What follows belongs to an exercise in optimizing a design on an open flow for small area and a short achievable clock period; a production flow would make more cautious choices.
Some runs may be left out. An edit can pass the tests and still lose a function that they never use.
No run shown here included a check of the RTL's function; only the layout flow was run.
Treat power and IR drop as tool artefacts here; the default activity estimate runs too high for this design.

### Metal 3, run 1

Scale bar: 100 um. Cells faint in the background.
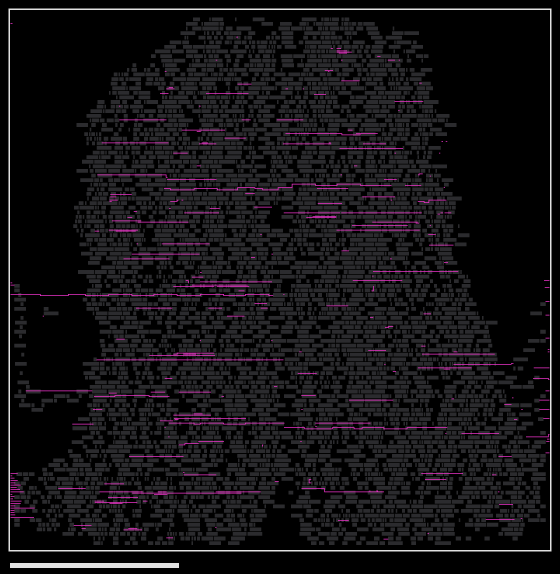
### Signal wires on met2, run 1

Scale bar: 100 um. Cells faint in the background.
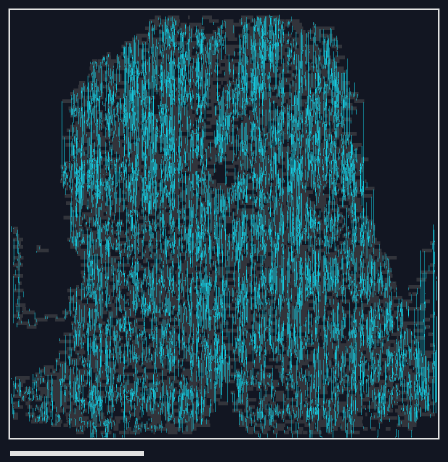
### Port wiring, run 1

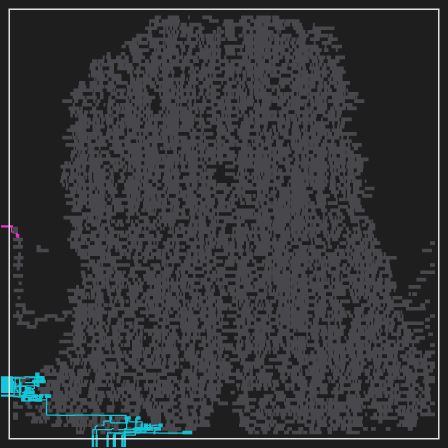
==> flow/design.v, too long to show whole: its modules and the start of the top module <==
// module rot8: 234 lines
// module rot9: 234 lines
// module rot10: 234 lines
// module rot11: 234 lines
// module rot12: 234 lines
// module rot13: 234 lines
// module rot14: 231 lines
// module rot0: 234 lines
// module rot1: 234 lines
// module rot2: 234 lines
// module rot3: 234 lines
// module rot4: 234 lines
// module rot5: 234 lines
// module rot6: 234 lines
// module rot7: 234 lines
// module cordic: 69 lines
module cordic (
    input  wire                     clk,
    input  wire                     rst,
    input  wire                     valid_i,
    input  wire signed [16:0] x_i,
    input  wire signed [16:0] y_i,
    output wire                     valid_o,
    output wire signed [16:0] x_o,
    output wire signed [16:0] y_o
    );
  // ...
==> flow/run.sh <==
#!/bin/bash
# synth_recipe.tcl (not shown) runs the flow's synth.tcl, then flattens the netlist and writes it again
# the make line also repeats each setting of config.mk as NAME=value (left out here)
make -C /OpenROAD-flow-scripts/flow DESIGN_CONFIG=/design/flow/config.mk WORK_HOME=/design/flow/orfs CLKGATE_MAP_FILE= SYNTH_SCRIPT=/design/flow/synth_recipe.tcl finish
==> flow/config.mk <==
export PLATFORM = sky130hd
export DESIGN_NAME = cordic
export DESIGN_NICKNAME = cordic
export VERILOG_FILES = /design/flow/design.v
export SDC_FILE = /design/flow/constraint.sdc
export NUM_CORES = 4
export LEC_CHECK = 0
export CAP_MARGIN = 20
export CORE_MARGIN = 2
export CORE_UTILIZATION = 40
export SETUP_SLACK_MARGIN = 2.0
export SLEW_MARGIN = 20
==> flow/constraint.sdc <==
create_clock -name core_clock -period 4.6 [get_ports {clk}]
set_input_delay 0.9200 -clock core_clock [delete_from_list [all_inputs] [get_ports {clk}]]
set_output_delay 0.9200 -clock core_clock [all_outputs]
set_load 0.01 [all_outputs]
==> run summary, run 1 <==
outcome: timing/DRC/antenna clean
most frequent cell after synthesis: ha_1
Syn Inst Count: 4138
Top delay family on crit path: compound AO/OA/AOI/OAI gates
post-synth top area cell: dfxtp_1
area grow syn2layout: 39.2%
mux share of post-synthesis cell area: 0.433%
layout cell share with drive strength beyond 1: 30.5%
Clock Latency Late Sink: 630 ps
sequential cell area fraction in the yosys report: 28.8%
DR pass1 iterations: 5
setup tns final: 0 ps
multi-input logic area: 32600 um^2
Overflow after GRT: 0
most frequent cells after synthesis: 643 x ha_1, 574 x dfxtp_1, 538 x inv_1
Max-cap violations: 0
residual DRC count: 0
async set or reset register ratio after synthesis: 0%
WP buf/inv: 1
WL per Instance: 16.5 um
first-pass GRT wire length: 155000 um
TritonCTS buffer count: 69
Die ar.: 102000 um^2
compound-cell area share of the yosys netlist: 10.6%
simple-gate share of the synthesized area: 8.88%
Yosys top cell area share: 28.8%
CTS root buf: clkbuf_16
CP required: 5170 ps
final core utilization: 56.3%
initial antenna violation count: 0
1st-iter DRT viols: 1370
Post-Syn Area: 39900 um^2
critical-path cell list: xor2_4 > ha_4 > and2_4 > a221o_1 > or4_4 > a311oi_4 > nor3_2 > a21oi_2 > fa_1 > inv_1
final hold vios: 0
Chip Height: 320 um
CP arrival: 3550 ps
largest net degree at the start of global routing: 18
CP max FO: 5
final wirelength: 99400 um
slowest CP cell: or4_4
CP startpoint kind: flop
Seq. cell area: 11600 um^2
RePlAce Congestion: 0.834
row count: 115
Starting Density: 40.4%
Crit. End Element: flop
Clock transition at path regs: 60 ps
FILL cells: 8033
CTS tree: built
clock sinks: 574
Core Region: 98600 um^2
CTS Hold Bufs: 0
synth top area cells: dfxtp_1 29%, ha_1 20%, xnor2_1 11%
Synth cell types: 60
Ys Warns: 16
max-slew violations: 0
largest family of logic cells by synthesized area: adder cells
CP max stage delay: 450 ps
Hold Path Depth: 1
skew final: 26.7 ps
Top FF cell, synth: dfxtp_1
About 'Metal 3':
161 nets have wire on it. The layer holds 3.1% of the routed length. The layer carries 3110 um of wire. The longest straight run is 110 um.

About 'Signal wires on met2':
4704 nets have wire on it. The longest straight run is 105 um. The layer holds 49% of the routed length.
routing usage on met2: 32.2%
vias: 29752

About 'Port wiring':
Cyan stands for x_i, direction input, end cells 42, buffers 17, wire 715 um. Magenta stands for valid_i, direction input, end cells 1, buffers 1, wire 9.30 um.
top-level port count: 72
port bufs: 71

run 1: per-layer routing:
| layer | track usage, % | wire (um) | share of wire (%) | vias up |
|---|---|---|---|---|
| li1 | - | - | - | 14926 |
| met5 | 0 | 0 | 0 | - |
| met2 | 32.2 | 49100 | 49 | 374 |
| met4 | 5.35 | 2620 | 2.6 | 0 |
| met1 | 24.1 | 44500 | 45 | 14301 |
| met3 | 2.57 | 3110 | 3.1 | 151 |
run 1: cell families (layout without fill, tap and decap cells):
kind of cell,Yosys count,after routing
multiplexers,15,15
flip-flops,574,574
adder cells (fa/ha/maj),763,763
AO/OA/AOI/OAI,686,686
buffers and inverters,583,1199
XOR/XNOR,886,886
AND/OR/NAND/NOR,631,631
run 1: cell usage in the layout (no fill, tap or decap), types with 76 or more instances in the layout:
master | Yosys | routed
a21oi_1 | 269 | 155
a21oi_2 | 1 | 99
buf_4 | 0 | 330
buf_6 | 1 | 84
dfxtp_1 | 574 | 545
fa_1 | 120 | 76
ha_1 | 643 | 430
ha_4 | 0 | 167
inv_1 | 538 | 492
nand2_1 | 103 | 102
nor2_1 | 105 | 95
xnor2_1 | 502 | 432
xor2_1 | 384 | 272
run 1: timing repair:
action | in CTS | in global routing
gates resized for setup | 587 | 420
setup buffers | 326 | 120
cloned | 8 | 1
pin swaps | 282 | 269
setup endpoints to repair | 258 | 153
run 1: cell type report:
class | count | area share [%]
inverters | 538 | 3.69
clock inverters | 32 | 0.857
repair buffers | 541 | 9.53
multi-input cells | 2981 | 58.8
well taps | 1287 | 2.90
flip-flops and latches | 574 | 20.9
clock buffers | 88 | 3.38
run 1: stage by stage:
| step | instances | setup WS (ps) | hold slack, ps |
|---|---|---|---|
| after detailed placement | 5466 | 989 | 422 |
| after global routing | 6041 | 1490 | 461 |
| after floorplan | 4138 | 1380 | 414 |
| final | 6041 | 1610 | 427 |
| after global placement | 5466 | 1040 | 417 |
| after CTS | 5920 | 1580 | 436 |
--- run 2 (diff from run 1) ---
--- a/flow/design.v
+++ b/flow/design.v
@@ -229,3 +229,2 @@
     assign sy_co = sy_G4_17;
-    wire nz = (sy_p[1] ^ d) | (|(sy_p[17:2] ^ (sy_p[16:1] | sy_g[16:1])));
     always @(posedge clk) begin
@@ -233,3 +232,3 @@
         yn <= sy;
-        dn <= ~sy[16] & nz;
+        dn <= ~sy[16] & (|sy[15:0]);
     end
@@ -464,3 +463,2 @@
     assign sy_co = sy_G4_17;
-    wire nz = (sy_p[1] ^ d) | (|(sy_p[17:2] ^ (sy_p[16:1] | sy_g[16:1])));
     always @(posedge clk) begin
@@ -468,3 +466,3 @@
         yn <= sy;
-        dn <= ~sy[16] & nz;
+        dn <= ~sy[16] & (|sy[15:0]);
     end
@@ -699,3 +697,2 @@
     assign sy_co = sy_G4_17;
-    wire nz = (sy_p[1] ^ d) | (|(sy_p[17:2] ^ (sy_p[16:1] | sy_g[16:1])));
     always @(posedge clk) begin
@@ -703,3 +700,3 @@
         yn <= sy;
-        dn <= ~sy[16] & nz;
+        dn <= ~sy[16] & (|sy[15:0]);
     end
@@ -934,3 +931,2 @@
     assign sy_co = sy_G4_17;
-    wire nz = (sy_p[1] ^ d) | (|(sy_p[17:2] ^ (sy_p[16:1] | sy_g[16:1])));
     always @(posedge clk) begin
@@ -938,3 +934,3 @@
         yn <= sy;
-        dn <= ~sy[16] & nz;
+        dn <= ~sy[16] & (|sy[15:0]);
     end
@@ -1169,3 +1165,2 @@
     assign sy_co = sy_G4_17;
-    wire nz = (sy_p[1] ^ d) | (|(sy_p[17:2] ^ (sy_p[16:1] | sy_g[16:1])));
     always @(posedge clk) begin
@@ -1173,3 +1168,3 @@
         yn <= sy;
-        dn <= ~sy[16] & nz;
+        dn <= ~sy[16] & (|sy[15:0]);
     end
@@ -1404,3 +1399,2 @@
     assign sy_co = sy_G4_17;
-    wire nz = (sy_p[1] ^ d) | (|(sy_p[17:2] ^ (sy_p[16:1] | sy_g[16:1])));
     always @(posedge clk) begin
@@ -1408,3 +1402,3 @@
         yn <= sy;
-        dn <= ~sy[16] & nz;
+        dn <= ~sy[16] & (|sy[15:0]);
     end
@@ -1871,3 +1865,2 @@
     assign sy_co = sy_G4_17;
-    wire nz = (sy_p[1] ^ d) | (|(sy_p[17:2] ^ (sy_p[16:1] | sy_g[16:1])));
     always @(posedge clk) begin
@@ -1875,3 +1868,3 @@
         yn <= sy;
-        dn <= ~sy[16] & nz;
+        dn <= ~sy[16] & (|sy[15:0]);
     end
@@ -2106,3 +2099,2 @@
     assign sy_co = sy_G4_17;
-    wire nz = (sy_p[1] ^ d) | (|(sy_p[17:2] ^ (sy_p[16:1] | sy_g[16:1])));
     always @(posedge clk) begin
@@ -2110,3 +2102,3 @@
         yn <= sy;
-        dn <= ~sy[16] & nz;
+        dn <= ~sy[16] & (|sy[15:0]);
     end
@@ -2341,3 +2333,2 @@
     assign sy_co = sy_G4_17;
-    wire nz = (sy_p[1] ^ d) | (|(sy_p[17:2] ^ (sy_p[16:1] | sy_g[16:1])));
     always @(posedge clk) begin
@@ -2345,3 +2336,3 @@
         yn <= sy;
-        dn <= ~sy[16] & nz;
+        dn <= ~sy[16] & (|sy[15:0]);
     end
@@ -2576,3 +2567,2 @@
     assign sy_co = sy_G4_17;
-    wire nz = (sy_p[1] ^ d) | (|(sy_p[17:2] ^ (sy_p[16:1] | sy_g[16:1])));
     always @(posedge clk) begin
@@ -2580,3 +2570,3 @@
         yn <= sy;
-        dn <= ~sy[16] & nz;
+        dn <= ~sy[16] & (|sy[15:0]);
     end
@@ -2811,3 +2801,2 @@
     assign sy_co = sy_G4_17;
-    wire nz = (sy_p[1] ^ d) | (|(sy_p[17:2] ^ (sy_p[16:1] | sy_g[16:1])));
     always @(posedge clk) begin
@@ -2815,3 +2804,3 @@
         yn <= sy;
-        dn <= ~sy[16] & nz;
+        dn <= ~sy[16] & (|sy[15:0]);
     end
@@ -3046,3 +3035,2 @@
     assign sy_co = sy_G4_17;
-    wire nz = (sy_p[1] ^ d) | (|(sy_p[17:2] ^ (sy_p[16:1] | sy_g[16:1])));
     always @(posedge clk) begin
@@ -3050,3 +3038,3 @@
         yn <= sy;
-        dn <= ~sy[16] & nz;
+        dn <= ~sy[16] & (|sy[15:0]);
     end
@@ -3281,3 +3269,2 @@
     assign sy_co = sy_G4_17;
-    wire nz = (sy_p[1] ^ d) | (|(sy_p[17:2] ^ (sy_p[16:1] | sy_g[16:1])));
     always @(posedge clk) begin
@@ -3285,3 +3272,3 @@
         yn <= sy;
-        dn <= ~sy[16] & nz;
+        dn <= ~sy[16] & (|sy[15:0]);
     end
@@ -3516,3 +3503,2 @@
     assign sy_co = sy_G4_17;
-    wire nz = (sy_p[1] ^ d) | (|(sy_p[17:2] ^ (sy_p[16:1] | sy_g[16:1])));
     always @(posedge clk) begin
@@ -3520,3 +3506,3 @@
         yn <= sy;
-        dn <= ~sy[16] & nz;
+        dn <= ~sy[16] & (|sy[15:0]);
     end
==> flow/flow/run.sh (new file) <==
#!/bin/bash
# The standard layout (standard.sh: ORFS from synthesis to the final layout), with one change:
# ADDER_MAP_FILE is empty, so ORFS's synthesis skips Yosys's full/half adder extraction and abc maps
# the adders' logic like the rest. Everything else, including the registers, is the standard flow.
set -euo pipefail
cd "$(dirname "$0")/.."
export ADDER_MAP_FILE=
bash standard.sh > standard.log 2>&1
==> flow/standard.sh (new file) <==
#!/bin/bash
# synth_recipe.tcl (not shown) runs the flow's synth.tcl, then flattens the netlist and writes it again
# the make line also repeats each setting of config.mk as NAME=value (left out here)
make -C /OpenROAD-flow-scripts/flow DESIGN_CONFIG=/design/flow/config.mk WORK_HOME=/design/flow/orfs CLKGATE_MAP_FILE= SYNTH_SCRIPT=/design/flow/synth_recipe.tcl "${@:-finish}"
--- a/flow/config.mk
+++ b/flow/config.mk
@@ -7,2 +7,3 @@
 export LEC_CHECK = 0
+export ABC_AREA = 1
 export CAP_MARGIN = 20
@@ -10,3 +11,6 @@
 export CORE_UTILIZATION = 40
+export CTS_CLUSTER_DIAMETER = 120
+export CTS_CLUSTER_SIZE = 20
 export SETUP_SLACK_MARGIN = 2.0
 export SLEW_MARGIN = 20
+export SYNTH_HIERARCHICAL = 0
removed: flow/run.sh
### Port wiring, run 2

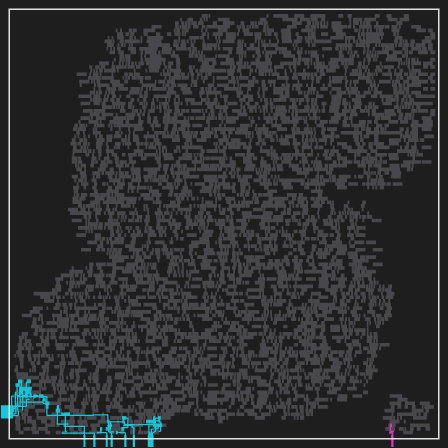
Cyan stands for x_i, direction input, end cells 38, buffers 17, wire 601 um. Magenta stands for valid_i, direction input, end cells 1, buffers 1, wire 12.8 um.

### Cell area per tile, run 2

Scale bar: 100 um. 32 x 32 tiles, from black (low) to pale yellow (high), 0 to 100% covered.
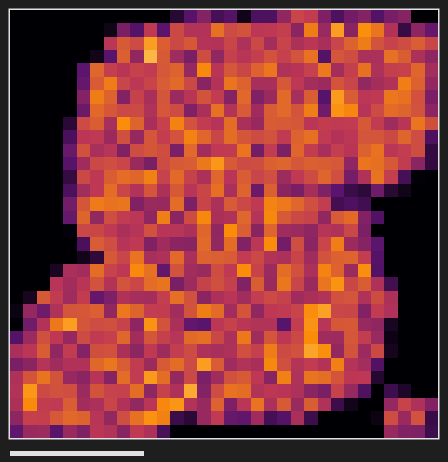
19% of the tiles are nearly empty. The mean over all tiles is 40%. The fullest tile reaches 84%. 2.3% of the tiles are over 75% full. The emptiest ninth of the die: upper left.

### Metal 3, run 2

Scale bar: 100 um. Cells faint in the background.
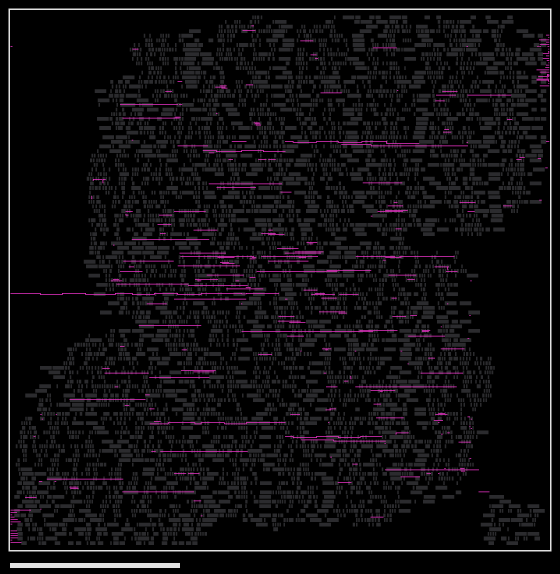
The layer holds 3.1% of the routed length. The wires run mostly horizontal. 198 nets have wire on it.
final wirelength: 92100 um
grt met3 use: 2.10%

==> run 2 against run 1 <==
Compared with the run above:
- core utilization down 13 points
- count of clock-buffer cells in the layout down 52
- maximum frequency rose by 19%
- via count up 22%
- synthesized area fell by 0.75%
- still clean on timing, DRC and antenna
- setup slack better by 480 ps
- critical path depth is 9 lower
- wire length shrank 7.4%
- flip-flop and latch count up 1
==> run summary, run 2 <==
Vias/cell: 4.58
max-slew violations: 0
setup ws final: 2090 ps
setup tns final: 0 ps
1st-iter DRT viols: 1950
deepest clock path buffer count: 3
Clock Latency Late Sink: 620 ps
CP Depth: 1
Hold Crit Class: flop to flop
final hold vios: 0
CP max FO: 1
ANT cells: 0
critical-path cell list: clkdlybuf4s50_1
WL per Instance: 11.6 um
Chip Height: 318 um
first-pass GRT wire length: 155000 um
Die Span X: 318 um
EDFF count, synth: 0
synth top area cells: dfxtp_1 29%, nand2_1 25%, inv_1 9.9%
R2R cell count: 14
CP max stage delay: 560 ps
fin nets: 6670
RSZ-0062 raised after global routing: no
clock sinks: 575
RePlAce Congestion: 0.855
Yosys top cell area share: 29.1%
vias: 36309
CTS tree: built
CP startpoint kind: flop
Avg Synthesized Cell Area: 6.01 um^2
Ys Warns: 16
R2R Setup Slk: 2200 ps
outcome: timing/DRC/antenna clean
commonest non-fill, non-tap cell in the layout: nand2_1
CP arrival: 1590 ps
Synth cell types: 58
register bit total from synthesis: 575
Syn Nets: 6619
layout cell share with drive strength beyond 1: 5.15%
Tmin final: 2510 ps
Starting Density: 40.3%
dpl hpwl: 75200 um
most frequent cells in the layout: 2668 x nand2_1, 1044 x inv_1, 566 x dfxtp_1
Top delay family on crit path: buffers and inverters
port bufs: 71
post-synth top area cell: dfxtp_1
Max Clk Rate: 399 MHz
Post-Syn Area: 39600 um^2
CP required: 3680 ps
slowest CP cell: clkdlybuf4s50_1
Setup-failing EPs final: 0
critical setup path kind: flop to output pin
Top FF cell, synth: dfxtp_1
area grow syn2layout: 7.65%
most frequent cells after synthesis: 2676 x nand2_1, 1045 x inv_1, 575 x dfxtp_1
TritonCTS buffer count: 34
pre-CTS setup slack: 1420 ps
aggregate global-route resource usage: 18.0%
DR pass1 iterations: 7
Syn Inst Count: 6582
skew final: 33.4 ps
largest net degree at the start of global routing: 36
worst slew pin tran: 644 ps
DRT antenna net count: 0
residual DRC count: 0
H-tree depth: 2
CTS root buf: clkbuf_16
row count: 115
most frequent cell after synthesis: nand2_1
Max-cap violations: 0
Hold Path Depth: 2
Crit. End Element: output pin
vias in the first global route: 32705
Die ar.: 101000 um^2
WP buf/inv: 1
final core utilization: 43.3%
initial antenna violation count: 1
final period utilization: 54.5%
Core Region: 98300 um^2
async set or reset register ratio after synthesis: 0%
Clock transition at path regs: 80 ps
top-level port count: 72
minimum hold slack: 405 ps
Slew Limit Headroom: 56.6%
sequential cell area fraction in the yosys report: 29.1%
Overflow after GRT: 0
[run 2: logic make-up after synthesis]
logic type | Yosys count | share of synthesized area [%]
compound gates | 430 | 6.46
xor+xnor | 490 | 11.1
buf+inv | 1148 | 11.9
flops | 575 | 29.1
simple gates | 3939 | 41.4
[run 2: cell type report]
type / instances / area [um^2]
clock inverters: 3 / 62.6
repair inverters: 1 / 5.00
repair buffers: 92 / 926
clock buffers: 36 / 880
inverters: 1070 / 4060
flip-flops and latches: 575 / 11500
well taps: 1287 / 1610
multi-input cells: 4859 / 23500
fillers: 10438 / 55700
[run 2: routing by layer]
| layer | vias up | global-route usage, % | wire [um] |
|---|---|---|---|
| met1 | 15717 | 24.4 | 46300 |
| met5 | - | 0 | 14 |
| li1 | 20066 | - | - |
| met2 | 420 | 30.3 | 40800 |
| met3 | 104 | 2.10 | 2870 |
| met4 | 2 | 4.43 | 2060 |
[run 2: repair_timing]
item / CTS / global route
setup buffers: 0 / 11
endpoints found under the hold margin: 0 / 0
hold buffers: 0 / 0
resized for setup: 16 / 87
cloned: 0 / 1
setup endpoints to repair: 64 / 116
[run 2: through the flow]
stage	cells	area (um^2)
3_5_place_dp	7872	41300
2_1_floorplan	6582	39600
3_3_place_gp	7872	41300
5_1_grt	7923	42600
4_1_cts	7911	42200
6_report	7923	42600
## Run 3: large edit since run 2, in outline
flow/design.v: 3579 -> 3219 lines; modules unchanged: 1
  rot8: edited, 233 -> 209 lines
  rot9: edited, 233 -> 209 lines
  rot10: edited, 233 -> 209 lines
  rot11: edited, 233 -> 209 lines
  rot12: edited, 233 -> 209 lines
  rot13: edited, 233 -> 209 lines
  rot14: edited, 231 -> 207 lines
  rot0: edited, 233 -> 209 lines
  rot1: edited, 233 -> 209 lines
  rot2: edited, 233 -> 209 lines
  rot3: edited, 233 -> 209 lines
  rot4: edited, 233 -> 209 lines
  rot5: edited, 233 -> 209 lines
  rot6: edited, 233 -> 209 lines
  rot7: edited, 233 -> 209 lines
==> module rot13 as of run 3 <==
module rot13 (
    input  wire        clk,
    input  wire [16:0] x, y,
    input  wire        d,
    output reg  [16:0] xn, yn,
    output reg         dn
    );
    wire [16:0] sx;
    wire sx_co;
    wire [17:0] sx_p, sx_g;
    assign sx_g[0] = ~d;
    assign sx_p[0] = 1'b0;
    assign sx_p[1] = x[0] ^ (y[13] ^ ~d);
    assign sx_g[1] = x[0] & (y[13] ^ ~d);
    assign sx_p[2] = x[1] ^ (y[14] ^ ~d);
    assign sx_g[2] = x[1] & (y[14] ^ ~d);
    assign sx_p[3] = x[2] ^ (y[15] ^ ~d);
    assign sx_g[3] = x[2] & (y[15] ^ ~d);
    assign sx_p[4] = x[3] ^ (y[16] ^ ~d);
    assign sx_g[4] = x[3] & (y[16] ^ ~d);
    assign sx_p[5] = x[4] ^ (y[16] ^ ~d);
    assign sx_g[5] = x[4] & (y[16] ^ ~d);
    assign sx_p[6] = x[5] ^ (y[16] ^ ~d);
    assign sx_g[6] = x[5] & (y[16] ^ ~d);
    assign sx_p[7] = x[6] ^ (y[16] ^ ~d);
    assign sx_g[7] = x[6] & (y[16] ^ ~d);
    assign sx_p[8] = x[7] ^ (y[16] ^ ~d);
    assign sx_g[8] = x[7] & (y[16] ^ ~d);
    assign sx_p[9] = x[8] ^ (y[16] ^ ~d);
    assign sx_g[9] = x[8] & (y[16] ^ ~d);
    assign sx_p[10] = x[9] ^ (y[16] ^ ~d);
    assign sx_g[10] = x[9] & (y[16] ^ ~d);
    assign sx_p[11] = x[10] ^ (y[16] ^ ~d);
    assign sx_g[11] = x[10] & (y[16] ^ ~d);
    assign sx_p[12] = x[11] ^ (y[16] ^ ~d);
    assign sx_g[12] = x[11] & (y[16] ^ ~d);
    assign sx_p[13] = x[12] ^ (y[16] ^ ~d);
    assign sx_g[13] = x[12] & (y[16] ^ ~d);
    assign sx_p[14] = x[13] ^ (y[16] ^ ~d);
    assign sx_g[14] = x[13] & (y[16] ^ ~d);
    assign sx_p[15] = x[14] ^ (y[16] ^ ~d);
    assign sx_g[15] = x[14] & (y[16] ^ ~d);
    assign sx_p[16] = x[15] ^ (y[16] ^ ~d);
    assign sx_g[16] = x[15] & (y[16] ^ ~d);
    assign sx_p[17] = x[16] ^ (y[16] ^ ~d);
    assign sx_g[17] = x[16] & (y[16] ^ ~d);
    wire sx_G0_1 = sx_g[1] | (sx_p[1] & sx_g[0]);
    wire sx_G0_3 = sx_g[3] | (sx_p[3] & sx_g[2]);
    wire sx_P0_3 = sx_p[3] & sx_p[2];
    wire sx_G0_5 = sx_g[5] | (sx_p[5] & sx_g[4]);
    wire sx_P0_5 = sx_p[5] & sx_p[4];
    wire sx_G0_7 = sx_g[7] | (sx_p[7] & sx_g[6]);
    wire sx_P0_7 = sx_p[7] & sx_p[6];
    wire sx_G0_9 = sx_g[9] | (sx_p[9] & sx_g[8]);
    wire sx_P0_9 = sx_p[9] & sx_p[8];
    wire sx_G0_11 = sx_g[11] | (sx_p[11] & sx_g[10]);
    wire sx_P0_11 = sx_p[11] & sx_p[10];
    wire sx_G0_13 = sx_g[13] | (sx_p[13] & sx_g[12]);
    wire sx_P0_13 = sx_p[13] & sx_p[12];
    wire sx_G0_15 = sx_g[15] | (sx_p[15] & sx_g[14]);
    wire sx_P0_15 = sx_p[15] & sx_p[14];
    wire sx_G0_17 = sx_g[17] | (sx_p[17] & sx_g[16]);
    wire sx_P0_17 = sx_p[17] & sx_p[16];
    wire sx_G1_3 = sx_G0_3 | (sx_P0_3 & sx_G0_1);
    wire sx_G1_7 = sx_G0_7 | (sx_P0_7 & sx_G0_5);
    wire sx_P1_7 = sx_P0_7 & sx_P0_5;
    wire sx_G1_11 = sx_G0_11 | (sx_P0_11 & sx_G0_9);
    wire sx_P1_11 = sx_P0_11 & sx_P0_9;
    wire sx_G1_15 = sx_G0_15 | (sx_P0_15 & sx_G0_13);
    wire sx_P1_15 = sx_P0_15 & sx_P0_13;
    wire sx_G2_7 = sx_G1_7 | (sx_P1_7 & sx_G1_3);
    wire sx_G2_15 = sx_G1_15 | (sx_P1_15 & sx_G1_11);
    wire sx_P2_15 = sx_P1_15 & sx_P1_11;
    wire sx_G3_15 = sx_G2_15 | (sx_P2_15 & sx_G2_7);
    wire sx_G4_11 = sx_G1_11 | (sx_P1_11 & sx_G2_7);
    wire sx_G5_5 = sx_G0_5 | (sx_P0_5 & sx_G1_3);
    wire sx_G5_9 = sx_G0_9 | (sx_P0_9 & sx_G2_7);
    wire sx_G5_13 = sx_G0_13 | (sx_P0_13 & sx_G4_11);
    wire sx_G5_17 = sx_G0_17 | (sx_P0_17 & sx_G3_15);
    wire sx_G6_2 = sx_g[2] | (sx_p[2] & sx_G0_1);
    wire sx_G6_4 = sx_g[4] | (sx_p[4] & sx_G1_3);
    wire sx_G6_6 = sx_g[6] | (sx_p[6] & sx_G5_5);
    wire sx_G6_8 = sx_g[8] | (sx_p[8] & sx_G2_7);
    wire sx_G6_10 = sx_g[10] | (sx_p[10] & sx_G5_9);
    wire sx_G6_12 = sx_g[12] | (sx_p[12] & sx_G4_11);
    wire sx_G6_14 = sx_g[14] | (sx_p[14] & sx_G5_13);
    wire sx_G6_16 = sx_g[16] | (sx_p[16] & sx_G3_15);
    assign sx[0] = sx_p[1] ^ sx_g[0];
    assign sx[1] = sx_p[2] ^ sx_G0_1;
    assign sx[2] = sx_p[3] ^ sx_G6_2;
    assign sx[3] = sx_p[4] ^ sx_G1_3;
    assign sx[4] = sx_p[5] ^ sx_G6_4;
    assign sx[5] = sx_p[6] ^ sx_G5_5;
    assign sx[6] = sx_p[7] ^ sx_G6_6;
    assign sx[7] = sx_p[8] ^ sx_G2_7;
    assign sx[8] = sx_p[9] ^ sx_G6_8;
    assign sx[9] = sx_p[10] ^ sx_G5_9;
    assign sx[10] = sx_p[11] ^ sx_G6_10;
    assign sx[11] = sx_p[12] ^ sx_G4_11;
    assign sx[12] = sx_p[13] ^ sx_G6_12;
    assign sx[13] = sx_p[14] ^ sx_G5_13;
    assign sx[14] = sx_p[15] ^ sx_G6_14;
    assign sx[15] = sx_p[16] ^ sx_G3_15;
    assign sx[16] = sx_p[17] ^ sx_G6_16;
    assign sx_co = sx_G5_17;
    wire [16:0] sy;
    wire sy_co;
    wire [17:0] sy_p, sy_g;
    assign sy_g[0] = d;
    assign sy_p[0] = 1'b0;
    assign sy_p[1] = y[0] ^ (x[13] ^ d);
    assign sy_g[1] = y[0] & (x[13] ^ d);
    assign sy_p[2] = y[1] ^ (x[14] ^ d);
    assign sy_g[2] = y[1] & (x[14] ^ d);
    assign sy_p[3] = y[2] ^ (x[15] ^ d);
    assign sy_g[3] = y[2] & (x[15] ^ d);
    assign sy_p[4] = y[3] ^ (x[16] ^ d);
    assign sy_g[4] = y[3] & (x[16] ^ d);
    assign sy_p[5] = y[4] ^ (x[16] ^ d);
    assign sy_g[5] = y[4] & (x[16] ^ d);
    assign sy_p[6] = y[5] ^ (x[16] ^ d);
    assign sy_g[6] = y[5] & (x[16] ^ d);
    assign sy_p[7] = y[6] ^ (x[16] ^ d);
    assign sy_g[7] = y[6] & (x[16] ^ d);
    assign sy_p[8] = y[7] ^ (x[16] ^ d);
    assign sy_g[8] = y[7] & (x[16] ^ d);
    assign sy_p[9] = y[8] ^ (x[16] ^ d);
    assign sy_g[9] = y[8] & (x[16] ^ d);
    assign sy_p[10] = y[9] ^ (x[16] ^ d);
    assign sy_g[10] = y[9] & (x[16] ^ d);
    assign sy_p[11] = y[10] ^ (x[16] ^ d);
    assign sy_g[11] = y[10] & (x[16] ^ d);
    assign sy_p[12] = y[11] ^ (x[16] ^ d);
    assign sy_g[12] = y[11] & (x[16] ^ d);
    assign sy_p[13] = y[12] ^ (x[16] ^ d);
    assign sy_g[13] = y[12] & (x[16] ^ d);
    assign sy_p[14] = y[13] ^ (x[16] ^ d);
    assign sy_g[14] = y[13] & (x[16] ^ d);
    assign sy_p[15] = y[14] ^ (x[16] ^ d);
    assign sy_g[15] = y[14] & (x[16] ^ d);
    assign sy_p[16] = y[15] ^ (x[16] ^ d);
    assign sy_g[16] = y[15] & (x[16] ^ d);
    assign sy_p[17] = y[16] ^ (x[16] ^ d);
    assign sy_g[17] = y[16] & (x[16] ^ d);
    wire sy_G0_1 = sy_g[1] | (sy_p[1] & sy_g[0]);
    wire sy_G0_3 = sy_g[3] | (sy_p[3] & sy_g[2]);
    wire sy_P0_3 = sy_p[3] & sy_p[2];
    wire sy_G0_5 = sy_g[5] | (sy_p[5] & sy_g[4]);
    wire sy_P0_5 = sy_p[5] & sy_p[4];
    wire sy_G0_7 = sy_g[7] | (sy_p[7] & sy_g[6]);
    wire sy_P0_7 = sy_p[7] & sy_p[6];
    wire sy_G0_9 = sy_g[9] | (sy_p[9] & sy_g[8]);
    wire sy_P0_9 = sy_p[9] & sy_p[8];
    wire sy_G0_11 = sy_g[11] | (sy_p[11] & sy_g[10]);
    wire sy_P0_11 = sy_p[11] & sy_p[10];
    wire sy_G0_13 = sy_g[13] | (sy_p[13] & sy_g[12]);
    wire sy_P0_13 = sy_p[13] & sy_p[12];
    wire sy_G0_15 = sy_g[15] | (sy_p[15] & sy_g[14]);
    wire sy_P0_15 = sy_p[15] & sy_p[14];
    wire sy_G0_17 = sy_g[17] | (sy_p[17] & sy_g[16]);
    wire sy_P0_17 = sy_p[17] & sy_p[16];
    wire sy_G1_3 = sy_G0_3 | (sy_P0_3 & sy_G0_1);
    wire sy_G1_7 = sy_G0_7 | (sy_P0_7 & sy_G0_5);
    wire sy_P1_7 = sy_P0_7 & sy_P0_5;
    wire sy_G1_11 = sy_G0_11 | (sy_P0_11 & sy_G0_9);
    wire sy_P1_11 = sy_P0_11 & sy_P0_9;
    wire sy_G1_15 = sy_G0_15 | (sy_P0_15 & sy_G0_13);
    wire sy_P1_15 = sy_P0_15 & sy_P0_13;
    wire sy_G2_7 = sy_G1_7 | (sy_P1_7 & sy_G1_3);
    wire sy_G2_15 = sy_G1_15 | (sy_P1_15 & sy_G1_11);
    wire sy_P2_15 = sy_P1_15 & sy_P1_11;
    wire sy_G3_15 = sy_G2_15 | (sy_P2_15 & sy_G2_7);
    wire sy_G4_11 = sy_G1_11 | (sy_P1_11 & sy_G2_7);
    wire sy_G5_5 = sy_G0_5 | (sy_P0_5 & sy_G1_3);
    wire sy_G5_9 = sy_G0_9 | (sy_P0_9 & sy_G2_7);
    wire sy_G5_13 = sy_G0_13 | (sy_P0_13 & sy_G4_11);
    wire sy_G5_17 = sy_G0_17 | (sy_P0_17 & sy_G3_15);
    wire sy_G6_2 = sy_g[2] | (sy_p[2] & sy_G0_1);
    wire sy_G6_4 = sy_g[4] | (sy_p[4] & sy_G1_3);
    wire sy_G6_6 = sy_g[6] | (sy_p[6] & sy_G5_5);
    wire sy_G6_8 = sy_g[8] | (sy_p[8] & sy_G2_7);
    wire sy_G6_10 = sy_g[10] | (sy_p[10] & sy_G5_9);
    wire sy_G6_12 = sy_g[12] | (sy_p[12] & sy_G4_11);
    wire sy_G6_14 = sy_g[14] | (sy_p[14] & sy_G5_13);
    wire sy_G6_16 = sy_g[16] | (sy_p[16] & sy_G3_15);
    assign sy[0] = sy_p[1] ^ sy_g[0];
    assign sy[1] = sy_p[2] ^ sy_G0_1;
    assign sy[2] = sy_p[3] ^ sy_G6_2;
    assign sy[3] = sy_p[4] ^ sy_G1_3;
    assign sy[4] = sy_p[5] ^ sy_G6_4;
    assign sy[5] = sy_p[6] ^ sy_G5_5;
    assign sy[6] = sy_p[7] ^ sy_G6_6;
    assign sy[7] = sy_p[8] ^ sy_G2_7;
    assign sy[8] = sy_p[9] ^ sy_G6_8;
    assign sy[9] = sy_p[10] ^ sy_G5_9;
    assign sy[10] = sy_p[11] ^ sy_G6_10;
    assign sy[11] = sy_p[12] ^ sy_G4_11;
    assign sy[12] = sy_p[13] ^ sy_G6_12;
    assign sy[13] = sy_p[14] ^ sy_G5_13;
    assign sy[14] = sy_p[15] ^ sy_G6_14;
    assign sy[15] = sy_p[16] ^ sy_G3_15;
    assign sy[16] = sy_p[17] ^ sy_G6_16;
    assign sy_co = sy_G5_17;
    always @(posedge clk) begin
        xn <= sx;
        yn <= sy;
        dn <= ~sy[16] & (|sy[15:0]);
    end
endmodule
### Port wiring, run 3

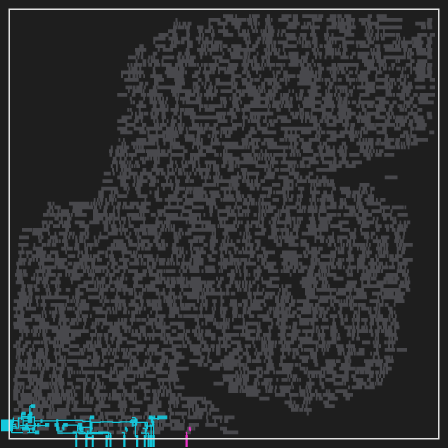
Magenta stands for valid_i, direction input, end cells 1, buffers 1, wire 6.70 um. Cyan stands for x_i, direction input, end cells 38, buffers 17, wire 518 um.

### Cell area per tile, run 3

Scale bar: 100 um. 31 x 31 tiles, from black (low) to pale yellow (high), 0 to 100% covered.
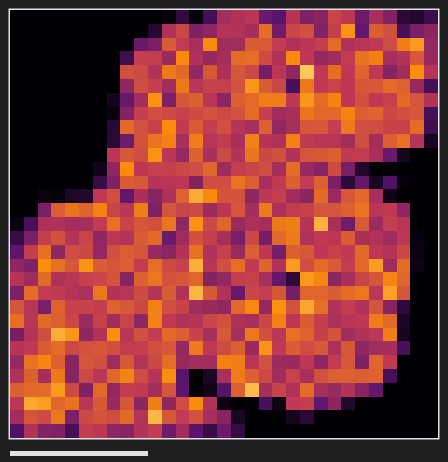
19% of the tiles are nearly empty. The mean over all tiles is 41%. The emptiest ninth of the die: upper left. The fullest tile reaches 88%.

### Metal 3, run 3

Scale bar: 100 um. Cells faint in the background.
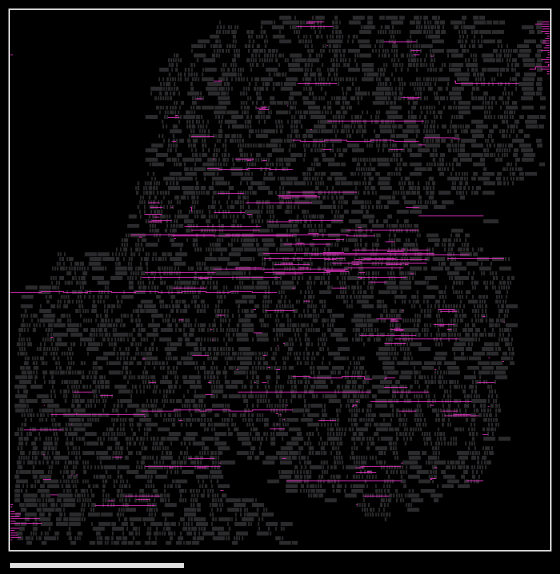
The longest straight run is 84.2 um. 189 nets have wire on it.
final wirelength: 84900 um
vias: 33118
grt met3 use: 2.35%

==> run 3 against run 2 <==
Compared with the run above:
- non-clock buffer count grew 13
- cell area shrank 4.1%
- synthesized cell count shrank 8.8%
- critical path depth grew 16
- synthesized area shrank 5.0%
- core utilization grew 0.49 points
- flip-flop and latch count shrank 1
- global-route usage shrank 0.15 points
- critical endpoint is now y0[15]
- via count shrank 8.8%
- wire length shrank 7.8%
- largest cell class unchanged
==> run summary, run 3 <==
Max-cap violations: 0
EDFF count, synth: 0
most frequent cells after synthesis: 2423 x nand2_1, 869 x inv_1, 574 x dfxtp_1
aggregate global-route resource usage: 17.9%
CP arrival: 2980 ps
Die ar.: 96400 um^2
R2R Setup Slk: 2180 ps
CP required: 5120 ps
Top FF cell, synth: dfxtp_1
Synth cell types: 56
most frequent cells in the layout: 2399 x nand2_1, 867 x inv_1, 562 x dfxtp_1
Syn Inst Count: 6001
Avg Synthesized Cell Area: 6.26 um^2
residual DRC count: 0
Hold Crit Class: flop to flop
RSZ-0062 raised after global routing: yes
synth top area cells: dfxtp_1 31%, nand2_1 24%, inv_1 8.7%
Ys Warns: 16
max-slew violations: 0
clock sinks: 574
port bufs: 71
layout cell share with drive strength beyond 1: 7.93%
Crit. End Element: flop
Starting Density: 40.3%
DRT antenna net count: 0
Slew Limit Headroom: 61.1%
Clock Latency Late Sink: 610 ps
skew final: 22.4 ps
Clock transition at path regs: 80 ps
vias in the first global route: 30209
R2R cell count: 19
CP max stage delay: 400 ps
Setup-failing EPs final: 0
1st-iter DRT viols: 1594
deepest clock path buffer count: 3
area grow syn2layout: 8.73%
top-level port count: 72
final hold vios: 0
outcome: timing/DRC/antenna clean
sequential cell area fraction in the yosys report: 30.6%
critical setup path kind: input pin to flop
most frequent CP cell: nand2_2
fin area: 40800 um^2
CP max FO: 3
Post-DP Area: 39200 um^2
CP startpoint kind: input pin
Overflow after GRT: 0
Syn Nets: 6038
RePlAce Congestion: 0.847
Yosys top cell area share: 30.6%
Tmin final: 2460 ps
async set or reset register ratio after synthesis: 0%
Die Span X: 310 um
dpl hpwl: 68700 um
largest net degree at the start of global routing: 32
initial antenna violation count: 0
worst slew pin tran: 579 ps
register bit total from synthesis: 574
CTS root buf: clkbuf_16
slowest CP cell: clkdlybuf4s50_1
WL per Instance: 11.6 um
setup tns final: 0 ps
DR pass1 iterations: 7
Hold Path Depth: 2
Core Region: 93200 um^2
commonest non-fill, non-tap cell in the layout: nand2_1
critical-path cell list: clkdlybuf4s50_1 > inv_1 > nand2_1 > nor2_2 > nand2_1 > nor2_1 > nand2_2 > nor2_4 > nand2_2 > nor2_4 > nand2_2 > nor2_4 > nand2_2 > nor2_2 > nor2_1 > a21oi_1 > xnor2_1
H-tree depth: 2
TritonCTS buffer count: 35
Post-Syn Area: 37600 um^2
most frequent cell after synthesis: nand2_1
final period utilization: 53.5%
first-pass GRT wire length: 142000 um
Chip Height: 310 um
Vias/cell: 4.52
Max Clk Rate: 407 MHz
post-synth top area cell: dfxtp_1
fin nets: 6110
CTS tree: built
row count: 112
[run 3: cell types whose count changed after synthesis, moves of 18 or more]
cell,delta
nand2_1,-253
or2_2,-22
nand3_1,-151
a31oi_1,-18
xnor2_1,+34
inv_1,-176
a21oi_1,-75
inv_2,+23
nor2_1,-64
nand2_2,+66
nand4_1,-20
or2_1,+46
[run 3: cell type report]
type	count	area, um^2
inverter	923	3510
antenna	1	2.50
multi-input combinational	4433	22100
timing repair inverter	1	7.51
fill	9751	52300
sequential	574	11500
timing repair buffer	105	1120
clock buffer	37	915
tap	1254	1570
clock inverter	4	50.0
[run 3: through the flow]
step,cells,hold WS [ps],worst slack [ps],utilization (%)
5_1_grt,7331,414,1890,43.8
3_3_place_gp,7264,389,1160,42.1
4_1_cts,7306,406,2000,43.2
2_1_floorplan,6001,388,2150,-
6_report,7332,403,2140,43.8
3_5_place_dp,7264,394,1250,42.1
[run 3: cells by family (layout without fill, tap and decap cells)]
family	Yosys count	after routing	share of synthesized area, %
other	0	1	0
XOR/XNOR	537	537	12.8
buffers and inverters	994	1070	11.1
flip-flops	574	574	30.6
AO/OA/AOI/OAI	314	314	5.05
AND/OR/NAND/NOR	3582	3582	40.5
[run 3: routing by layer]
| layer | wire length [um] | up-vias | track usage, % |
|---|---|---|---|
| li1 | - | 18236 | - |
| met1 | 42300 | 14380 | 24.2 |
| met2 | 37500 | 407 | 30.1 |
| met3 | 3320 | 95 | 2.35 |
| met4 | 1760 | 0 | 4.03 |
| met5 | 0 | - | 0 |
[run 3: what timing repair did]
item	CTS	global route
pin swaps	0	12
hold endpoints to repair	0	0
hold buffers	0	0
gates cloned	1	3
setup endpoints to repair	66	78
gates resized for setup	24	114
setup buffers	0	22
[run 3: worst max-delay path: cells and delay by family]
| kind | cells | cell delay, ps |
|---|---|---|
| XOR/XNOR | 1 | 130 |
| AND/OR/NAND/NOR | 13 | 1270 |
| AO/OA/AOI/OAI | 1 | 160 |
| buffers and inverters | 2 | 480 |
--- run 4 (diff from run 3) ---
--- a/flow/config.mk
+++ b/flow/config.mk
@@ -15,2 +15,2 @@
 export SLEW_MARGIN = 20
-export SYNTH_HIERARCHICAL = 0
+export SYNTH_HIERARCHICAL = 1
### Static IR drop, run 4

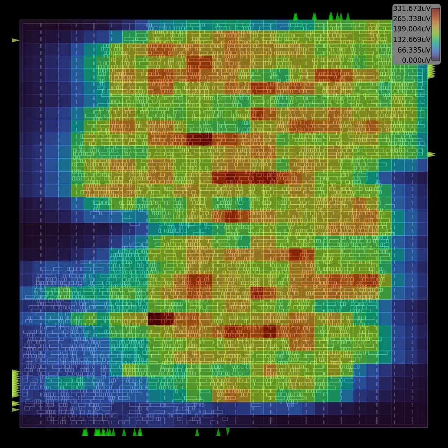

### Port wiring, run 4

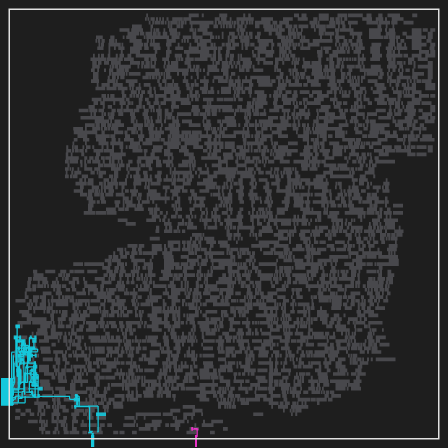
Cyan stands for x_i, direction input, end cells 55, buffers 17, wire 823 um. Magenta stands for valid_i, direction input, end cells 1, buffers 1, wire 15.0 um.

### Metal 3, run 4

Scale bar: 100 um. Cells faint in the background.
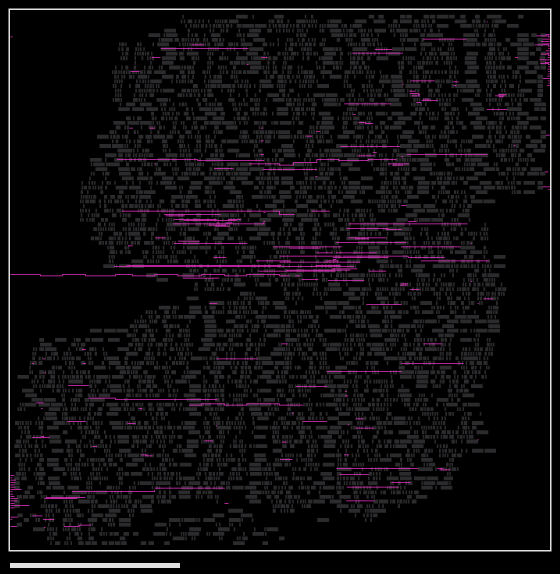
The layer holds 3.5% of the routed length. The layer carries 2960 um of wire. 159 nets have wire on it. The longest straight run is 97.5 um. The wires run mostly horizontal.
grt met3 use: 2.04%
vias: 33257
final wirelength: 85900 um

==> run 4 against run 3 <==
Compared with the run above:
- still clean
- die area grew 5.0%
- count of clock-buffer cells in the layout shrank 2
- setup slack improved by 49 ps
- first-iteration DRC count rose by 4.1%
- critical endpoint is now x_o[7]
- largest cell class unchanged
==> run summary, run 4 <==
Hold Path Depth: 2
slowest CP cell: clkdlybuf4s50_1
TritonCTS buffer count: 34
synth top area cells: dfxtp_1 29%, nand2_1 22%, inv_1 7.8%
Yosys top cell area share: 29.1%
CP max stage delay: 570 ps
most frequent cells after synthesis: 2292 x nand2_1, 815 x inv_1, 574 x dfxtp_1
sequential cell area fraction in the yosys report: 29.1%
minimum hold slack: 403 ps
EDFF count, synth: 0
Tmin final: 2410 ps
deepest clock path buffer count: 3
Max-cap violations: 0
outcome: timing/DRC/antenna clean
initial antenna violation count: 0
CP startpoint kind: flop
Overflow after GRT: 0
CP required: 3680 ps
max-slew violations: 0
Ys Warns: 22
CP max FO: 1
Starting Density: 40.2%
post-synth top area cell: dfxtp_1
aggregate global-route resource usage: 16.9%
first-pass GRT wire length: 144000 um
critical-path cell list: clkdlybuf4s50_1
worst slew pin tran: 742 ps
top-level port count: 72
Synth cell types: 66
fin nets: 6229
Top FF cell, synth: dfxtp_1
row count: 115
Crit. End Element: output pin
Clock Latency Late Sink: 590 ps
Clock transition at path regs: 90 ps
WP buf/inv: 1
Die Span X: 318 um
critical setup path kind: flop to output pin
DRT antenna net count: 0
CTS tree: built
CTS root buf: clkbuf_16
RSZ-0062 raised after global routing: yes
Vias/cell: 4.45
Setup-failing EPs final: 0
most frequent cells in the layout: 2285 x nand2_1, 815 x inv_1, 561 x dfxtp_1
Syn Nets: 6179
final hold vios: 0
Core Region: 98100 um^2
RePlAce Congestion: 0.846
WL per Instance: 11.5 um
clock sinks: 574
async set or reset register ratio after synthesis: 0%
dpl hpwl: 70500 um
FILL cells: 10338
CTS Hold Bufs: 0
CP Depth: 1
largest net degree at the start of global routing: 34
final period utilization: 52.4%
register bit total from synthesis: 574
skew final: 43.9 ps
layout cell share with drive strength beyond 1: 12.6%
DR pass1 iterations: 6
Slew Limit Headroom: 50.1%
R2R Setup Slk: 2230 ps
H-tree depth: 2
Die ar.: 101000 um^2
Syn Inst Count: 6142
area grow syn2layout: 6.69%
Post-DP Area: 40900 um^2
vias in the first global route: 30303
most frequent cell after synthesis: nand2_1
ANT cells: 0
-- run 4: cell count changes after synthesis, sizes merged, moves of 10 or more --
| cell | change |
|---|---|
| nand3 | +81 |
| a21o | +17 |
| nand4 | -10 |
| xnor2 | -30 |
| or2 | +15 |
| nand2 | +54 |
| o21ai | +17 |
-- run 4: cell families (layout without fill, tap and decap cells) --
| family | count (synthesis) | after routing | share of synthesized area (%) |
|---|---|---|---|
| flops | 574 | 574 | 29.1 |
| compound gates | 352 | 352 | 5.94 |
| xor+xnor | 498 | 498 | 11.5 |
| simple gates | 3712 | 3712 | 42.1 |
| buf+inv | 1006 | 1057 | 11.3 |
-- run 4: stage by stage --
stage,util [%],std cells
after global routing,42.9,7480
after detailed placement,41.7,7434
after global placement,41.7,7434
after floorplan,-,6142
final,42.9,7480
after CTS,42.6,7471
-- run 4: area by class of cell --
type                            count  area (um^2)  area share, %
Multi-Input combinational cell   4562        23600           56.0
Timing Repair Buffer               89          948           2.25
Clock buffer                       35          855           2.03
Inverter                          931         3550           8.44
Sequential cell                   574        11500           27.4
Clock inverter                      2         23.8         0.0565
Tap cell                         1287         1610           3.82
-- run 4: worst register-to-register path: cells and delay by family (launching register included) --
| kind | cells | cell delay, ps |
|---|---|---|
| buffers and inverters | 2 | 280 |
| AND/OR/NAND/NOR | 19 | 1690 |
| flip-flops | 1 | 330 |
-- run 4: per-layer routing --
| layer | track usage [%] | wire length (um) |
|---|---|---|
| met1 | 23.4 | 43500 |
| met2 | 28.2 | 37900 |
| met3 | 2.04 | 2960 |
| met4 | 3.45 | 1500 |
| met5 | 0 | 0 |
-- run 4: what timing repair did --
item,in CTS,in global routing
gates cloned,0,2
endpoints found under the setup margin,59,59
gates resized for setup,14,50
buffers inserted,0,7
## Run 5: large edit since run 4, in outline
flow/design.v: 3219 -> 3713 lines; modules unchanged: 0
  rot8_lo: new, 150 lines
  rot8_hi: new, 88 lines
  rot9_lo: new, 150 lines
  rot9_hi: new, 88 lines
  rot10_lo: new, 150 lines
  rot10_hi: new, 88 lines
  rot11_lo: new, 150 lines
  rot11_hi: new, 88 lines
  rot12_lo: new, 150 lines
  rot12_hi: new, 88 lines
  rot13_lo: new, 150 lines
  rot13_hi: new, 88 lines
  rot14_lo: new, 150 lines
  rot14_hi: new, 85 lines
  rot0_lo: new, 150 lines
  rot0_hi: new, 88 lines
  rot1_lo: new, 150 lines
  rot1_hi: new, 88 lines
  rot2_lo: new, 150 lines
  rot2_hi: new, 88 lines
  rot3_lo: new, 150 lines
  rot3_hi: new, 88 lines
  rot4_lo: new, 150 lines
  rot4_hi: new, 88 lines
  rot5_lo: new, 150 lines
  rot5_hi: new, 88 lines
  rot6_lo: new, 150 lines
  rot6_hi: new, 88 lines
  rot7_lo: new, 150 lines
  rot7_hi: new, 88 lines
  and 1 more new or edited modules
  removed: rot8, rot9, rot10, rot11, rot12, rot13, rot14, rot0, rot1, rot2, rot3, rot4, rot5, rot6, rot7
==> module rot8_hi as of run 5 <==
module rot8_hi (
    input  wire        clk,
    input  wire [10:0] xl, yl,
    input  wire        xc, yc,
    input  wire [16:11] xh, yh,
    input  wire        d,
    output reg  [16:0] xn, yn,
    output reg         dn
    );
    wire [5:0] sx;
    wire sx_co;
    wire [6:0] sx_p, sx_g;
    assign sx_g[0] = xc;
    assign sx_p[0] = 1'b0;
    assign sx_p[1] = xh[11] ^ (yh[16] ^ ~d);
    assign sx_g[1] = xh[11] & (yh[16] ^ ~d);
    assign sx_p[2] = xh[12] ^ (yh[16] ^ ~d);
    assign sx_g[2] = xh[12] & (yh[16] ^ ~d);
    assign sx_p[3] = xh[13] ^ (yh[16] ^ ~d);
    assign sx_g[3] = xh[13] & (yh[16] ^ ~d);
    assign sx_p[4] = xh[14] ^ (yh[16] ^ ~d);
    assign sx_g[4] = xh[14] & (yh[16] ^ ~d);
    assign sx_p[5] = xh[15] ^ (yh[16] ^ ~d);
    assign sx_g[5] = xh[15] & (yh[16] ^ ~d);
    assign sx_p[6] = xh[16] ^ (yh[16] ^ ~d);
    assign sx_g[6] = xh[16] & (yh[16] ^ ~d);
    wire sx_G0_1 = sx_g[1] | (sx_p[1] & sx_g[0]);
    wire sx_G0_3 = sx_g[3] | (sx_p[3] & sx_g[2]);
    wire sx_P0_3 = sx_p[3] & sx_p[2];
    wire sx_G0_5 = sx_g[5] | (sx_p[5] & sx_g[4]);
    wire sx_P0_5 = sx_p[5] & sx_p[4];
    wire sx_G1_2 = sx_g[2] | (sx_p[2] & sx_G0_1);
    wire sx_G1_3 = sx_G0_3 | (sx_P0_3 & sx_G0_1);
    wire sx_G1_6 = sx_g[6] | (sx_p[6] & sx_G0_5);
    wire sx_P1_6 = sx_p[6] & sx_P0_5;
    wire sx_G2_4 = sx_g[4] | (sx_p[4] & sx_G1_3);
    wire sx_G2_5 = sx_G0_5 | (sx_P0_5 & sx_G1_3);
    wire sx_G2_6 = sx_G1_6 | (sx_P1_6 & sx_G1_3);
    assign sx[0] = sx_p[1] ^ sx_g[0];
    assign sx[1] = sx_p[2] ^ sx_G0_1;
    assign sx[2] = sx_p[3] ^ sx_G1_2;
    assign sx[3] = sx_p[4] ^ sx_G1_3;
    assign sx[4] = sx_p[5] ^ sx_G2_4;
    assign sx[5] = sx_p[6] ^ sx_G2_5;
    assign sx_co = sx_G2_6;
    wire [5:0] sy;
    wire sy_co;
    wire [6:0] sy_p, sy_g;
    assign sy_g[0] = yc;
    assign sy_p[0] = 1'b0;
    assign sy_p[1] = yh[11] ^ (xh[16] ^ d);
    assign sy_g[1] = yh[11] & (xh[16] ^ d);
    assign sy_p[2] = yh[12] ^ (xh[16] ^ d);
    assign sy_g[2] = yh[12] & (xh[16] ^ d);
    assign sy_p[3] = yh[13] ^ (xh[16] ^ d);
    assign sy_g[3] = yh[13] & (xh[16] ^ d);
    assign sy_p[4] = yh[14] ^ (xh[16] ^ d);
    assign sy_g[4] = yh[14] & (xh[16] ^ d);
    assign sy_p[5] = yh[15] ^ (xh[16] ^ d);
    assign sy_g[5] = yh[15] & (xh[16] ^ d);
    assign sy_p[6] = yh[16] ^ (xh[16] ^ d);
    assign sy_g[6] = yh[16] & (xh[16] ^ d);
    wire sy_G0_1 = sy_g[1] | (sy_p[1] & sy_g[0]);
    wire sy_G0_3 = sy_g[3] | (sy_p[3] & sy_g[2]);
    wire sy_P0_3 = sy_p[3] & sy_p[2];
    wire sy_G0_5 = sy_g[5] | (sy_p[5] & sy_g[4]);
    wire sy_P0_5 = sy_p[5] & sy_p[4];
    wire sy_G1_2 = sy_g[2] | (sy_p[2] & sy_G0_1);
    wire sy_G1_3 = sy_G0_3 | (sy_P0_3 & sy_G0_1);
    wire sy_G1_6 = sy_g[6] | (sy_p[6] & sy_G0_5);
    wire sy_P1_6 = sy_p[6] & sy_P0_5;
    wire sy_G2_4 = sy_g[4] | (sy_p[4] & sy_G1_3);
    wire sy_G2_5 = sy_G0_5 | (sy_P0_5 & sy_G1_3);
    wire sy_G2_6 = sy_G1_6 | (sy_P1_6 & sy_G1_3);
    assign sy[0] = sy_p[1] ^ sy_g[0];
    assign sy[1] = sy_p[2] ^ sy_G0_1;
    assign sy[2] = sy_p[3] ^ sy_G1_2;
    assign sy[3] = sy_p[4] ^ sy_G1_3;
    assign sy[4] = sy_p[5] ^ sy_G2_4;
    assign sy[5] = sy_p[6] ^ sy_G2_5;
    assign sy_co = sy_G2_6;
    wire nzh = (sy_p[1] ^ yc) | (|(sy_p[6:2] ^ (sy_p[5:1] | sy_g[5:1])));
    always @(posedge clk) begin
        xn <= {sx, xl};
        yn <= {sy, yl};
        dn <= ~sy[5] & (nzh | (|yl));
    end
endmodule
==> module rot7_hi as of run 5 <==
module rot7_hi (
    input  wire        clk,
    input  wire [10:0] xl, yl,
    input  wire        xc, yc,
    input  wire [16:11] xh, yh,
    input  wire        d,
    output reg  [16:0] xn, yn,
    output reg         dn
    );
    wire [5:0] sx;
    wire sx_co;
    wire [6:0] sx_p, sx_g;
    assign sx_g[0] = xc;
    assign sx_p[0] = 1'b0;
    assign sx_p[1] = xh[11] ^ (yh[16] ^ ~d);
    assign sx_g[1] = xh[11] & (yh[16] ^ ~d);
    assign sx_p[2] = xh[12] ^ (yh[16] ^ ~d);
    assign sx_g[2] = xh[12] & (yh[16] ^ ~d);
    assign sx_p[3] = xh[13] ^ (yh[16] ^ ~d);
    assign sx_g[3] = xh[13] & (yh[16] ^ ~d);
    assign sx_p[4] = xh[14] ^ (yh[16] ^ ~d);
    assign sx_g[4] = xh[14] & (yh[16] ^ ~d);
    assign sx_p[5] = xh[15] ^ (yh[16] ^ ~d);
    assign sx_g[5] = xh[15] & (yh[16] ^ ~d);
    assign sx_p[6] = xh[16] ^ (yh[16] ^ ~d);
    assign sx_g[6] = xh[16] & (yh[16] ^ ~d);
    wire sx_G0_1 = sx_g[1] | (sx_p[1] & sx_g[0]);
    wire sx_G0_3 = sx_g[3] | (sx_p[3] & sx_g[2]);
    wire sx_P0_3 = sx_p[3] & sx_p[2];
    wire sx_G0_5 = sx_g[5] | (sx_p[5] & sx_g[4]);
    wire sx_P0_5 = sx_p[5] & sx_p[4];
    wire sx_G1_2 = sx_g[2] | (sx_p[2] & sx_G0_1);
    wire sx_G1_3 = sx_G0_3 | (sx_P0_3 & sx_G0_1);
    wire sx_G1_6 = sx_g[6] | (sx_p[6] & sx_G0_5);
    wire sx_P1_6 = sx_p[6] & sx_P0_5;
    wire sx_G2_4 = sx_g[4] | (sx_p[4] & sx_G1_3);
    wire sx_G2_5 = sx_G0_5 | (sx_P0_5 & sx_G1_3);
    wire sx_G2_6 = sx_G1_6 | (sx_P1_6 & sx_G1_3);
    assign sx[0] = sx_p[1] ^ sx_g[0];
    assign sx[1] = sx_p[2] ^ sx_G0_1;
    assign sx[2] = sx_p[3] ^ sx_G1_2;
    assign sx[3] = sx_p[4] ^ sx_G1_3;
    assign sx[4] = sx_p[5] ^ sx_G2_4;
    assign sx[5] = sx_p[6] ^ sx_G2_5;
    assign sx_co = sx_G2_6;
    wire [5:0] sy;
    wire sy_co;
    wire [6:0] sy_p, sy_g;
    assign sy_g[0] = yc;
    assign sy_p[0] = 1'b0;
    assign sy_p[1] = yh[11] ^ (xh[16] ^ d);
    assign sy_g[1] = yh[11] & (xh[16] ^ d);
    assign sy_p[2] = yh[12] ^ (xh[16] ^ d);
    assign sy_g[2] = yh[12] & (xh[16] ^ d);
    assign sy_p[3] = yh[13] ^ (xh[16] ^ d);
    assign sy_g[3] = yh[13] & (xh[16] ^ d);
    assign sy_p[4] = yh[14] ^ (xh[16] ^ d);
    assign sy_g[4] = yh[14] & (xh[16] ^ d);
    assign sy_p[5] = yh[15] ^ (xh[16] ^ d);
    assign sy_g[5] = yh[15] & (xh[16] ^ d);
    assign sy_p[6] = yh[16] ^ (xh[16] ^ d);
    assign sy_g[6] = yh[16] & (xh[16] ^ d);
    wire sy_G0_1 = sy_g[1] | (sy_p[1] & sy_g[0]);
    wire sy_G0_3 = sy_g[3] | (sy_p[3] & sy_g[2]);
    wire sy_P0_3 = sy_p[3] & sy_p[2];
    wire sy_G0_5 = sy_g[5] | (sy_p[5] & sy_g[4]);
    wire sy_P0_5 = sy_p[5] & sy_p[4];
    wire sy_G1_2 = sy_g[2] | (sy_p[2] & sy_G0_1);
    wire sy_G1_3 = sy_G0_3 | (sy_P0_3 & sy_G0_1);
    wire sy_G1_6 = sy_g[6] | (sy_p[6] & sy_G0_5);
    wire sy_P1_6 = sy_p[6] & sy_P0_5;
    wire sy_G2_4 = sy_g[4] | (sy_p[4] & sy_G1_3);
    wire sy_G2_5 = sy_G0_5 | (sy_P0_5 & sy_G1_3);
    wire sy_G2_6 = sy_G1_6 | (sy_P1_6 & sy_G1_3);
    assign sy[0] = sy_p[1] ^ sy_g[0];
    assign sy[1] = sy_p[2] ^ sy_G0_1;
    assign sy[2] = sy_p[3] ^ sy_G1_2;
    assign sy[3] = sy_p[4] ^ sy_G1_3;
    assign sy[4] = sy_p[5] ^ sy_G2_4;
    assign sy[5] = sy_p[6] ^ sy_G2_5;
    assign sy_co = sy_G2_6;
    wire nzh = (sy_p[1] ^ yc) | (|(sy_p[6:2] ^ (sy_p[5:1] | sy_g[5:1])));
    always @(posedge clk) begin
        xn <= {sx, xl};
        yn <= {sy, yl};
        dn <= ~sy[5] & (nzh | (|yl));
    end
endmodule
==> module rot9_hi as of run 5 <==
module rot9_hi (
    input  wire        clk,
    input  wire [10:0] xl, yl,
    input  wire        xc, yc,
    input  wire [16:11] xh, yh,
    input  wire        d,
    output reg  [16:0] xn, yn,
    output reg         dn
    );
    wire [5:0] sx;
    wire sx_co;
    wire [6:0] sx_p, sx_g;
    assign sx_g[0] = xc;
    assign sx_p[0] = 1'b0;
    assign sx_p[1] = xh[11] ^ (yh[16] ^ ~d);
    assign sx_g[1] = xh[11] & (yh[16] ^ ~d);
    assign sx_p[2] = xh[12] ^ (yh[16] ^ ~d);
    assign sx_g[2] = xh[12] & (yh[16] ^ ~d);
    assign sx_p[3] = xh[13] ^ (yh[16] ^ ~d);
    assign sx_g[3] = xh[13] & (yh[16] ^ ~d);
    assign sx_p[4] = xh[14] ^ (yh[16] ^ ~d);
    assign sx_g[4] = xh[14] & (yh[16] ^ ~d);
    assign sx_p[5] = xh[15] ^ (yh[16] ^ ~d);
    assign sx_g[5] = xh[15] & (yh[16] ^ ~d);
    assign sx_p[6] = xh[16] ^ (yh[16] ^ ~d);
    assign sx_g[6] = xh[16] & (yh[16] ^ ~d);
    wire sx_G0_1 = sx_g[1] | (sx_p[1] & sx_g[0]);
    wire sx_G0_3 = sx_g[3] | (sx_p[3] & sx_g[2]);
    wire sx_P0_3 = sx_p[3] & sx_p[2];
    wire sx_G0_5 = sx_g[5] | (sx_p[5] & sx_g[4]);
    wire sx_P0_5 = sx_p[5] & sx_p[4];
    wire sx_G1_2 = sx_g[2] | (sx_p[2] & sx_G0_1);
    wire sx_G1_3 = sx_G0_3 | (sx_P0_3 & sx_G0_1);
    wire sx_G1_6 = sx_g[6] | (sx_p[6] & sx_G0_5);
    wire sx_P1_6 = sx_p[6] & sx_P0_5;
    wire sx_G2_4 = sx_g[4] | (sx_p[4] & sx_G1_3);
    wire sx_G2_5 = sx_G0_5 | (sx_P0_5 & sx_G1_3);
    wire sx_G2_6 = sx_G1_6 | (sx_P1_6 & sx_G1_3);
    assign sx[0] = sx_p[1] ^ sx_g[0];
    assign sx[1] = sx_p[2] ^ sx_G0_1;
    assign sx[2] = sx_p[3] ^ sx_G1_2;
    assign sx[3] = sx_p[4] ^ sx_G1_3;
    assign sx[4] = sx_p[5] ^ sx_G2_4;
    assign sx[5] = sx_p[6] ^ sx_G2_5;
    assign sx_co = sx_G2_6;
    wire [5:0] sy;
    wire sy_co;
    wire [6:0] sy_p, sy_g;
    assign sy_g[0] = yc;
    assign sy_p[0] = 1'b0;
    assign sy_p[1] = yh[11] ^ (xh[16] ^ d);
    assign sy_g[1] = yh[11] & (xh[16] ^ d);
    assign sy_p[2] = yh[12] ^ (xh[16] ^ d);
    assign sy_g[2] = yh[12] & (xh[16] ^ d);
    assign sy_p[3] = yh[13] ^ (xh[16] ^ d);
    assign sy_g[3] = yh[13] & (xh[16] ^ d);
    assign sy_p[4] = yh[14] ^ (xh[16] ^ d);
    assign sy_g[4] = yh[14] & (xh[16] ^ d);
    assign sy_p[5] = yh[15] ^ (xh[16] ^ d);
    assign sy_g[5] = yh[15] & (xh[16] ^ d);
    assign sy_p[6] = yh[16] ^ (xh[16] ^ d);
    assign sy_g[6] = yh[16] & (xh[16] ^ d);
    wire sy_G0_1 = sy_g[1] | (sy_p[1] & sy_g[0]);
    wire sy_G0_3 = sy_g[3] | (sy_p[3] & sy_g[2]);
    wire sy_P0_3 = sy_p[3] & sy_p[2];
    wire sy_G0_5 = sy_g[5] | (sy_p[5] & sy_g[4]);
    wire sy_P0_5 = sy_p[5] & sy_p[4];
    wire sy_G1_2 = sy_g[2] | (sy_p[2] & sy_G0_1);
    wire sy_G1_3 = sy_G0_3 | (sy_P0_3 & sy_G0_1);
    wire sy_G1_6 = sy_g[6] | (sy_p[6] & sy_G0_5);
    wire sy_P1_6 = sy_p[6] & sy_P0_5;
    wire sy_G2_4 = sy_g[4] | (sy_p[4] & sy_G1_3);
    wire sy_G2_5 = sy_G0_5 | (sy_P0_5 & sy_G1_3);
    wire sy_G2_6 = sy_G1_6 | (sy_P1_6 & sy_G1_3);
    assign sy[0] = sy_p[1] ^ sy_g[0];
    assign sy[1] = sy_p[2] ^ sy_G0_1;
    assign sy[2] = sy_p[3] ^ sy_G1_2;
    assign sy[3] = sy_p[4] ^ sy_G1_3;
    assign sy[4] = sy_p[5] ^ sy_G2_4;
    assign sy[5] = sy_p[6] ^ sy_G2_5;
    assign sy_co = sy_G2_6;
    wire nzh = (sy_p[1] ^ yc) | (|(sy_p[6:2] ^ (sy_p[5:1] | sy_g[5:1])));
    always @(posedge clk) begin
        xn <= {sx, xl};
        yn <= {sy, yl};
        dn <= ~sy[5] & (nzh | (|yl));
    end
endmodule
==> flow/run.sh (new file) <==
#!/bin/bash
# synth_recipe.tcl (not shown) runs the flow's synth.tcl, then flattens the netlist and writes it again
# the make line also repeats each setting of config.mk as NAME=value (left out here)
make -C /OpenROAD-flow-scripts/flow DESIGN_CONFIG=/design/flow/config.mk WORK_HOME=/design/flow/orfs CLKGATE_MAP_FILE= SYNTH_SCRIPT=/design/flow/synth_recipe.tcl finish
==> flow/config.mk (replaced) <==
export PLATFORM = sky130hd
export DESIGN_NAME = cordic
export DESIGN_NICKNAME = cordic
export VERILOG_FILES = /design/flow/design.v
export SDC_FILE = /design/flow/constraint.sdc
export NUM_CORES = 4
export LEC_CHECK = 0
export CAP_MARGIN = 20
export CORE_MARGIN = 2
export CORE_UTILIZATION = 40
export SETUP_SLACK_MARGIN = 2.5
export SLEW_MARGIN = 20
export SYNTH_HIERARCHICAL = 1
removed: flow/flow/run.sh
removed: flow/standard.sh
### Static IR drop, run 5

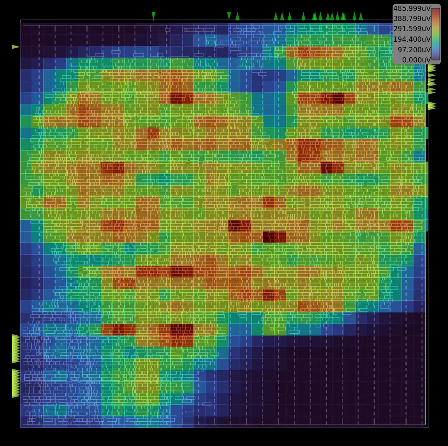

### Metal 3, run 5

Scale bar: 100 um. Cells faint in the background.
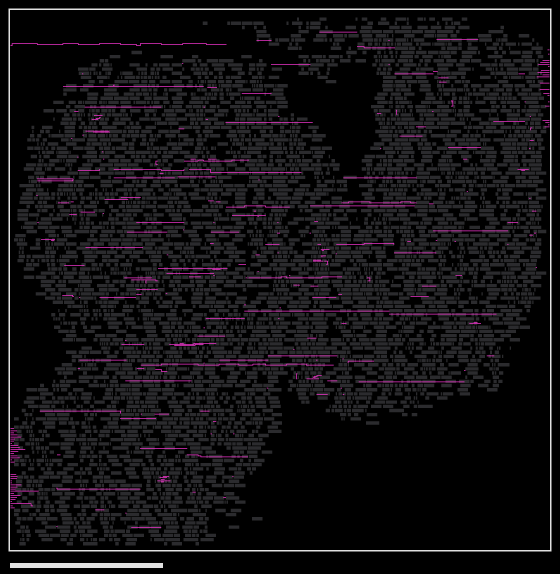
The layer carries 3110 um of wire. The wires run mostly horizontal. The longest straight run is 94.5 um. 158 nets have wire on it. The layer holds 3.1% of the routed length.
final wirelength: 101000 um
vias: 30643
grt met3 use: 2.44%

### Cell area per tile, run 5

Scale bar: 100 um. 35 x 35 tiles, from black (low) to pale yellow (high), 0 to 100% covered.
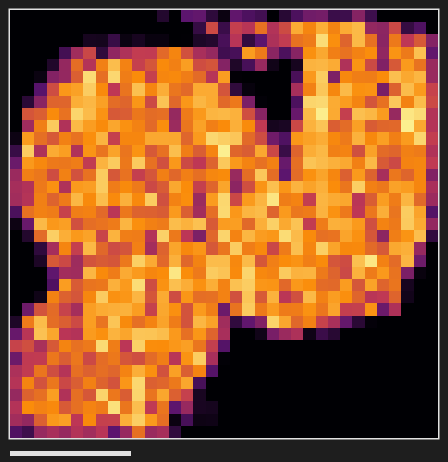
The densest ninth of the die: centre. The fullest tile reaches 97%. The mean over all tiles is 50%. 27% of the tiles are over 75% full. 21% of the tiles are nearly empty.
final core utilization: 53.2%
Starting Density: 40.4%

==> run 5 against run 4 <==
Compared with the run above:
- hold slack worse by 92 ps
- critical path depth increased by 8
- count of clock-buffer cells in the layout is 116 higher
- synthesized area rose by 23%
- first-iteration DRC count is 30% lower
- global-route usage decreased by 1.2 points
- register-to-register slack gained 60 ps
- cell count down 13%
- largest cell class unchanged
- highest routed layer unchanged
==> run summary, run 5 <==
Vias/cell: 4.68
vias in the first global route: 32167
critical-path cell list: buf_12 > xor2_2 > ha_1 > a21o_1 > a221oi_4 > nand2_2 > nand2_2 > fa_2 > inv_2
Overflow after GRT: 0
Post-Syn Area: 48700 um^2
CP max stage delay: 430 ps
port bufs: 71
Tmin final: 2310 ps
Largest register FFs: 31
Seq. cell area: 23100 um^2
Top delay family on crit path: adder cells
slowest CP cell: fa_2
Crit. End Element: flop
synth top area cells: dfxtp_1 47%, ha_1 12%, fa_1 7.4%
clock sinks: 1144
first-pass GRT wire length: 161000 um
fin nets: 5508
RePlAce Congestion: 0.816
TritonCTS buffer count: 113
top-level port count: 72
RSZ-0062 raised after global routing: yes
FILL cells: 10016
sequential cell area fraction in the yosys report: 47.1%
Die Span X: 353 um
area grow syn2layout: 31.5%
register bit total from synthesis: 1144
max-slew violations: 0
outcome: timing/DRC/antenna clean
ANT cells: 0
most frequent cells in the layout: 1066 x dfxtp_1, 420 x inv_1, 323 x ha_1
Chip Height: 353 um
WP buf/inv: 2
CP required: 5230 ps
Die ar.: 124000 um^2
1st-iter DRT viols: 1167
H-tree depth: 3
R2R Setup Slk: 2290 ps
critical setup path kind: flop to flop
Yosys top cell area share: 47.1%
CTS root buf: clkbuf_16
dpl hpwl: 69400 um
Core Region: 120000 um^2
Synth cell types: 89
layout cell share with drive strength beyond 1: 29.3%
commonest non-fill, non-tap cell in the layout: dfxtp_1
CP arrival: 2940 ps
Slew Limit Headroom: 52.4%
CP max FO: 4
initial antenna violation count: 0
Max-cap violations: 0
Syn Inst Count: 4284
aggregate global-route resource usage: 15.7%
DR pass1 iterations: 6
residual DRC count: 0
WL per Instance: 15.5 um
Max Clk Rate: 433 MHz
Avg Synthesized Cell Area: 11.4 um^2
Ys Warns: 37
Hold Crit Class: flop to flop
Syn Nets: 4951
Hold Path Depth: 0
most frequent cell after synthesis: dfxtp_1
largest net degree at the start of global routing: 32
DRT antenna net count: 0
CTS tree: built
final period utilization: 50.2%
Clock transition at path regs: 60 ps
final hold vios: 0
post-synth top area cell: dfxtp_1
CP Depth: 9
Clock Latency Late Sink: 710 ps
multi-input logic area: 28700 um^2
worst slew pin tran: 712 ps
setup tns final: 0 ps
R2R cell count: 9
async set or reset register ratio after synthesis: 0%
minimum hold slack: 311 ps
CP startpoint kind: flop
deepest clock path buffer count: 3
most frequent cells after synthesis: 1144 x dfxtp_1, 450 x ha_1, 437 x inv_1
row count: 127
most frequent CP cell: nand2_2
Setup-failing EPs final: 0
Top FF cell, synth: dfxtp_1
skew final: 38.4 ps
EDFF count, synth: 0
[run 5: kinds of logic (layout without fill, tap and decap cells)]
group           Yosys count  after routing  share of synthesized area [%]
simple gates            737            737                           8.08
xor+xnor                645            645                           12.2
fa+ha+maj               630            630                           19.0
flops                  1144           1144                           47.1
buf+inv                 490           1139                           4.02
compound gates          622            622                           9.21
mux                      16             16                          0.483
[run 5: stage by stage]
stage	area, um^2	setup WS [ps]	utilization, %	std cells
after floorplan	49600	2320	-	4284
after global placement	51900	1760	43.2	5927
after detailed placement	51900	1690	43.2	5927
after CTS	60000	2310	49.9	6386
after global routing	64000	2200	53.2	6545
final	64000	2290	53.2	6545
[run 5: what timing repair did]
item                       CTS  global route
setup endpoints to repair  374           266
hold buffers                 0             0
setup buffers              251           157
gates resized for setup    528           516
cloned                       1             2
hold endpoints to repair     0             0
pin swaps                  300           343
[run 5: routing by layer]
layer  global-route usage (%)  part of all wire (%)  vias up
met3                     2.44                   3.1      160
li1                         -                     -    15420
met4                     4.41                   2.2        0
met5                        0                     0        -
met1                     18.9                    43    14680
met2                     28.7                    52      383
[run 5: cell type report]
cell class              instances  share of cell area (%)
multi-input cells            2650                    44.8
flip-flops and latches       1144                    36.1
repair buffers                483                    6.89
clock buffers                 151                    4.96
well taps                    1612                    3.15
inverters                     449                    2.68
clock inverters                56                    1.43
--- run 6 (diff from run 5) ---
--- a/flow/config.mk
+++ b/flow/config.mk
@@ -10,3 +10,4 @@
 export CORE_UTILIZATION = 40
-export SETUP_SLACK_MARGIN = 2.5
+export CTS_BUF_LIST = sky130_fd_sc_hd__clkbuf_4 sky130_fd_sc_hd__clkbuf_8
+export SETUP_SLACK_MARGIN = 1.8
 export SLEW_MARGIN = 20
### Signal wires on met2, run 6

Scale bar: 100 um. Cells faint in the background.
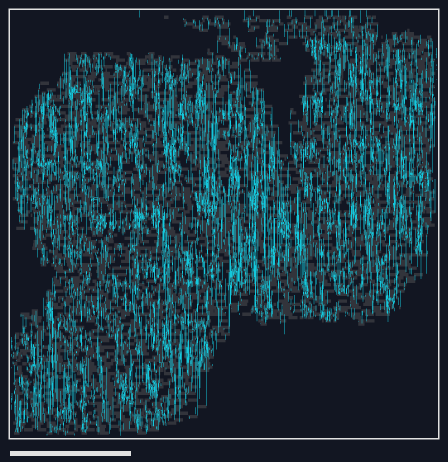
The layer holds 49% of the routed length. The longest straight run is 86.0 um. The wires run mostly vertical.
routing usage on met2: 25.8%
final wirelength: 90000 um
vias: 28746

### Port wiring, run 6

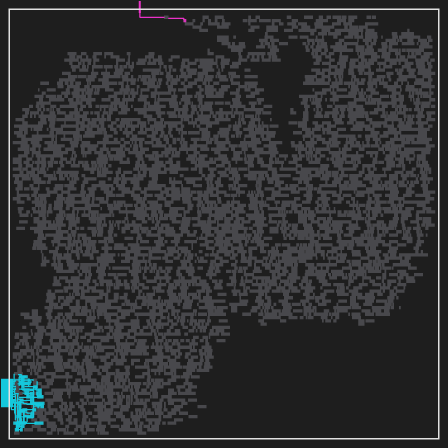
Cyan stands for x_i, direction input, end cells 42, buffers 17, wire 627 um. Magenta stands for valid_i, direction input, end cells 1, buffers 1, wire 40.4 um.

### Static IR drop, run 6

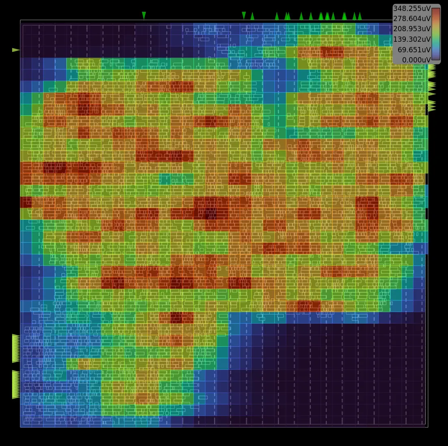

==> run 6 against run 5 <==
Compared with the run above:
- cell count shrank 4.2%
- still clean on timing, DRC and antenna
- maximum frequency shrank 14%
- register-to-register slack lost 390 ps
- critical path type unchanged
- hold slack gained 2.6 ps
- synthesized area is the same
- die area is the same
==> run summary, run 6 <==
dpl hpwl: 69800 um
CP max FO: 10
largest net degree at the start of global routing: 32
Yosys top cell area share: 47.1%
Hold Path Depth: 0
1st-iter DRT viols: 1097
sequential cell area fraction in the yosys report: 47.1%
CP startpoint kind: flop
first-pass GRT wire length: 151000 um
Core Region: 120000 um^2
Clock transition at path regs: 70 ps
Top FF cell, synth: dfxtp_1
DRT antenna net count: 0
Avg Synthesized Cell Area: 11.4 um^2
post-CTS setup buffers: 0
register bit total from synthesis: 1144
Synth cell types: 89
RSZ-0062 raised after global routing: yes
Tmin final: 2700 ps
Largest register FFs: 31
post-synth top area cell: dfxtp_1
initial antenna violation count: 1
most frequent cell after synthesis: dfxtp_1
Post-Syn Area: 48700 um^2
DR pass1 iterations: 5
Setup-failing EPs final: 0
fin nets: 5173
top-level port count: 72
layout cell share with drive strength beyond 1: 10.5%
most frequent cells in the layout: 1131 x dfxtp_1, 450 x ha_1, 437 x inv_1
skew final: 34.1 ps
Syn Inst Count: 4284
H-tree depth: 4
Vias/cell: 4.59
aggregate global-route resource usage: 14.8%
CTS Hold Bufs: 0
Die Span X: 353 um
outcome: timing/DRC/antenna clean
critical setup path kind: flop to flop
R2R cell count: 8
Post-DP Area: 51200 um^2
synth top area cells: dfxtp_1 47%, ha_1 12%, fa_1 7.4%
worst slew pin tran: 1020 ps
async set or reset register ratio after synthesis: 0%
CP required: 5380 ps
final period utilization: 58.7%
Chip Height: 353 um
Ys Warns: 37
Slew Limit Headroom: 32.0%
CTS root buf: clkbuf_8
Overflow after GRT: 0
port bufs: 71
area grow syn2layout: 14.0%
clock sinks: 1144
Hold Crit Class: flop to flop
vias in the first global route: 30501
Starting Density: 40.4%
EDFF count, synth: 0
most frequent cells after synthesis: 1144 x dfxtp_1, 450 x ha_1, 437 x inv_1
minimum hold slack: 313 ps
residual DRC count: 0
final hold vios: 0
R2R Setup Slk: 1900 ps
WL per Instance: 14.4 um
RePlAce Congestion: 0.824
Max Clk Rate: 371 MHz
run 6: layout make-up:
type	count	area, um^2
inverters	449	1700
multi-input cells	2650	23900
flip-flops and latches	1144	22900
diodes	1	2.50
well taps	1612	2020
fillers	11191	64800
clock inverters	63	686
clock buffers	270	3500
repair buffers	78	767
run 6: critical path: stages, from the launching register on:
cell	delay [ps]
dfxtp_1	570
xor2_2	490
ha_1	380
a21o_1	230
a221oi_4	330
nand2_2	90
nand2_1	80
fa_1	410
inv_1	60
run 6: cell families (layout without fill, tap and decap cells):
family | count (synthesis) | in the layout | share of synthesized area (%)
other cells | 0 | 1 | 0
mux | 16 | 16 | 0.483
simple gates | 737 | 737 | 8.08
fa+ha+maj | 630 | 630 | 19.0
flops | 1144 | 1144 | 47.1
buf+inv | 490 | 860 | 4.02
compound gates | 622 | 622 | 9.21
xor+xnor | 645 | 645 | 12.2
run 6: per-stage QoR:
stage	std cells	worst slack [ps]
floorplan	4284	2040
global placement	5933	1710
detailed placement	5933	1640
finish	6267	1900
global route	6267	1770
CTS	6266	1770
run 6: per-layer routing:
metal	vias up	routed length (um)	GRT usage [%]	part of all wire, %
li1	14783	-	-	-
met3	164	2800	2.67	3.1
met4	0	2360	5.77	2.6
met2	389	43800	25.8	49
met5	-	0	0	0
met1	13410	41100	18.0	46
--- run 7 (diff from run 6) ---
==> flow/flow/run.sh (new file) <==
#!/bin/bash
# The standard layout (standard.sh: ORFS from synthesis to the final layout), with one change:
# ADDER_MAP_FILE is empty, so ORFS's synthesis skips Yosys's full/half adder extraction and abc maps
# the adders' logic like the rest. Everything else, including the registers, is the standard flow.
set -euo pipefail
cd "$(dirname "$0")/.."
export ADDER_MAP_FILE=
bash standard.sh > standard.log 2>&1
==> flow/standard.sh (new file) <==
#!/bin/bash
# synth_recipe.tcl (not shown) runs the flow's synth.tcl, then flattens the netlist and writes it again
# the make line also repeats each setting of config.mk as NAME=value (left out here)
make -C /OpenROAD-flow-scripts/flow DESIGN_CONFIG=/design/flow/config.mk WORK_HOME=/design/flow/orfs CLKGATE_MAP_FILE= SYNTH_SCRIPT=/design/flow/synth_recipe.tcl "${@:-finish}"
--- a/flow/config.mk
+++ b/flow/config.mk
@@ -7,2 +7,3 @@
 export LEC_CHECK = 0
+export ABC_AREA = 1
 export CAP_MARGIN = 20
@@ -10,4 +11,3 @@
 export CORE_UTILIZATION = 40
-export CTS_BUF_LIST = sky130_fd_sc_hd__clkbuf_4 sky130_fd_sc_hd__clkbuf_8
-export SETUP_SLACK_MARGIN = 1.8
+export SETUP_SLACK_MARGIN = 2.2
 export SLEW_MARGIN = 20
removed: flow/run.sh
### Static IR drop, run 7

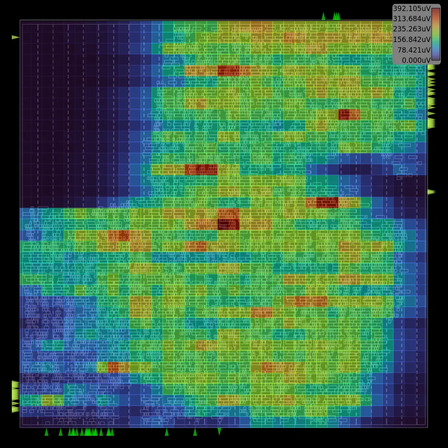

### Cell area per tile, run 7

Scale bar: 100 um. 37 x 37 tiles, from black (low) to pale yellow (high), 0 to 100% covered.
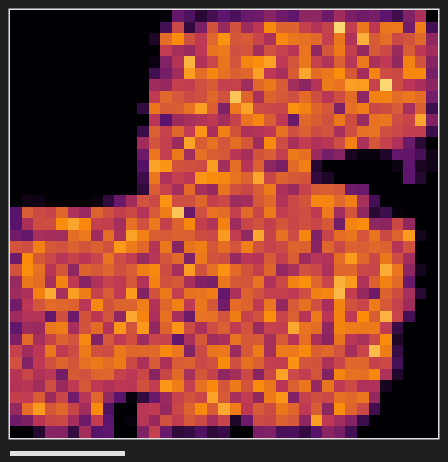
The fullest tile reaches 92%. 21% of the tiles are nearly empty. The emptiest ninth of the die: upper left. 4.8% of the tiles are over 75% full. The densest ninth of the die: centre. The mean over all tiles is 42%.

### Signal wires on met2, run 7

Scale bar: 100 um. Cells faint in the background.
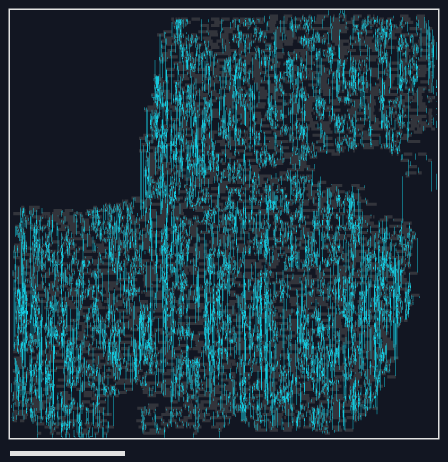
The layer holds 47% of the routed length. The longest straight run is 89.1 um. The wires run mostly vertical. 5726 nets have wire on it.

==> run 7 against run 6 <==
Compared with the run above:
- wire length increased by 17%
- global-route usage increased by 0.72 points
- synthesized area increased by 11%
- via count increased by 42%
- maximum frequency increased by 18%
- sequential share of layout area decreased by 3.1 points
- hold slack got worse by 31 ps
- setup slack improved by 420 ps
- cell count increased by 48%
- critical path type is now flop to output pin
- critical endpoint is now x_o[3]
==> run summary, run 7 <==
Synth cell types: 66
initial antenna violation count: 3
final hold vios: 0
skew final: 56.4 ps
Crit. End Element: output pin
1st-iter DRT viols: 1788
Clock transition at path regs: 60 ps
RSZ-0062 raised after global routing: no
most frequent cells in the layout: 2359 x nand2_1, 1136 x dfxtp_1, 899 x inv_1
DRT antenna net count: 0
WL per Instance: 11.4 um
Slew Limit Headroom: 32.2%
Chip Height: 371 um
CTS tree: built
Tmin final: 2280 ps
area grow syn2layout: 11.4%
RePlAce Congestion: 0.828
CP max stage delay: 340 ps
DR pass1 iterations: 5
H-tree depth: 3
WP buf/inv: 1
max-slew violations: 0
Die Span X: 371 um
sequential cell area fraction in the yosys report: 42.5%
Top delay family on crit path: flip-flops
CTS root buf: clkbuf_16
port bufs: 71
CP max FO: 1
residual DRC count: 0
CP Depth: 1
post-synth top area cell: dfxtp_1
Ys Warns: 37
first-pass GRT wire length: 178000 um
Overflow after GRT: 0
slowest CP cell: dfxtp_1
layout cell share with drive strength beyond 1: 15.9%
vias in the first global route: 38246
Hold Crit Class: flop to flop
critical-path cell list: dlygate4sd2_1
final wirelength: 106000 um
synth top area cells: dfxtp_1 42%, nand2_1 16%, inv_1 6.3%
fin area: 60000 um^2
vias: 40886
Core Region: 134000 um^2
largest net degree at the start of global routing: 32
deepest clock path buffer count: 3
Top FF cell, synth: dfxtp_1
CP startpoint kind: flop
Largest register FFs: 31
outcome: timing/DRC/antenna clean
CP arrival: 1360 ps
R2R cell count: 11
Vias/cell: 4.41
setup tns final: 0 ps
dpl hpwl: 82400 um
Syn Nets: 7324
CP required: 3680 ps
Yosys top cell area share: 42.5%
aggregate global-route resource usage: 15.5%
Starting Density: 40.3%
row count: 134
Die ar.: 138000 um^2
Hold Path Depth: 0
most frequent cells after synthesis: 2359 x nand2_1, 1144 x dfxtp_1, 901 x inv_1
[run 7: cell count changes after synthesis, moves of 239 or more]
cell | previous run | this run
nor2_1 | 174 | 413
inv_1 | 437 | 901
ha_1 | 450 | 0
nand2_1 | 129 | 2359
nand3_1 | 17 | 438
nand2_2 | 7 | 496
[run 7: cell type report]
class                      instances  area (um^2)
inverter                        1040         3970
tap                             1768         2210
timing repair inverter             2         15.0
clock buffer                     150         3250
timing repair buffer              80          734
sequential                      1144        22900
fill                           13141        73600
multi-input combinational       5025        26100
clock inverter                    67          833
[run 7: timing repair]
action                     CTS  global route
setup buffers                0             2
hold endpoints to repair     0             0
resized for setup           40            10
hold buffers                 0             0
setup endpoints to repair   62            45
gates cloned                 0             2
[run 7: kinds of logic (layout without fill, tap and decap cells)]
logic type / Yosys count / in the layout / synth area share [%]
AO/OA/AOI/OAI: 367 / 367 / 4.11
flip-flops: 1144 / 1144 / 42.5
buffers and inverters: 1118 / 1339 / 9.07
XOR/XNOR: 495 / 495 / 8.17
AND/OR/NAND/NOR: 4163 / 4163 / 36.2
[run 7: through the flow]
step	instances	setup WS [ps]	hold slack [ps]	utilization, %
4_1_cts	9272	2220	269	44.9
5_1_grt	9276	2200	285	44.9
6_report	9276	2320	282	44.9
3_5_place_dp	9055	2090	312	41.9
3_3_place_gp	9055	2120	310	41.9
2_1_floorplan	7287	2960	310	-
[run 7: per-layer routing]
metal | wire length, um | vias up | GRT usage (%)
met1 | 49300 | 17814 | 19.2
met3 | 3920 | 169 | 2.54
li1 | - | 22400 | -
met4 | 3000 | 0 | 5.58
met2 | 49300 | 503 | 27.0
met5 | 0 | - | 0
--- run 8: outline of the changes from run 7 ---
flow/design.v: 3713 -> 3653 lines; modules unchanged: 0
  rot8_lo: edited, 150 -> 122 lines
  rot8_hi: edited, 88 -> 112 lines
  rot9_lo: edited, 150 -> 122 lines
  rot9_hi: edited, 88 -> 112 lines
  rot10_lo: edited, 150 -> 122 lines
  rot10_hi: edited, 88 -> 112 lines
  rot11_lo: edited, 150 -> 122 lines
  rot11_hi: edited, 88 -> 112 lines
  rot12_lo: edited, 150 -> 122 lines
  rot12_hi: edited, 88 -> 112 lines
  rot13_lo: edited, 150 -> 122 lines
  rot13_hi: edited, 88 -> 112 lines
  rot14_lo: edited, 150 -> 122 lines
  rot14_hi: edited, 85 -> 109 lines
  rot0_lo: edited, 150 -> 122 lines
  rot0_hi: edited, 88 -> 112 lines
  rot1_lo: edited, 150 -> 122 lines
  rot1_hi: edited, 88 -> 112 lines
  rot2_lo: edited, 150 -> 122 lines
  rot2_hi: edited, 88 -> 112 lines
  rot3_lo: edited, 150 -> 122 lines
  rot3_hi: edited, 88 -> 112 lines
  rot4_lo: edited, 150 -> 122 lines
  rot4_hi: edited, 88 -> 112 lines
  rot5_lo: edited, 150 -> 122 lines
  rot5_hi: edited, 88 -> 112 lines
  rot6_lo: edited, 150 -> 122 lines
  rot6_hi: edited, 88 -> 112 lines
  rot7_lo: edited, 150 -> 122 lines
  rot7_hi: edited, 88 -> 112 lines
  and 1 more new or edited modules
==> module rot11_hi as of run 8 <==
module rot11_hi (
    input  wire        clk,
    input  wire [8:0] xl, yl,
    input  wire        xc, yc,
    input  wire [16:9] xh, yh,
    input  wire        d,
    output reg  [16:0] xn, yn,
    output reg         dn
    );
    wire [7:0] sx;
    wire sx_co;
    wire [8:0] sx_p, sx_g;
    assign sx_g[0] = xc;
    assign sx_p[0] = 1'b0;
    assign sx_p[1] = xh[9] ^ (yh[16] ^ ~d);
    assign sx_g[1] = xh[9] & (yh[16] ^ ~d);
    assign sx_p[2] = xh[10] ^ (yh[16] ^ ~d);
    assign sx_g[2] = xh[10] & (yh[16] ^ ~d);
    assign sx_p[3] = xh[11] ^ (yh[16] ^ ~d);
    assign sx_g[3] = xh[11] & (yh[16] ^ ~d);
    assign sx_p[4] = xh[12] ^ (yh[16] ^ ~d);
    assign sx_g[4] = xh[12] & (yh[16] ^ ~d);
    assign sx_p[5] = xh[13] ^ (yh[16] ^ ~d);
    assign sx_g[5] = xh[13] & (yh[16] ^ ~d);
    assign sx_p[6] = xh[14] ^ (yh[16] ^ ~d);
    assign sx_g[6] = xh[14] & (yh[16] ^ ~d);
    assign sx_p[7] = xh[15] ^ (yh[16] ^ ~d);
    assign sx_g[7] = xh[15] & (yh[16] ^ ~d);
    assign sx_p[8] = xh[16] ^ (yh[16] ^ ~d);
    assign sx_g[8] = xh[16] & (yh[16] ^ ~d);
    wire sx_G0_1 = sx_g[1] | (sx_p[1] & sx_g[0]);
    wire sx_G0_3 = sx_g[3] | (sx_p[3] & sx_g[2]);
    wire sx_P0_3 = sx_p[3] & sx_p[2];
    wire sx_G0_5 = sx_g[5] | (sx_p[5] & sx_g[4]);
    wire sx_P0_5 = sx_p[5] & sx_p[4];
    wire sx_G0_7 = sx_g[7] | (sx_p[7] & sx_g[6]);
    wire sx_P0_7 = sx_p[7] & sx_p[6];
    wire sx_G1_2 = sx_g[2] | (sx_p[2] & sx_G0_1);
    wire sx_G1_3 = sx_G0_3 | (sx_P0_3 & sx_G0_1);
    wire sx_G1_6 = sx_g[6] | (sx_p[6] & sx_G0_5);
    wire sx_P1_6 = sx_p[6] & sx_P0_5;
    wire sx_G1_7 = sx_G0_7 | (sx_P0_7 & sx_G0_5);
    wire sx_P1_7 = sx_P0_7 & sx_P0_5;
    wire sx_G2_4 = sx_g[4] | (sx_p[4] & sx_G1_3);
    wire sx_G2_5 = sx_G0_5 | (sx_P0_5 & sx_G1_3);
    wire sx_G2_6 = sx_G1_6 | (sx_P1_6 & sx_G1_3);
    wire sx_G2_7 = sx_G1_7 | (sx_P1_7 & sx_G1_3);
    wire sx_G3_8 = sx_g[8] | (sx_p[8] & sx_G2_7);
    assign sx[0] = sx_p[1] ^ sx_g[0];
    assign sx[1] = sx_p[2] ^ sx_G0_1;
    assign sx[2] = sx_p[3] ^ sx_G1_2;
    assign sx[3] = sx_p[4] ^ sx_G1_3;
    assign sx[4] = sx_p[5] ^ sx_G2_4;
    assign sx[5] = sx_p[6] ^ sx_G2_5;
    assign sx[6] = sx_p[7] ^ sx_G2_6;
    assign sx[7] = sx_p[8] ^ sx_G2_7;
    assign sx_co = sx_G3_8;
    wire [7:0] sy;
    wire sy_co;
    wire [8:0] sy_p, sy_g;
    assign sy_g[0] = yc;
    assign sy_p[0] = 1'b0;
    assign sy_p[1] = yh[9] ^ (xh[16] ^ d);
    assign sy_g[1] = yh[9] & (xh[16] ^ d);
    assign sy_p[2] = yh[10] ^ (xh[16] ^ d);
    assign sy_g[2] = yh[10] & (xh[16] ^ d);
    assign sy_p[3] = yh[11] ^ (xh[16] ^ d);
    assign sy_g[3] = yh[11] & (xh[16] ^ d);
    assign sy_p[4] = yh[12] ^ (xh[16] ^ d);
    assign sy_g[4] = yh[12] & (xh[16] ^ d);
    assign sy_p[5] = yh[13] ^ (xh[16] ^ d);
    assign sy_g[5] = yh[13] & (xh[16] ^ d);
    assign sy_p[6] = yh[14] ^ (xh[16] ^ d);
    assign sy_g[6] = yh[14] & (xh[16] ^ d);
    assign sy_p[7] = yh[15] ^ (xh[16] ^ d);
    assign sy_g[7] = yh[15] & (xh[16] ^ d);
    assign sy_p[8] = yh[16] ^ (xh[16] ^ d);
    assign sy_g[8] = yh[16] & (xh[16] ^ d);
    wire sy_G0_1 = sy_g[1] | (sy_p[1] & sy_g[0]);
    wire sy_G0_3 = sy_g[3] | (sy_p[3] & sy_g[2]);
    wire sy_P0_3 = sy_p[3] & sy_p[2];
    wire sy_G0_5 = sy_g[5] | (sy_p[5] & sy_g[4]);
    wire sy_P0_5 = sy_p[5] & sy_p[4];
    wire sy_G0_7 = sy_g[7] | (sy_p[7] & sy_g[6]);
    wire sy_P0_7 = sy_p[7] & sy_p[6];
    wire sy_G1_2 = sy_g[2] | (sy_p[2] & sy_G0_1);
    wire sy_G1_3 = sy_G0_3 | (sy_P0_3 & sy_G0_1);
    wire sy_G1_6 = sy_g[6] | (sy_p[6] & sy_G0_5);
    wire sy_P1_6 = sy_p[6] & sy_P0_5;
    wire sy_G1_7 = sy_G0_7 | (sy_P0_7 & sy_G0_5);
    wire sy_P1_7 = sy_P0_7 & sy_P0_5;
    wire sy_G2_4 = sy_g[4] | (sy_p[4] & sy_G1_3);
    wire sy_G2_5 = sy_G0_5 | (sy_P0_5 & sy_G1_3);
    wire sy_G2_6 = sy_G1_6 | (sy_P1_6 & sy_G1_3);
    wire sy_G2_7 = sy_G1_7 | (sy_P1_7 & sy_G1_3);
    wire sy_G3_8 = sy_g[8] | (sy_p[8] & sy_G2_7);
    assign sy[0] = sy_p[1] ^ sy_g[0];
    assign sy[1] = sy_p[2] ^ sy_G0_1;
    assign sy[2] = sy_p[3] ^ sy_G1_2;
    assign sy[3] = sy_p[4] ^ sy_G1_3;
    assign sy[4] = sy_p[5] ^ sy_G2_4;
    assign sy[5] = sy_p[6] ^ sy_G2_5;
    assign sy[6] = sy_p[7] ^ sy_G2_6;
    assign sy[7] = sy_p[8] ^ sy_G2_7;
    assign sy_co = sy_G3_8;
    wire nzh = (sy_p[1] ^ yc) | (|(sy_p[8:2] ^ (sy_p[7:1] | sy_g[7:1])));
    always @(posedge clk) begin
        xn <= {sx, xl};
        yn <= {sy, yl};
        dn <= ~sy[7] & (nzh | (|yl));
    end
endmodule
==> flow/run.sh (new file) <==
#!/bin/bash
# synth_recipe.tcl (not shown) runs the flow's synth.tcl, then flattens the netlist and writes it again
# the make line also repeats each setting of config.mk as NAME=value (left out here)
make -C /OpenROAD-flow-scripts/flow DESIGN_CONFIG=/design/flow/config.mk WORK_HOME=/design/flow/orfs CLKGATE_MAP_FILE= SYNTH_SCRIPT=/design/flow/synth_recipe.tcl finish
--- a/flow/config.mk
+++ b/flow/config.mk
@@ -6,9 +6,8 @@
 export NUM_CORES = 4
 export LEC_CHECK = 0
-export ABC_AREA = 1
 export CAP_MARGIN = 20
 export CORE_MARGIN = 2
 export CORE_UTILIZATION = 40
-export SETUP_SLACK_MARGIN = 2.2
+export SETUP_SLACK_MARGIN = 2.5
 export SLEW_MARGIN = 20
 export SYNTH_HIERARCHICAL = 1
removed: flow/flow/run.sh
removed: flow/standard.sh
### Metal 3, run 8

Scale bar: 100 um. Cells faint in the background.
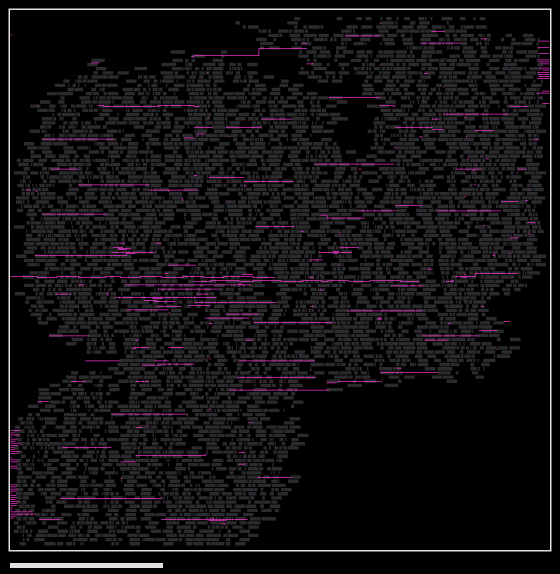
The layer carries 3100 um of wire. The wires run mostly horizontal. The longest straight run is 81.4 um.

### Static IR drop, run 8

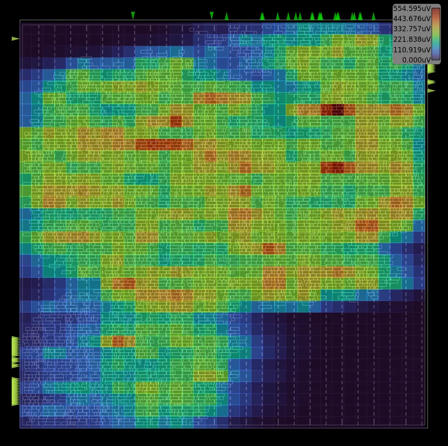

### Port wiring, run 8

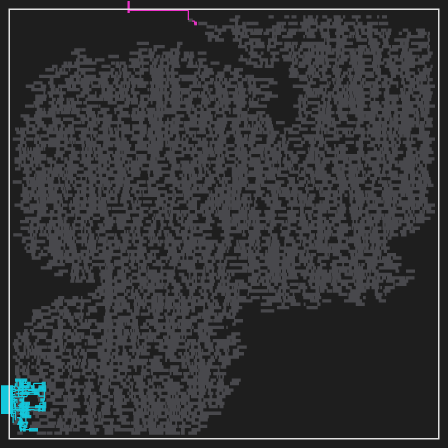
Magenta stands for valid_i, direction input, end cells 1, buffers 1, wire 61.4 um. Cyan stands for x_i, direction input, end cells 42, buffers 17, wire 554 um.

==> run 8 against run 7 <==
Compared with the run above:
- cell area rose by 5.6%
- via count fell by 27%
- setup slack got worse by 91 ps
- synthesized area fell by 9.9%
- maximum frequency fell by 3.8%
- hold slack improved by 1.4 ps
- synthesized cell count fell by 42%
- wire length fell by 6.3%
- register-to-register slack got worse by 190 ps
- clock skew rose by 12 ps
- critical endpoint is now u9_lo.xl[7]
==> run summary, run 8 <==
Post-Syn Area: 48600 um^2
Syn Nets: 4908
fin nets: 5426
Hold Path Depth: 0
H-tree depth: 3
skew final: 68.7 ps
1st-iter DRT viols: 1083
TritonCTS buffer count: 116
EDFF count, synth: 0
dpl cells: 5859
Starting Density: 40.4%
post-route insts no fill: 6453
deepest clock path buffer count: 3
Max Clk Rate: 422 MHz
DRT antenna net count: 0
worst slew pin tran: 1010 ps
post-synth top area cell: dfxtp_1
final core utilization: 52.8%
largest net degree at the start of global routing: 32
RSZ-0062 raised after global routing: yes
CP startpoint kind: flop
top-level port count: 72
minimum hold slack: 284 ps
CP max FO: 7
Largest register FFs: 31
multi-input logic area: 28400 um^2
first-pass GRT wire length: 157000 um
CTS Hold Bufs: 0
Core Region: 120000 um^2
Avg Synthesized Cell Area: 11.5 um^2
area grow syn2layout: 30.6%
outcome: timing/DRC/antenna clean
Tmin final: 2370 ps
most frequent cell after synthesis: dfxtp_1
async set or reset register ratio after synthesis: 0%
R2R Setup Slk: 2230 ps
final hold vios: 0
setup ws final: 2230 ps
max-slew violations: 0
Overflow after GRT: 0
slowest CP cell: fa_2
synth top area cells: dfxtp_1 47%, ha_1 12%, fa_1 7.4%
RePlAce Congestion: 0.796
pre-CTS setup slack: 1640 ps
ANT cells: 0
R2R cell count: 9
register bit total from synthesis: 1144
Synth cell types: 89
Die ar.: 124000 um^2
Ys Warns: 37
most frequent cells in the layout: 1067 x dfxtp_1, 439 x inv_1, 356 x ha_1
Yosys top cell area share: 47.2%
final period utilization: 51.5%
WL per Instance: 15.3 um
Clock Latency Late Sink: 710 ps
commonest non-fill, non-tap cell in the layout: dfxtp_1
vias: 29887
Slew Limit Headroom: 32.5%
sequential cell area fraction in the yosys report: 47.2%
CTS root buf: clkbuf_16
Syn Inst Count: 4221
CP max stage delay: 580 ps
critical setup path kind: flop to flop
initial antenna violation count: 0
aggregate global-route resource usage: 15.4%
Max-cap violations: 0
most frequent cells after synthesis: 1144 x dfxtp_1, 470 x ha_1, 457 x inv_1
Die Span X: 352 um
layout cell share with drive strength beyond 1: 29.4%
Chip Height: 352 um
vias in the first global route: 31050
FILL cells: 10277
clock sinks: 1144
Hold Crit Class: flop to flop
CP required: 5160 ps
Seq. cell area: 23100 um^2
fin area: 63400 um^2
Crit. End Element: flop
final wirelength: 98800 um
residual DRC count: 0
row count: 127
Setup-failing EPs final: 0
port bufs: 71
Post-DP Area: 51800 um^2
Vias/cell: 4.63
CTS tree: built
dpl hpwl: 68500 um
Top FF cell, synth: dfxtp_1
CP arrival: 2930 ps
setup tns final: 0 ps
DR pass1 iterations: 5
Clock transition at path regs: 60 ps
critical-path cell list: buf_12 > xnor2_4 > ha_4 > nand2_2 > o311ai_4 > a31o_2 > a21oi_2 > fa_2 > inv_1
run 8: cells by family after synthesis:
family	after synthesis	synth area share, %
xor+xnor	679	12.5
flops	1144	47.2
buf+inv	508	4.25
mux	21	0.533
simple gates	605	6.69
compound gates	614	9.33
fa+ha+maj	650	19.5
run 8: routing by layer:
layer	up-vias	routed length (um)	global-route usage, %
li1	15065	-	-
met1	14321	43500	19.2
met2	348	49900	27.4
met3	153	3100	2.38
met4	0	2310	4.44
met5	-	0	0
run 8: cell type report:
type | instances | area share [%]
multi-input cells | 2570 | 44.8
flip-flops and latches | 1144 | 36.4
repair buffers | 446 | 6.36
clock buffers | 158 | 5.16
well taps | 1612 | 3.18
inverters | 461 | 2.79
clock inverters | 62 | 1.33
run 8: timing repair:
action	CTS	global route
endpoints found under the setup margin	368	246
pin swaps	184	245
hold endpoints to repair	0	0
resized for setup	510	480
gates cloned	1	2
buffers inserted	232	139
run 8: worst max-delay path, delay by kind of cell, from the launching register on:
family / cells / cell delay [ps]
fa+ha+maj: 2 / 890
compound gates: 3 / 540
simple gates: 1 / 80
flops: 1 / 410
buf+inv: 2 / 200
xor+xnor: 1 / 120
--- run 9: outline of the changes from run 8 ---
flow/design.v: 3653 -> 3127 lines; modules unchanged: 0
  cordic: edited, 129 -> 3125 lines
  removed: rot8_lo, rot8_hi, rot9_lo, rot9_hi, rot10_lo, rot10_hi, rot11_lo, rot11_hi, rot12_lo, rot12_hi, rot13_lo, rot13_hi, rot14_lo, rot14_hi, rot0_lo, rot0_hi, rot1_lo, rot1_hi, rot2_lo, rot2_hi, rot3_lo, rot3_hi, rot4_lo, rot4_hi, rot5_lo, rot5_hi, rot6_lo, rot6_hi, rot7_lo, rot7_hi
--- a/flow/config.mk
+++ b/flow/config.mk
@@ -9,5 +9,4 @@
 export CORE_MARGIN = 2
 export CORE_UTILIZATION = 40
-export SETUP_SLACK_MARGIN = 2.5
+export SETUP_SLACK_MARGIN = 2.0
 export SLEW_MARGIN = 20
-export SYNTH_HIERARCHICAL = 1
### Metal 3, run 9

Scale bar: 100 um. Cells faint in the background.
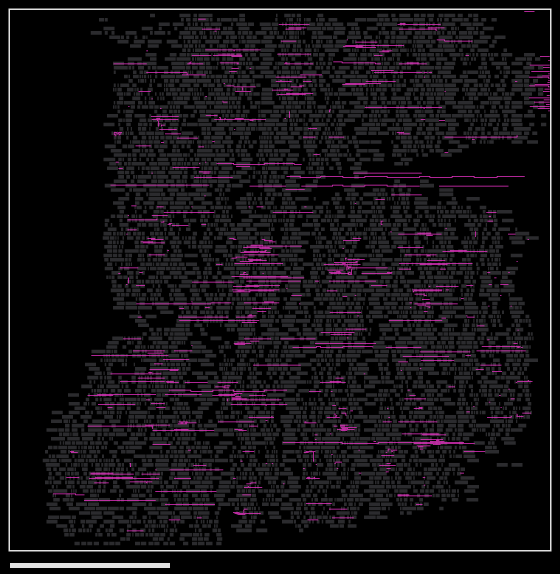
392 nets have wire on it. The wires run mostly horizontal.

### Cell area per tile, run 9

Scale bar: 100 um. 34 x 34 tiles, from black (low) to pale yellow (high), 0 to 100% covered.
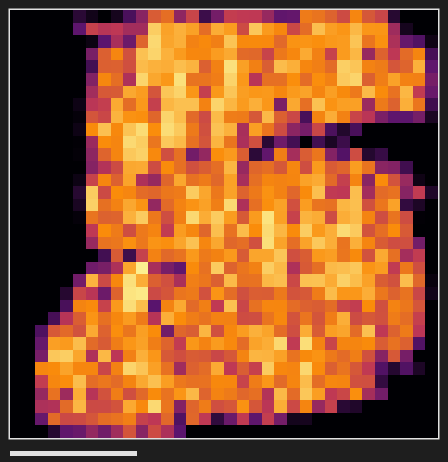
The mean over all tiles is 51%. 25% of the tiles are over 75% full. 21% of the tiles are nearly empty. The fullest tile reaches 97%.

### Signal wires on met2, run 9

Scale bar: 100 um. Cells faint in the background.
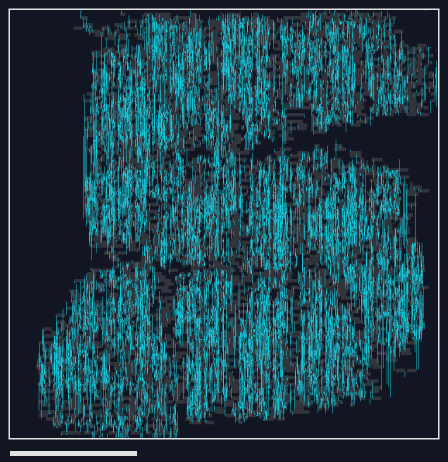
The longest straight run is 66.6 um. The wires run mostly vertical. The layer carries 59.5 mm of wire. 5314 nets have wire on it.

==> run 9 against run 8 <==
Compared with the run above:
- flip-flop and latch count shrank 570
- count of clock-buffer cells in the layout shrank 64
- wire length grew 31%
- hold slack gained 150 ps
- sequential share of layout area shrank 16 points
- global-route usage grew 6.2 points
- maximum frequency shrank 31%
==> run summary, run 9 <==
outcome: timing/DRC/antenna clean
Vias/cell: 5.36
skew final: 33.0 ps
slowest CP cell: a222oi_1
port bufs: 71
vias in the first global route: 37393
async set or reset register ratio after synthesis: 0%
Core Region: 110000 um^2
CTS tree: built
Ys Warns: 1
area grow syn2layout: 33.4%
Hold Crit Class: flop to flop
CP max FO: 4
Syn Nets: 5932
critical setup path kind: flop to flop
most frequent cells in the layout: 527 x xor2_1, 439 x xnor2_1, 396 x buf_4
max-slew violations: 0
RePlAce Congestion: 0.864
CP max stage delay: 460 ps
R2R cell count: 19
layout cell share with drive strength beyond 1: 29.6%
Die ar.: 113000 um^2
sequential cell area fraction in the yosys report: 26.0%
Clock transition at path regs: 50 ps
Setup-failing EPs final: 0
minimum hold slack: 433 ps
Clock Latency Late Sink: 640 ps
vias: 39405
Tmin final: 3440 ps
Die Span X: 337 um
final hold vios: 0
worst slew pin tran: 1190 ps
Max Clk Rate: 291 MHz
ANT cells: 0
Hold Path Depth: 1
WL per Instance: 17.6 um
first-pass GRT wire length: 201000 um
EDFF count, synth: 0
most frequent cell after synthesis: dfxtp_1
top-level port count: 72
CP arrival: 3980 ps
residual DRC count: 0
DR pass1 iterations: 7
Yosys top cell area share: 26.0%
CP required: 5140 ps
clock sinks: 574
register bit total from synthesis: 574
most frequent CP cell: buf_6
Crit. End Element: flop
setup tns final: 0 ps
Chip Height: 337 um
initial antenna violation count: 0
most frequent cells after synthesis: 574 x dfxtp_1, 547 x xor2_1, 473 x ha_1
CTS root buf: clkbuf_16
R2R Setup Slk: 1160 ps
Slew Limit Headroom: 20.6%
CP startpoint kind: flop
post-synth top area cell: dfxtp_1
deepest clock path buffer count: 3
critical-path cell list: inv_2 > ha_4 > and4b_1 > a221oi_2 > o22ai_2 > a222oi_1 > buf_4 > o21ai_4 > nand2_2 > nand2_2 > a222oi_1 > buf_4 > buf_6 > buf_6 > buf_6 > inv_4 > ha_4 > mux2i_2 > xor2_1
RSZ-0062 raised after global routing: yes
fin nets: 6333
H-tree depth: 3
final wirelength: 129000 um
Max-cap violations: 0
commonest non-fill, non-tap cell in the layout: xor2_1
dpl hpwl: 85800 um
Overflow after GRT: 0
synth top area cells: dfxtp_1 26%, ha_1 13%, xor2_1 11%
largest net degree at the start of global routing: 35
TritonCTS buffer count: 68
-- run 9: cell count changes after synthesis, moves of 95 or more --
cell,delta
fa_1,-172
mux2i_1,+97
nor3_1,+95
a21oi_1,+200
dfxtp_1,-570
o21ai_0,+226
clkbuf_1,+239
xor2_1,+244
nand2_1,+294
xnor2_1,+101
-- run 9: cell families (layout without fill, tap and decap cells) --
kind of cell / Yosys count / after routing / share of synthesized area [%]
XOR/XNOR: 1011 / 1011 / 20.0
buffers and inverters: 782 / 1234 / 6.78
multiplexers: 112 / 112 / 2.58
AO/OA/AOI/OAI: 1134 / 1134 / 16.1
flip-flops: 574 / 574 / 26.0
adder cells (fa/ha/maj): 487 / 487 / 13.9
AND/OR/NAND/NOR: 1314 / 1314 / 14.7
-- run 9: repair_timing --
item / 4_1_cts / 5_1_grt
gates cloned: 15 / 4
pin swaps: 342 / 316
endpoints found under the setup margin: 281 / 232
resized for setup: 847 / 523
hold buffers: 0 / 0
buffers inserted: 380 / 155
-- run 9: routing by layer --
layer | global-route usage [%] | vias to the layer above | share of wire [%]
met5 | 0 | - | 0
met4 | 6.40 | 0 | 2.5
met3 | 2.34 | 204 | 4.2
met2 | 34.7 | 945 | 46
met1 | 30.3 | 18803 | 47
li1 | - | 19453 | -
-- run 9: cell type report --
type | count | area [um^2]
Timing Repair inverter | 1 | 5.00
Inverter | 447 | 1790
Clock buffer | 94 | 1970
Tap cell | 1488 | 1860
Fill cell | 9740 | 51200
Clock inverter | 27 | 324
Sequential cell | 574 | 12100
Timing Repair Buffer | 665 | 6440
Multi-Input combinational cell | 4058 | 34600
-- run 9: per-stage QoR --
| stage | setup WS [ps] | utilization (%) | std cells | area, um^2 |
|---|---|---|---|---|
| after global placement | 852 | 42.4 | 6678 | 46700 |
| after floorplan | 1400 | - | 5414 | 45600 |
| final | 1160 | 53.6 | 7354 | 59000 |
| after detailed placement | 782 | 42.4 | 6678 | 46700 |
| after global routing | 991 | 53.6 | 7354 | 59000 |
| after CTS | 1280 | 50.4 | 7194 | 55500 |
-- run 9: critical path, delay by kind of cell, from the launching register on --
family	cells	cell delay [ps]
XOR/XNOR	1	170
multiplexers	1	190
AND/OR/NAND/NOR	3	330
adder cells (fa/ha/maj)	2	390
buffers and inverters	7	710
flip-flops	1	350
AO/OA/AOI/OAI	5	1200
--- run 10: outline of the changes from run 9 ---
flow/design.v: 3127 -> 3099 lines; modules unchanged: 0
  cordic: edited, 3125 -> 3097 lines
### Static IR drop, run 10

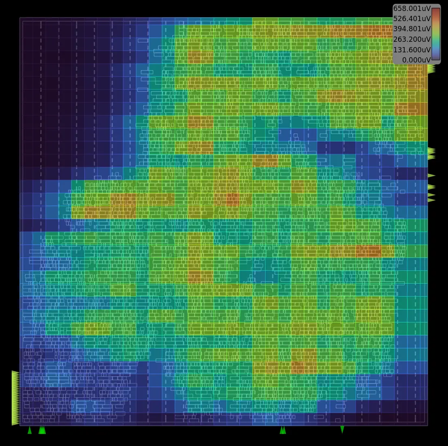

### Cell area per tile, run 10

Scale bar: 100 um. 32 x 32 tiles, from black (low) to pale yellow (high), 0 to 100% covered.
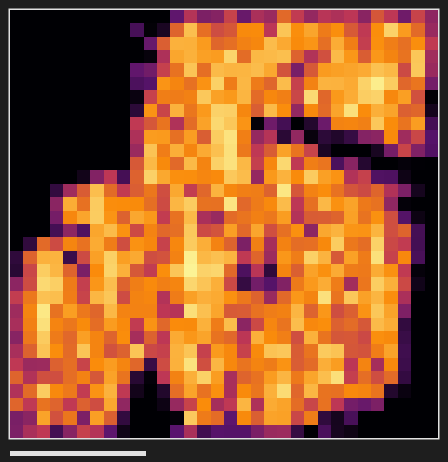
The fullest tile reaches 97%. The mean over all tiles is 51%. 20% of the tiles are nearly empty. The emptiest ninth of the die: upper left.
Core Region: 96400 um^2
final core utilization: 54.2%

### Port wiring, run 10

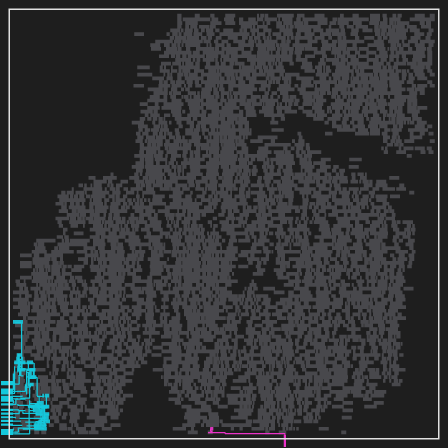
Magenta stands for valid_i, direction input, end cells 1, buffers 1, wire 63.6 um. Cyan stands for x_i, direction input, end cells 42, buffers 17, wire 677 um.

==> run 10 against run 9 <==
Compared with the run above:
- cell count decreased by 14%
- non-clock buffer count decreased by 169
- cell area decreased by 11%
- global-route usage decreased by 0.42 points
- hold slack about the same
- maximum frequency decreased by 5.3%
- first-iteration DRC count decreased by 36%
==> run summary, run 10 <==
largest net degree at the start of global routing: 34
Synth cell types: 85
1st-iter DRT viols: 2113
area grow syn2layout: 34.7%
CTS Hold Bufs: 0
Syn Inst Count: 4772
Vias/cell: 5.52
Seq. cell area: 12100 um^2
CTS root buf: clkbuf_16
CP arrival: 4120 ps
TritonCTS buffer count: 66
register bit total from synthesis: 574
R2R Setup Slk: 970 ps
initial antenna violation count: 0
Chip Height: 316 um
clock sinks: 574
async set or reset register ratio after synthesis: 0%
Hold Path Depth: 1
Yosys top cell area share: 29.6%
DRT antenna net count: 0
Overflow after GRT: 0
EDFF count, synth: 0
setup ws final: 968 ps
dpl hpwl: 75600 um
H-tree depth: 3
final hold vios: 0
setup tns final: 0 ps
final period utilization: 79.0%
Tmin final: 3630 ps
FILL cells: 8406
aggregate global-route resource usage: 21.2%
first-pass GRT wire length: 173000 um
deepest clock path buffer count: 3
Syn Nets: 5067
Hold Crit Class: flop to flop
CP required: 5090 ps
vias in the first global route: 32630
Die ar.: 99600 um^2
CP startpoint kind: flop
Crit. End Element: flop
Clock Latency Late Sink: 630 ps
Top FF cell, synth: dfxtp_1
Max-cap violations: 0
Ys Warns: 1
Clock transition at path regs: 60 ps
max-slew violations: 0
port bufs: 71
Setup-failing EPs final: 0
WL per Instance: 17.8 um
Starting Density: 40.3%
outcome: timing/DRC/antenna clean
skew final: 23.1 ps
Die Span X: 316 um
RSZ-0062 raised after global routing: yes
ANT cells: 0
most frequent cells after synthesis: 602 x xnor2_1, 574 x dfxtp_1, 465 x a21oi_1
vias: 34781
multi-input logic area: 30800 um^2
pre-CTS setup slack: 785 ps
Post-Syn Area: 38800 um^2
fin nets: 5276
worst slew pin tran: 1330 ps
post-synth top area cell: dfxtp_1
Max Clk Rate: 275 MHz
final wirelength: 112000 um
critical setup path kind: flop to flop
RePlAce Congestion: 0.870
layout cell share with drive strength beyond 1: 33.8%
Slew Limit Headroom: 11.0%
residual DRC count: 0
CP max FO: 4
commonest non-fill, non-tap cell in the layout: xnor2_1
most frequent cell after synthesis: xnor2_1
-- run 10: final cells by class --
cell class	count	share of cell area (%)
multi-input combinational	3614	59.0
sequential	574	23.1
timing repair buffer	496	8.97
clock buffer	92	3.72
tap	1276	3.05
inverter	229	1.71
clock inverter	22	0.533
-- run 10: worst max-delay path, cell delays in order, from the launching register on --
cell	delay, ps
dfxtp_4	360
ha_4	260
nand4_1	120
o311ai_2	110
a21o_1	190
a221o_1	340
a221o_1	350
a221o_1	350
a221o_1	320
a221o_1	340
ha_4	240
nor3_4	160
nand3_2	100
nor4_2	180
a21oi_1	100
-- run 10: layer usage --
layer | share of wire, % | global-route usage (%) | up-vias
li1 | - | - | 17106
met1 | 45 | 27.8 | 16764
met2 | 49 | 35.9 | 708
met3 | 3.8 | 2.71 | 203
met4 | 2.9 | 6.89 | 0
met5 | 0 | 0 | -
-- run 10: cell families after synthesis --
logic type                 share of synthesized area [%]
and+or+nand+nor                                     15.9
DFF                                                 29.6
xor gates and xnor gates                            19.1
adders and majority gates                           9.96
muxes                                              0.647
buffers and inverters                               5.72
AOI/OAI and AO/OA                                   19.1
-- run 10: repair_timing --
item / 4_1_cts / 5_1_grt
setup buffers: 250 / 114
setup endpoints to repair: 246 / 210
resized for setup: 787 / 629
gates cloned: 11 / 1
pin swaps: 375 / 330
-- run 10: stage by stage --
stage | hold slack (ps) | cells | area, um^2
after global routing | 462 | 6303 | 52300
final | 433 | 6303 | 52300
after global placement | 415 | 5813 | 41000
after floorplan | 414 | 4772 | 40200
after CTS | 437 | 6188 | 48400
after detailed placement | 424 | 5813 | 41000

==> layout pictures side by side <==
Signal wires on met2.
Scale bar: 100 um. Cells faint in the background.
(a)
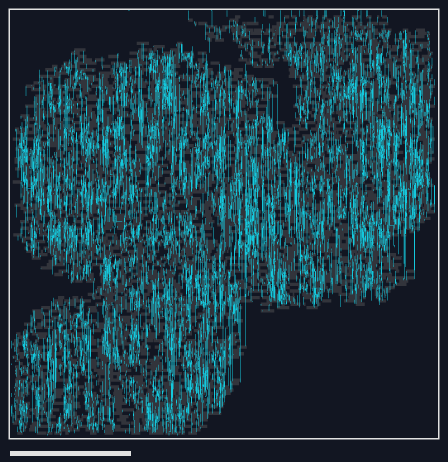
(b)
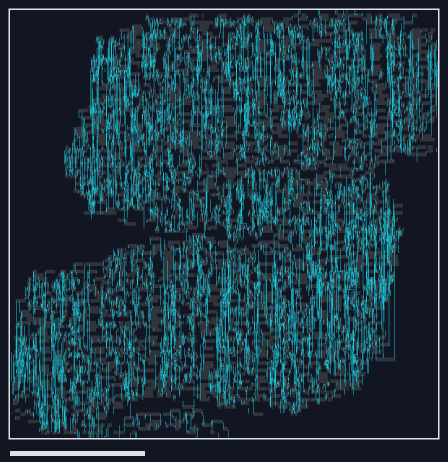
(c)
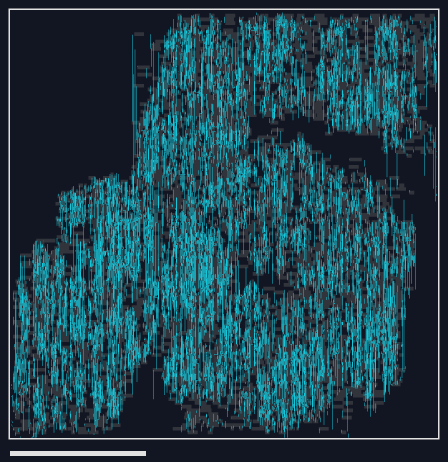
Of these, largest die: (a)
(a) comes from run 8.
(b) comes from run 4.
(c) comes from run 10.


## Gallery

Signal wires on met2.
Scale bar: 100 um. Cells faint in the background.
shot_01.png
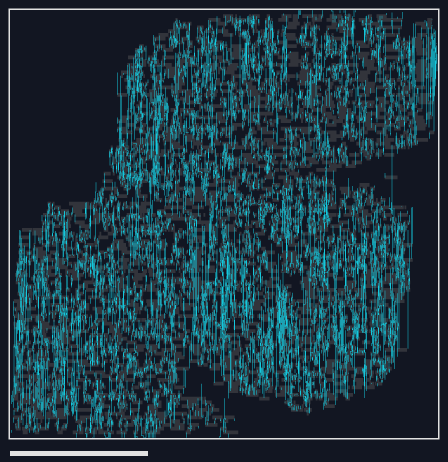
shot_02.png
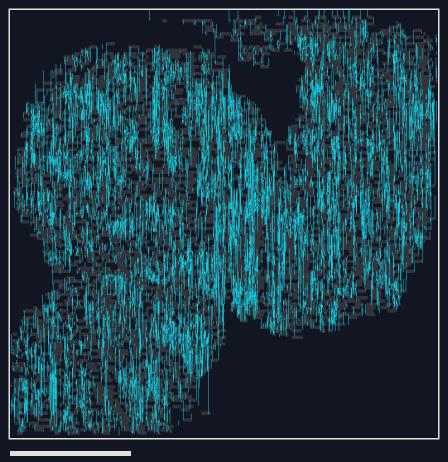
- largest die: shot_02.png
shot_01.png -> run 3
shot_02.png -> run 5

Key to shot_02.png:
4807 nets have wire on it. The longest straight run is 72.9 um. The wires run mostly vertical.

## what the ideal ports hide
No port has a modelled driver above. Below, the same layouts with a new extraction and two added sets of constraints. Step 1: set_driving_cell puts a clkbuf_16 on clk and a buf_2 on each other input, an assumption about the parent block. Step 2 also shifts input and output timing later by t, the mid clock arrival at the registers, as if the neighbouring blocks saw the same clock. Slacks: no drivers / after step 1 / after step 2; pairs: no drivers / after step 1.
run | shift t [ns] | setup WS [ns] | worst hold slack (ns) | worst setup path at the end | cell pins on the clock port's net
run 1 | 0.682 | 1.613 / 1.613 / 1.559 | 0.427 / 0.427 / 0.427 | input to register | 1
run 2 | 0.669 | 2.094 / 2.030 / 1.587 | 0.405 / 0.405 / 0.405 | input to register | 1
run 3 | 0.658 | 2.140 / 2.105 / 1.525 | 0.403 / 0.403 / 0.403 | input to register | 1
run 4 | 0.631 | 2.189 / 2.127 / 2.146 | 0.403 / 0.403 / 0.403 | input to register | 1
run 5 | 0.768 | 2.292 / 2.292 / 1.822 | 0.311 / 0.311 / 0.311 | input to register | 1
run 6 | 0.899 | 1.902 / 1.902 / 1.764 | 0.313 / 0.313 / 0.313 | input to register | 1
run 7 | 0.795 | 2.323 / 2.254 / 2.121 | 0.282 / 0.282 / 0.282 | input to register | 1
run 8 | 0.748 | 2.232 / 2.232 / 1.838 | 0.284 / 0.284 / 0.284 | input to register | 1
run 9 | 0.696 | 1.161 / 1.161 / 1.161 | 0.433 / 0.433 / 0.433 | register to register | 1
run 10 | 0.686 | 0.968 / 0.968 / 0.968 | 0.433 / 0.433 / 0.433 | register to register | 1
After both steps every run listed still meets setup and hold. For run 3, which loses most, drivers alone change the setup slack by -0.035 ns; drivers and shift together by -0.615 ns.
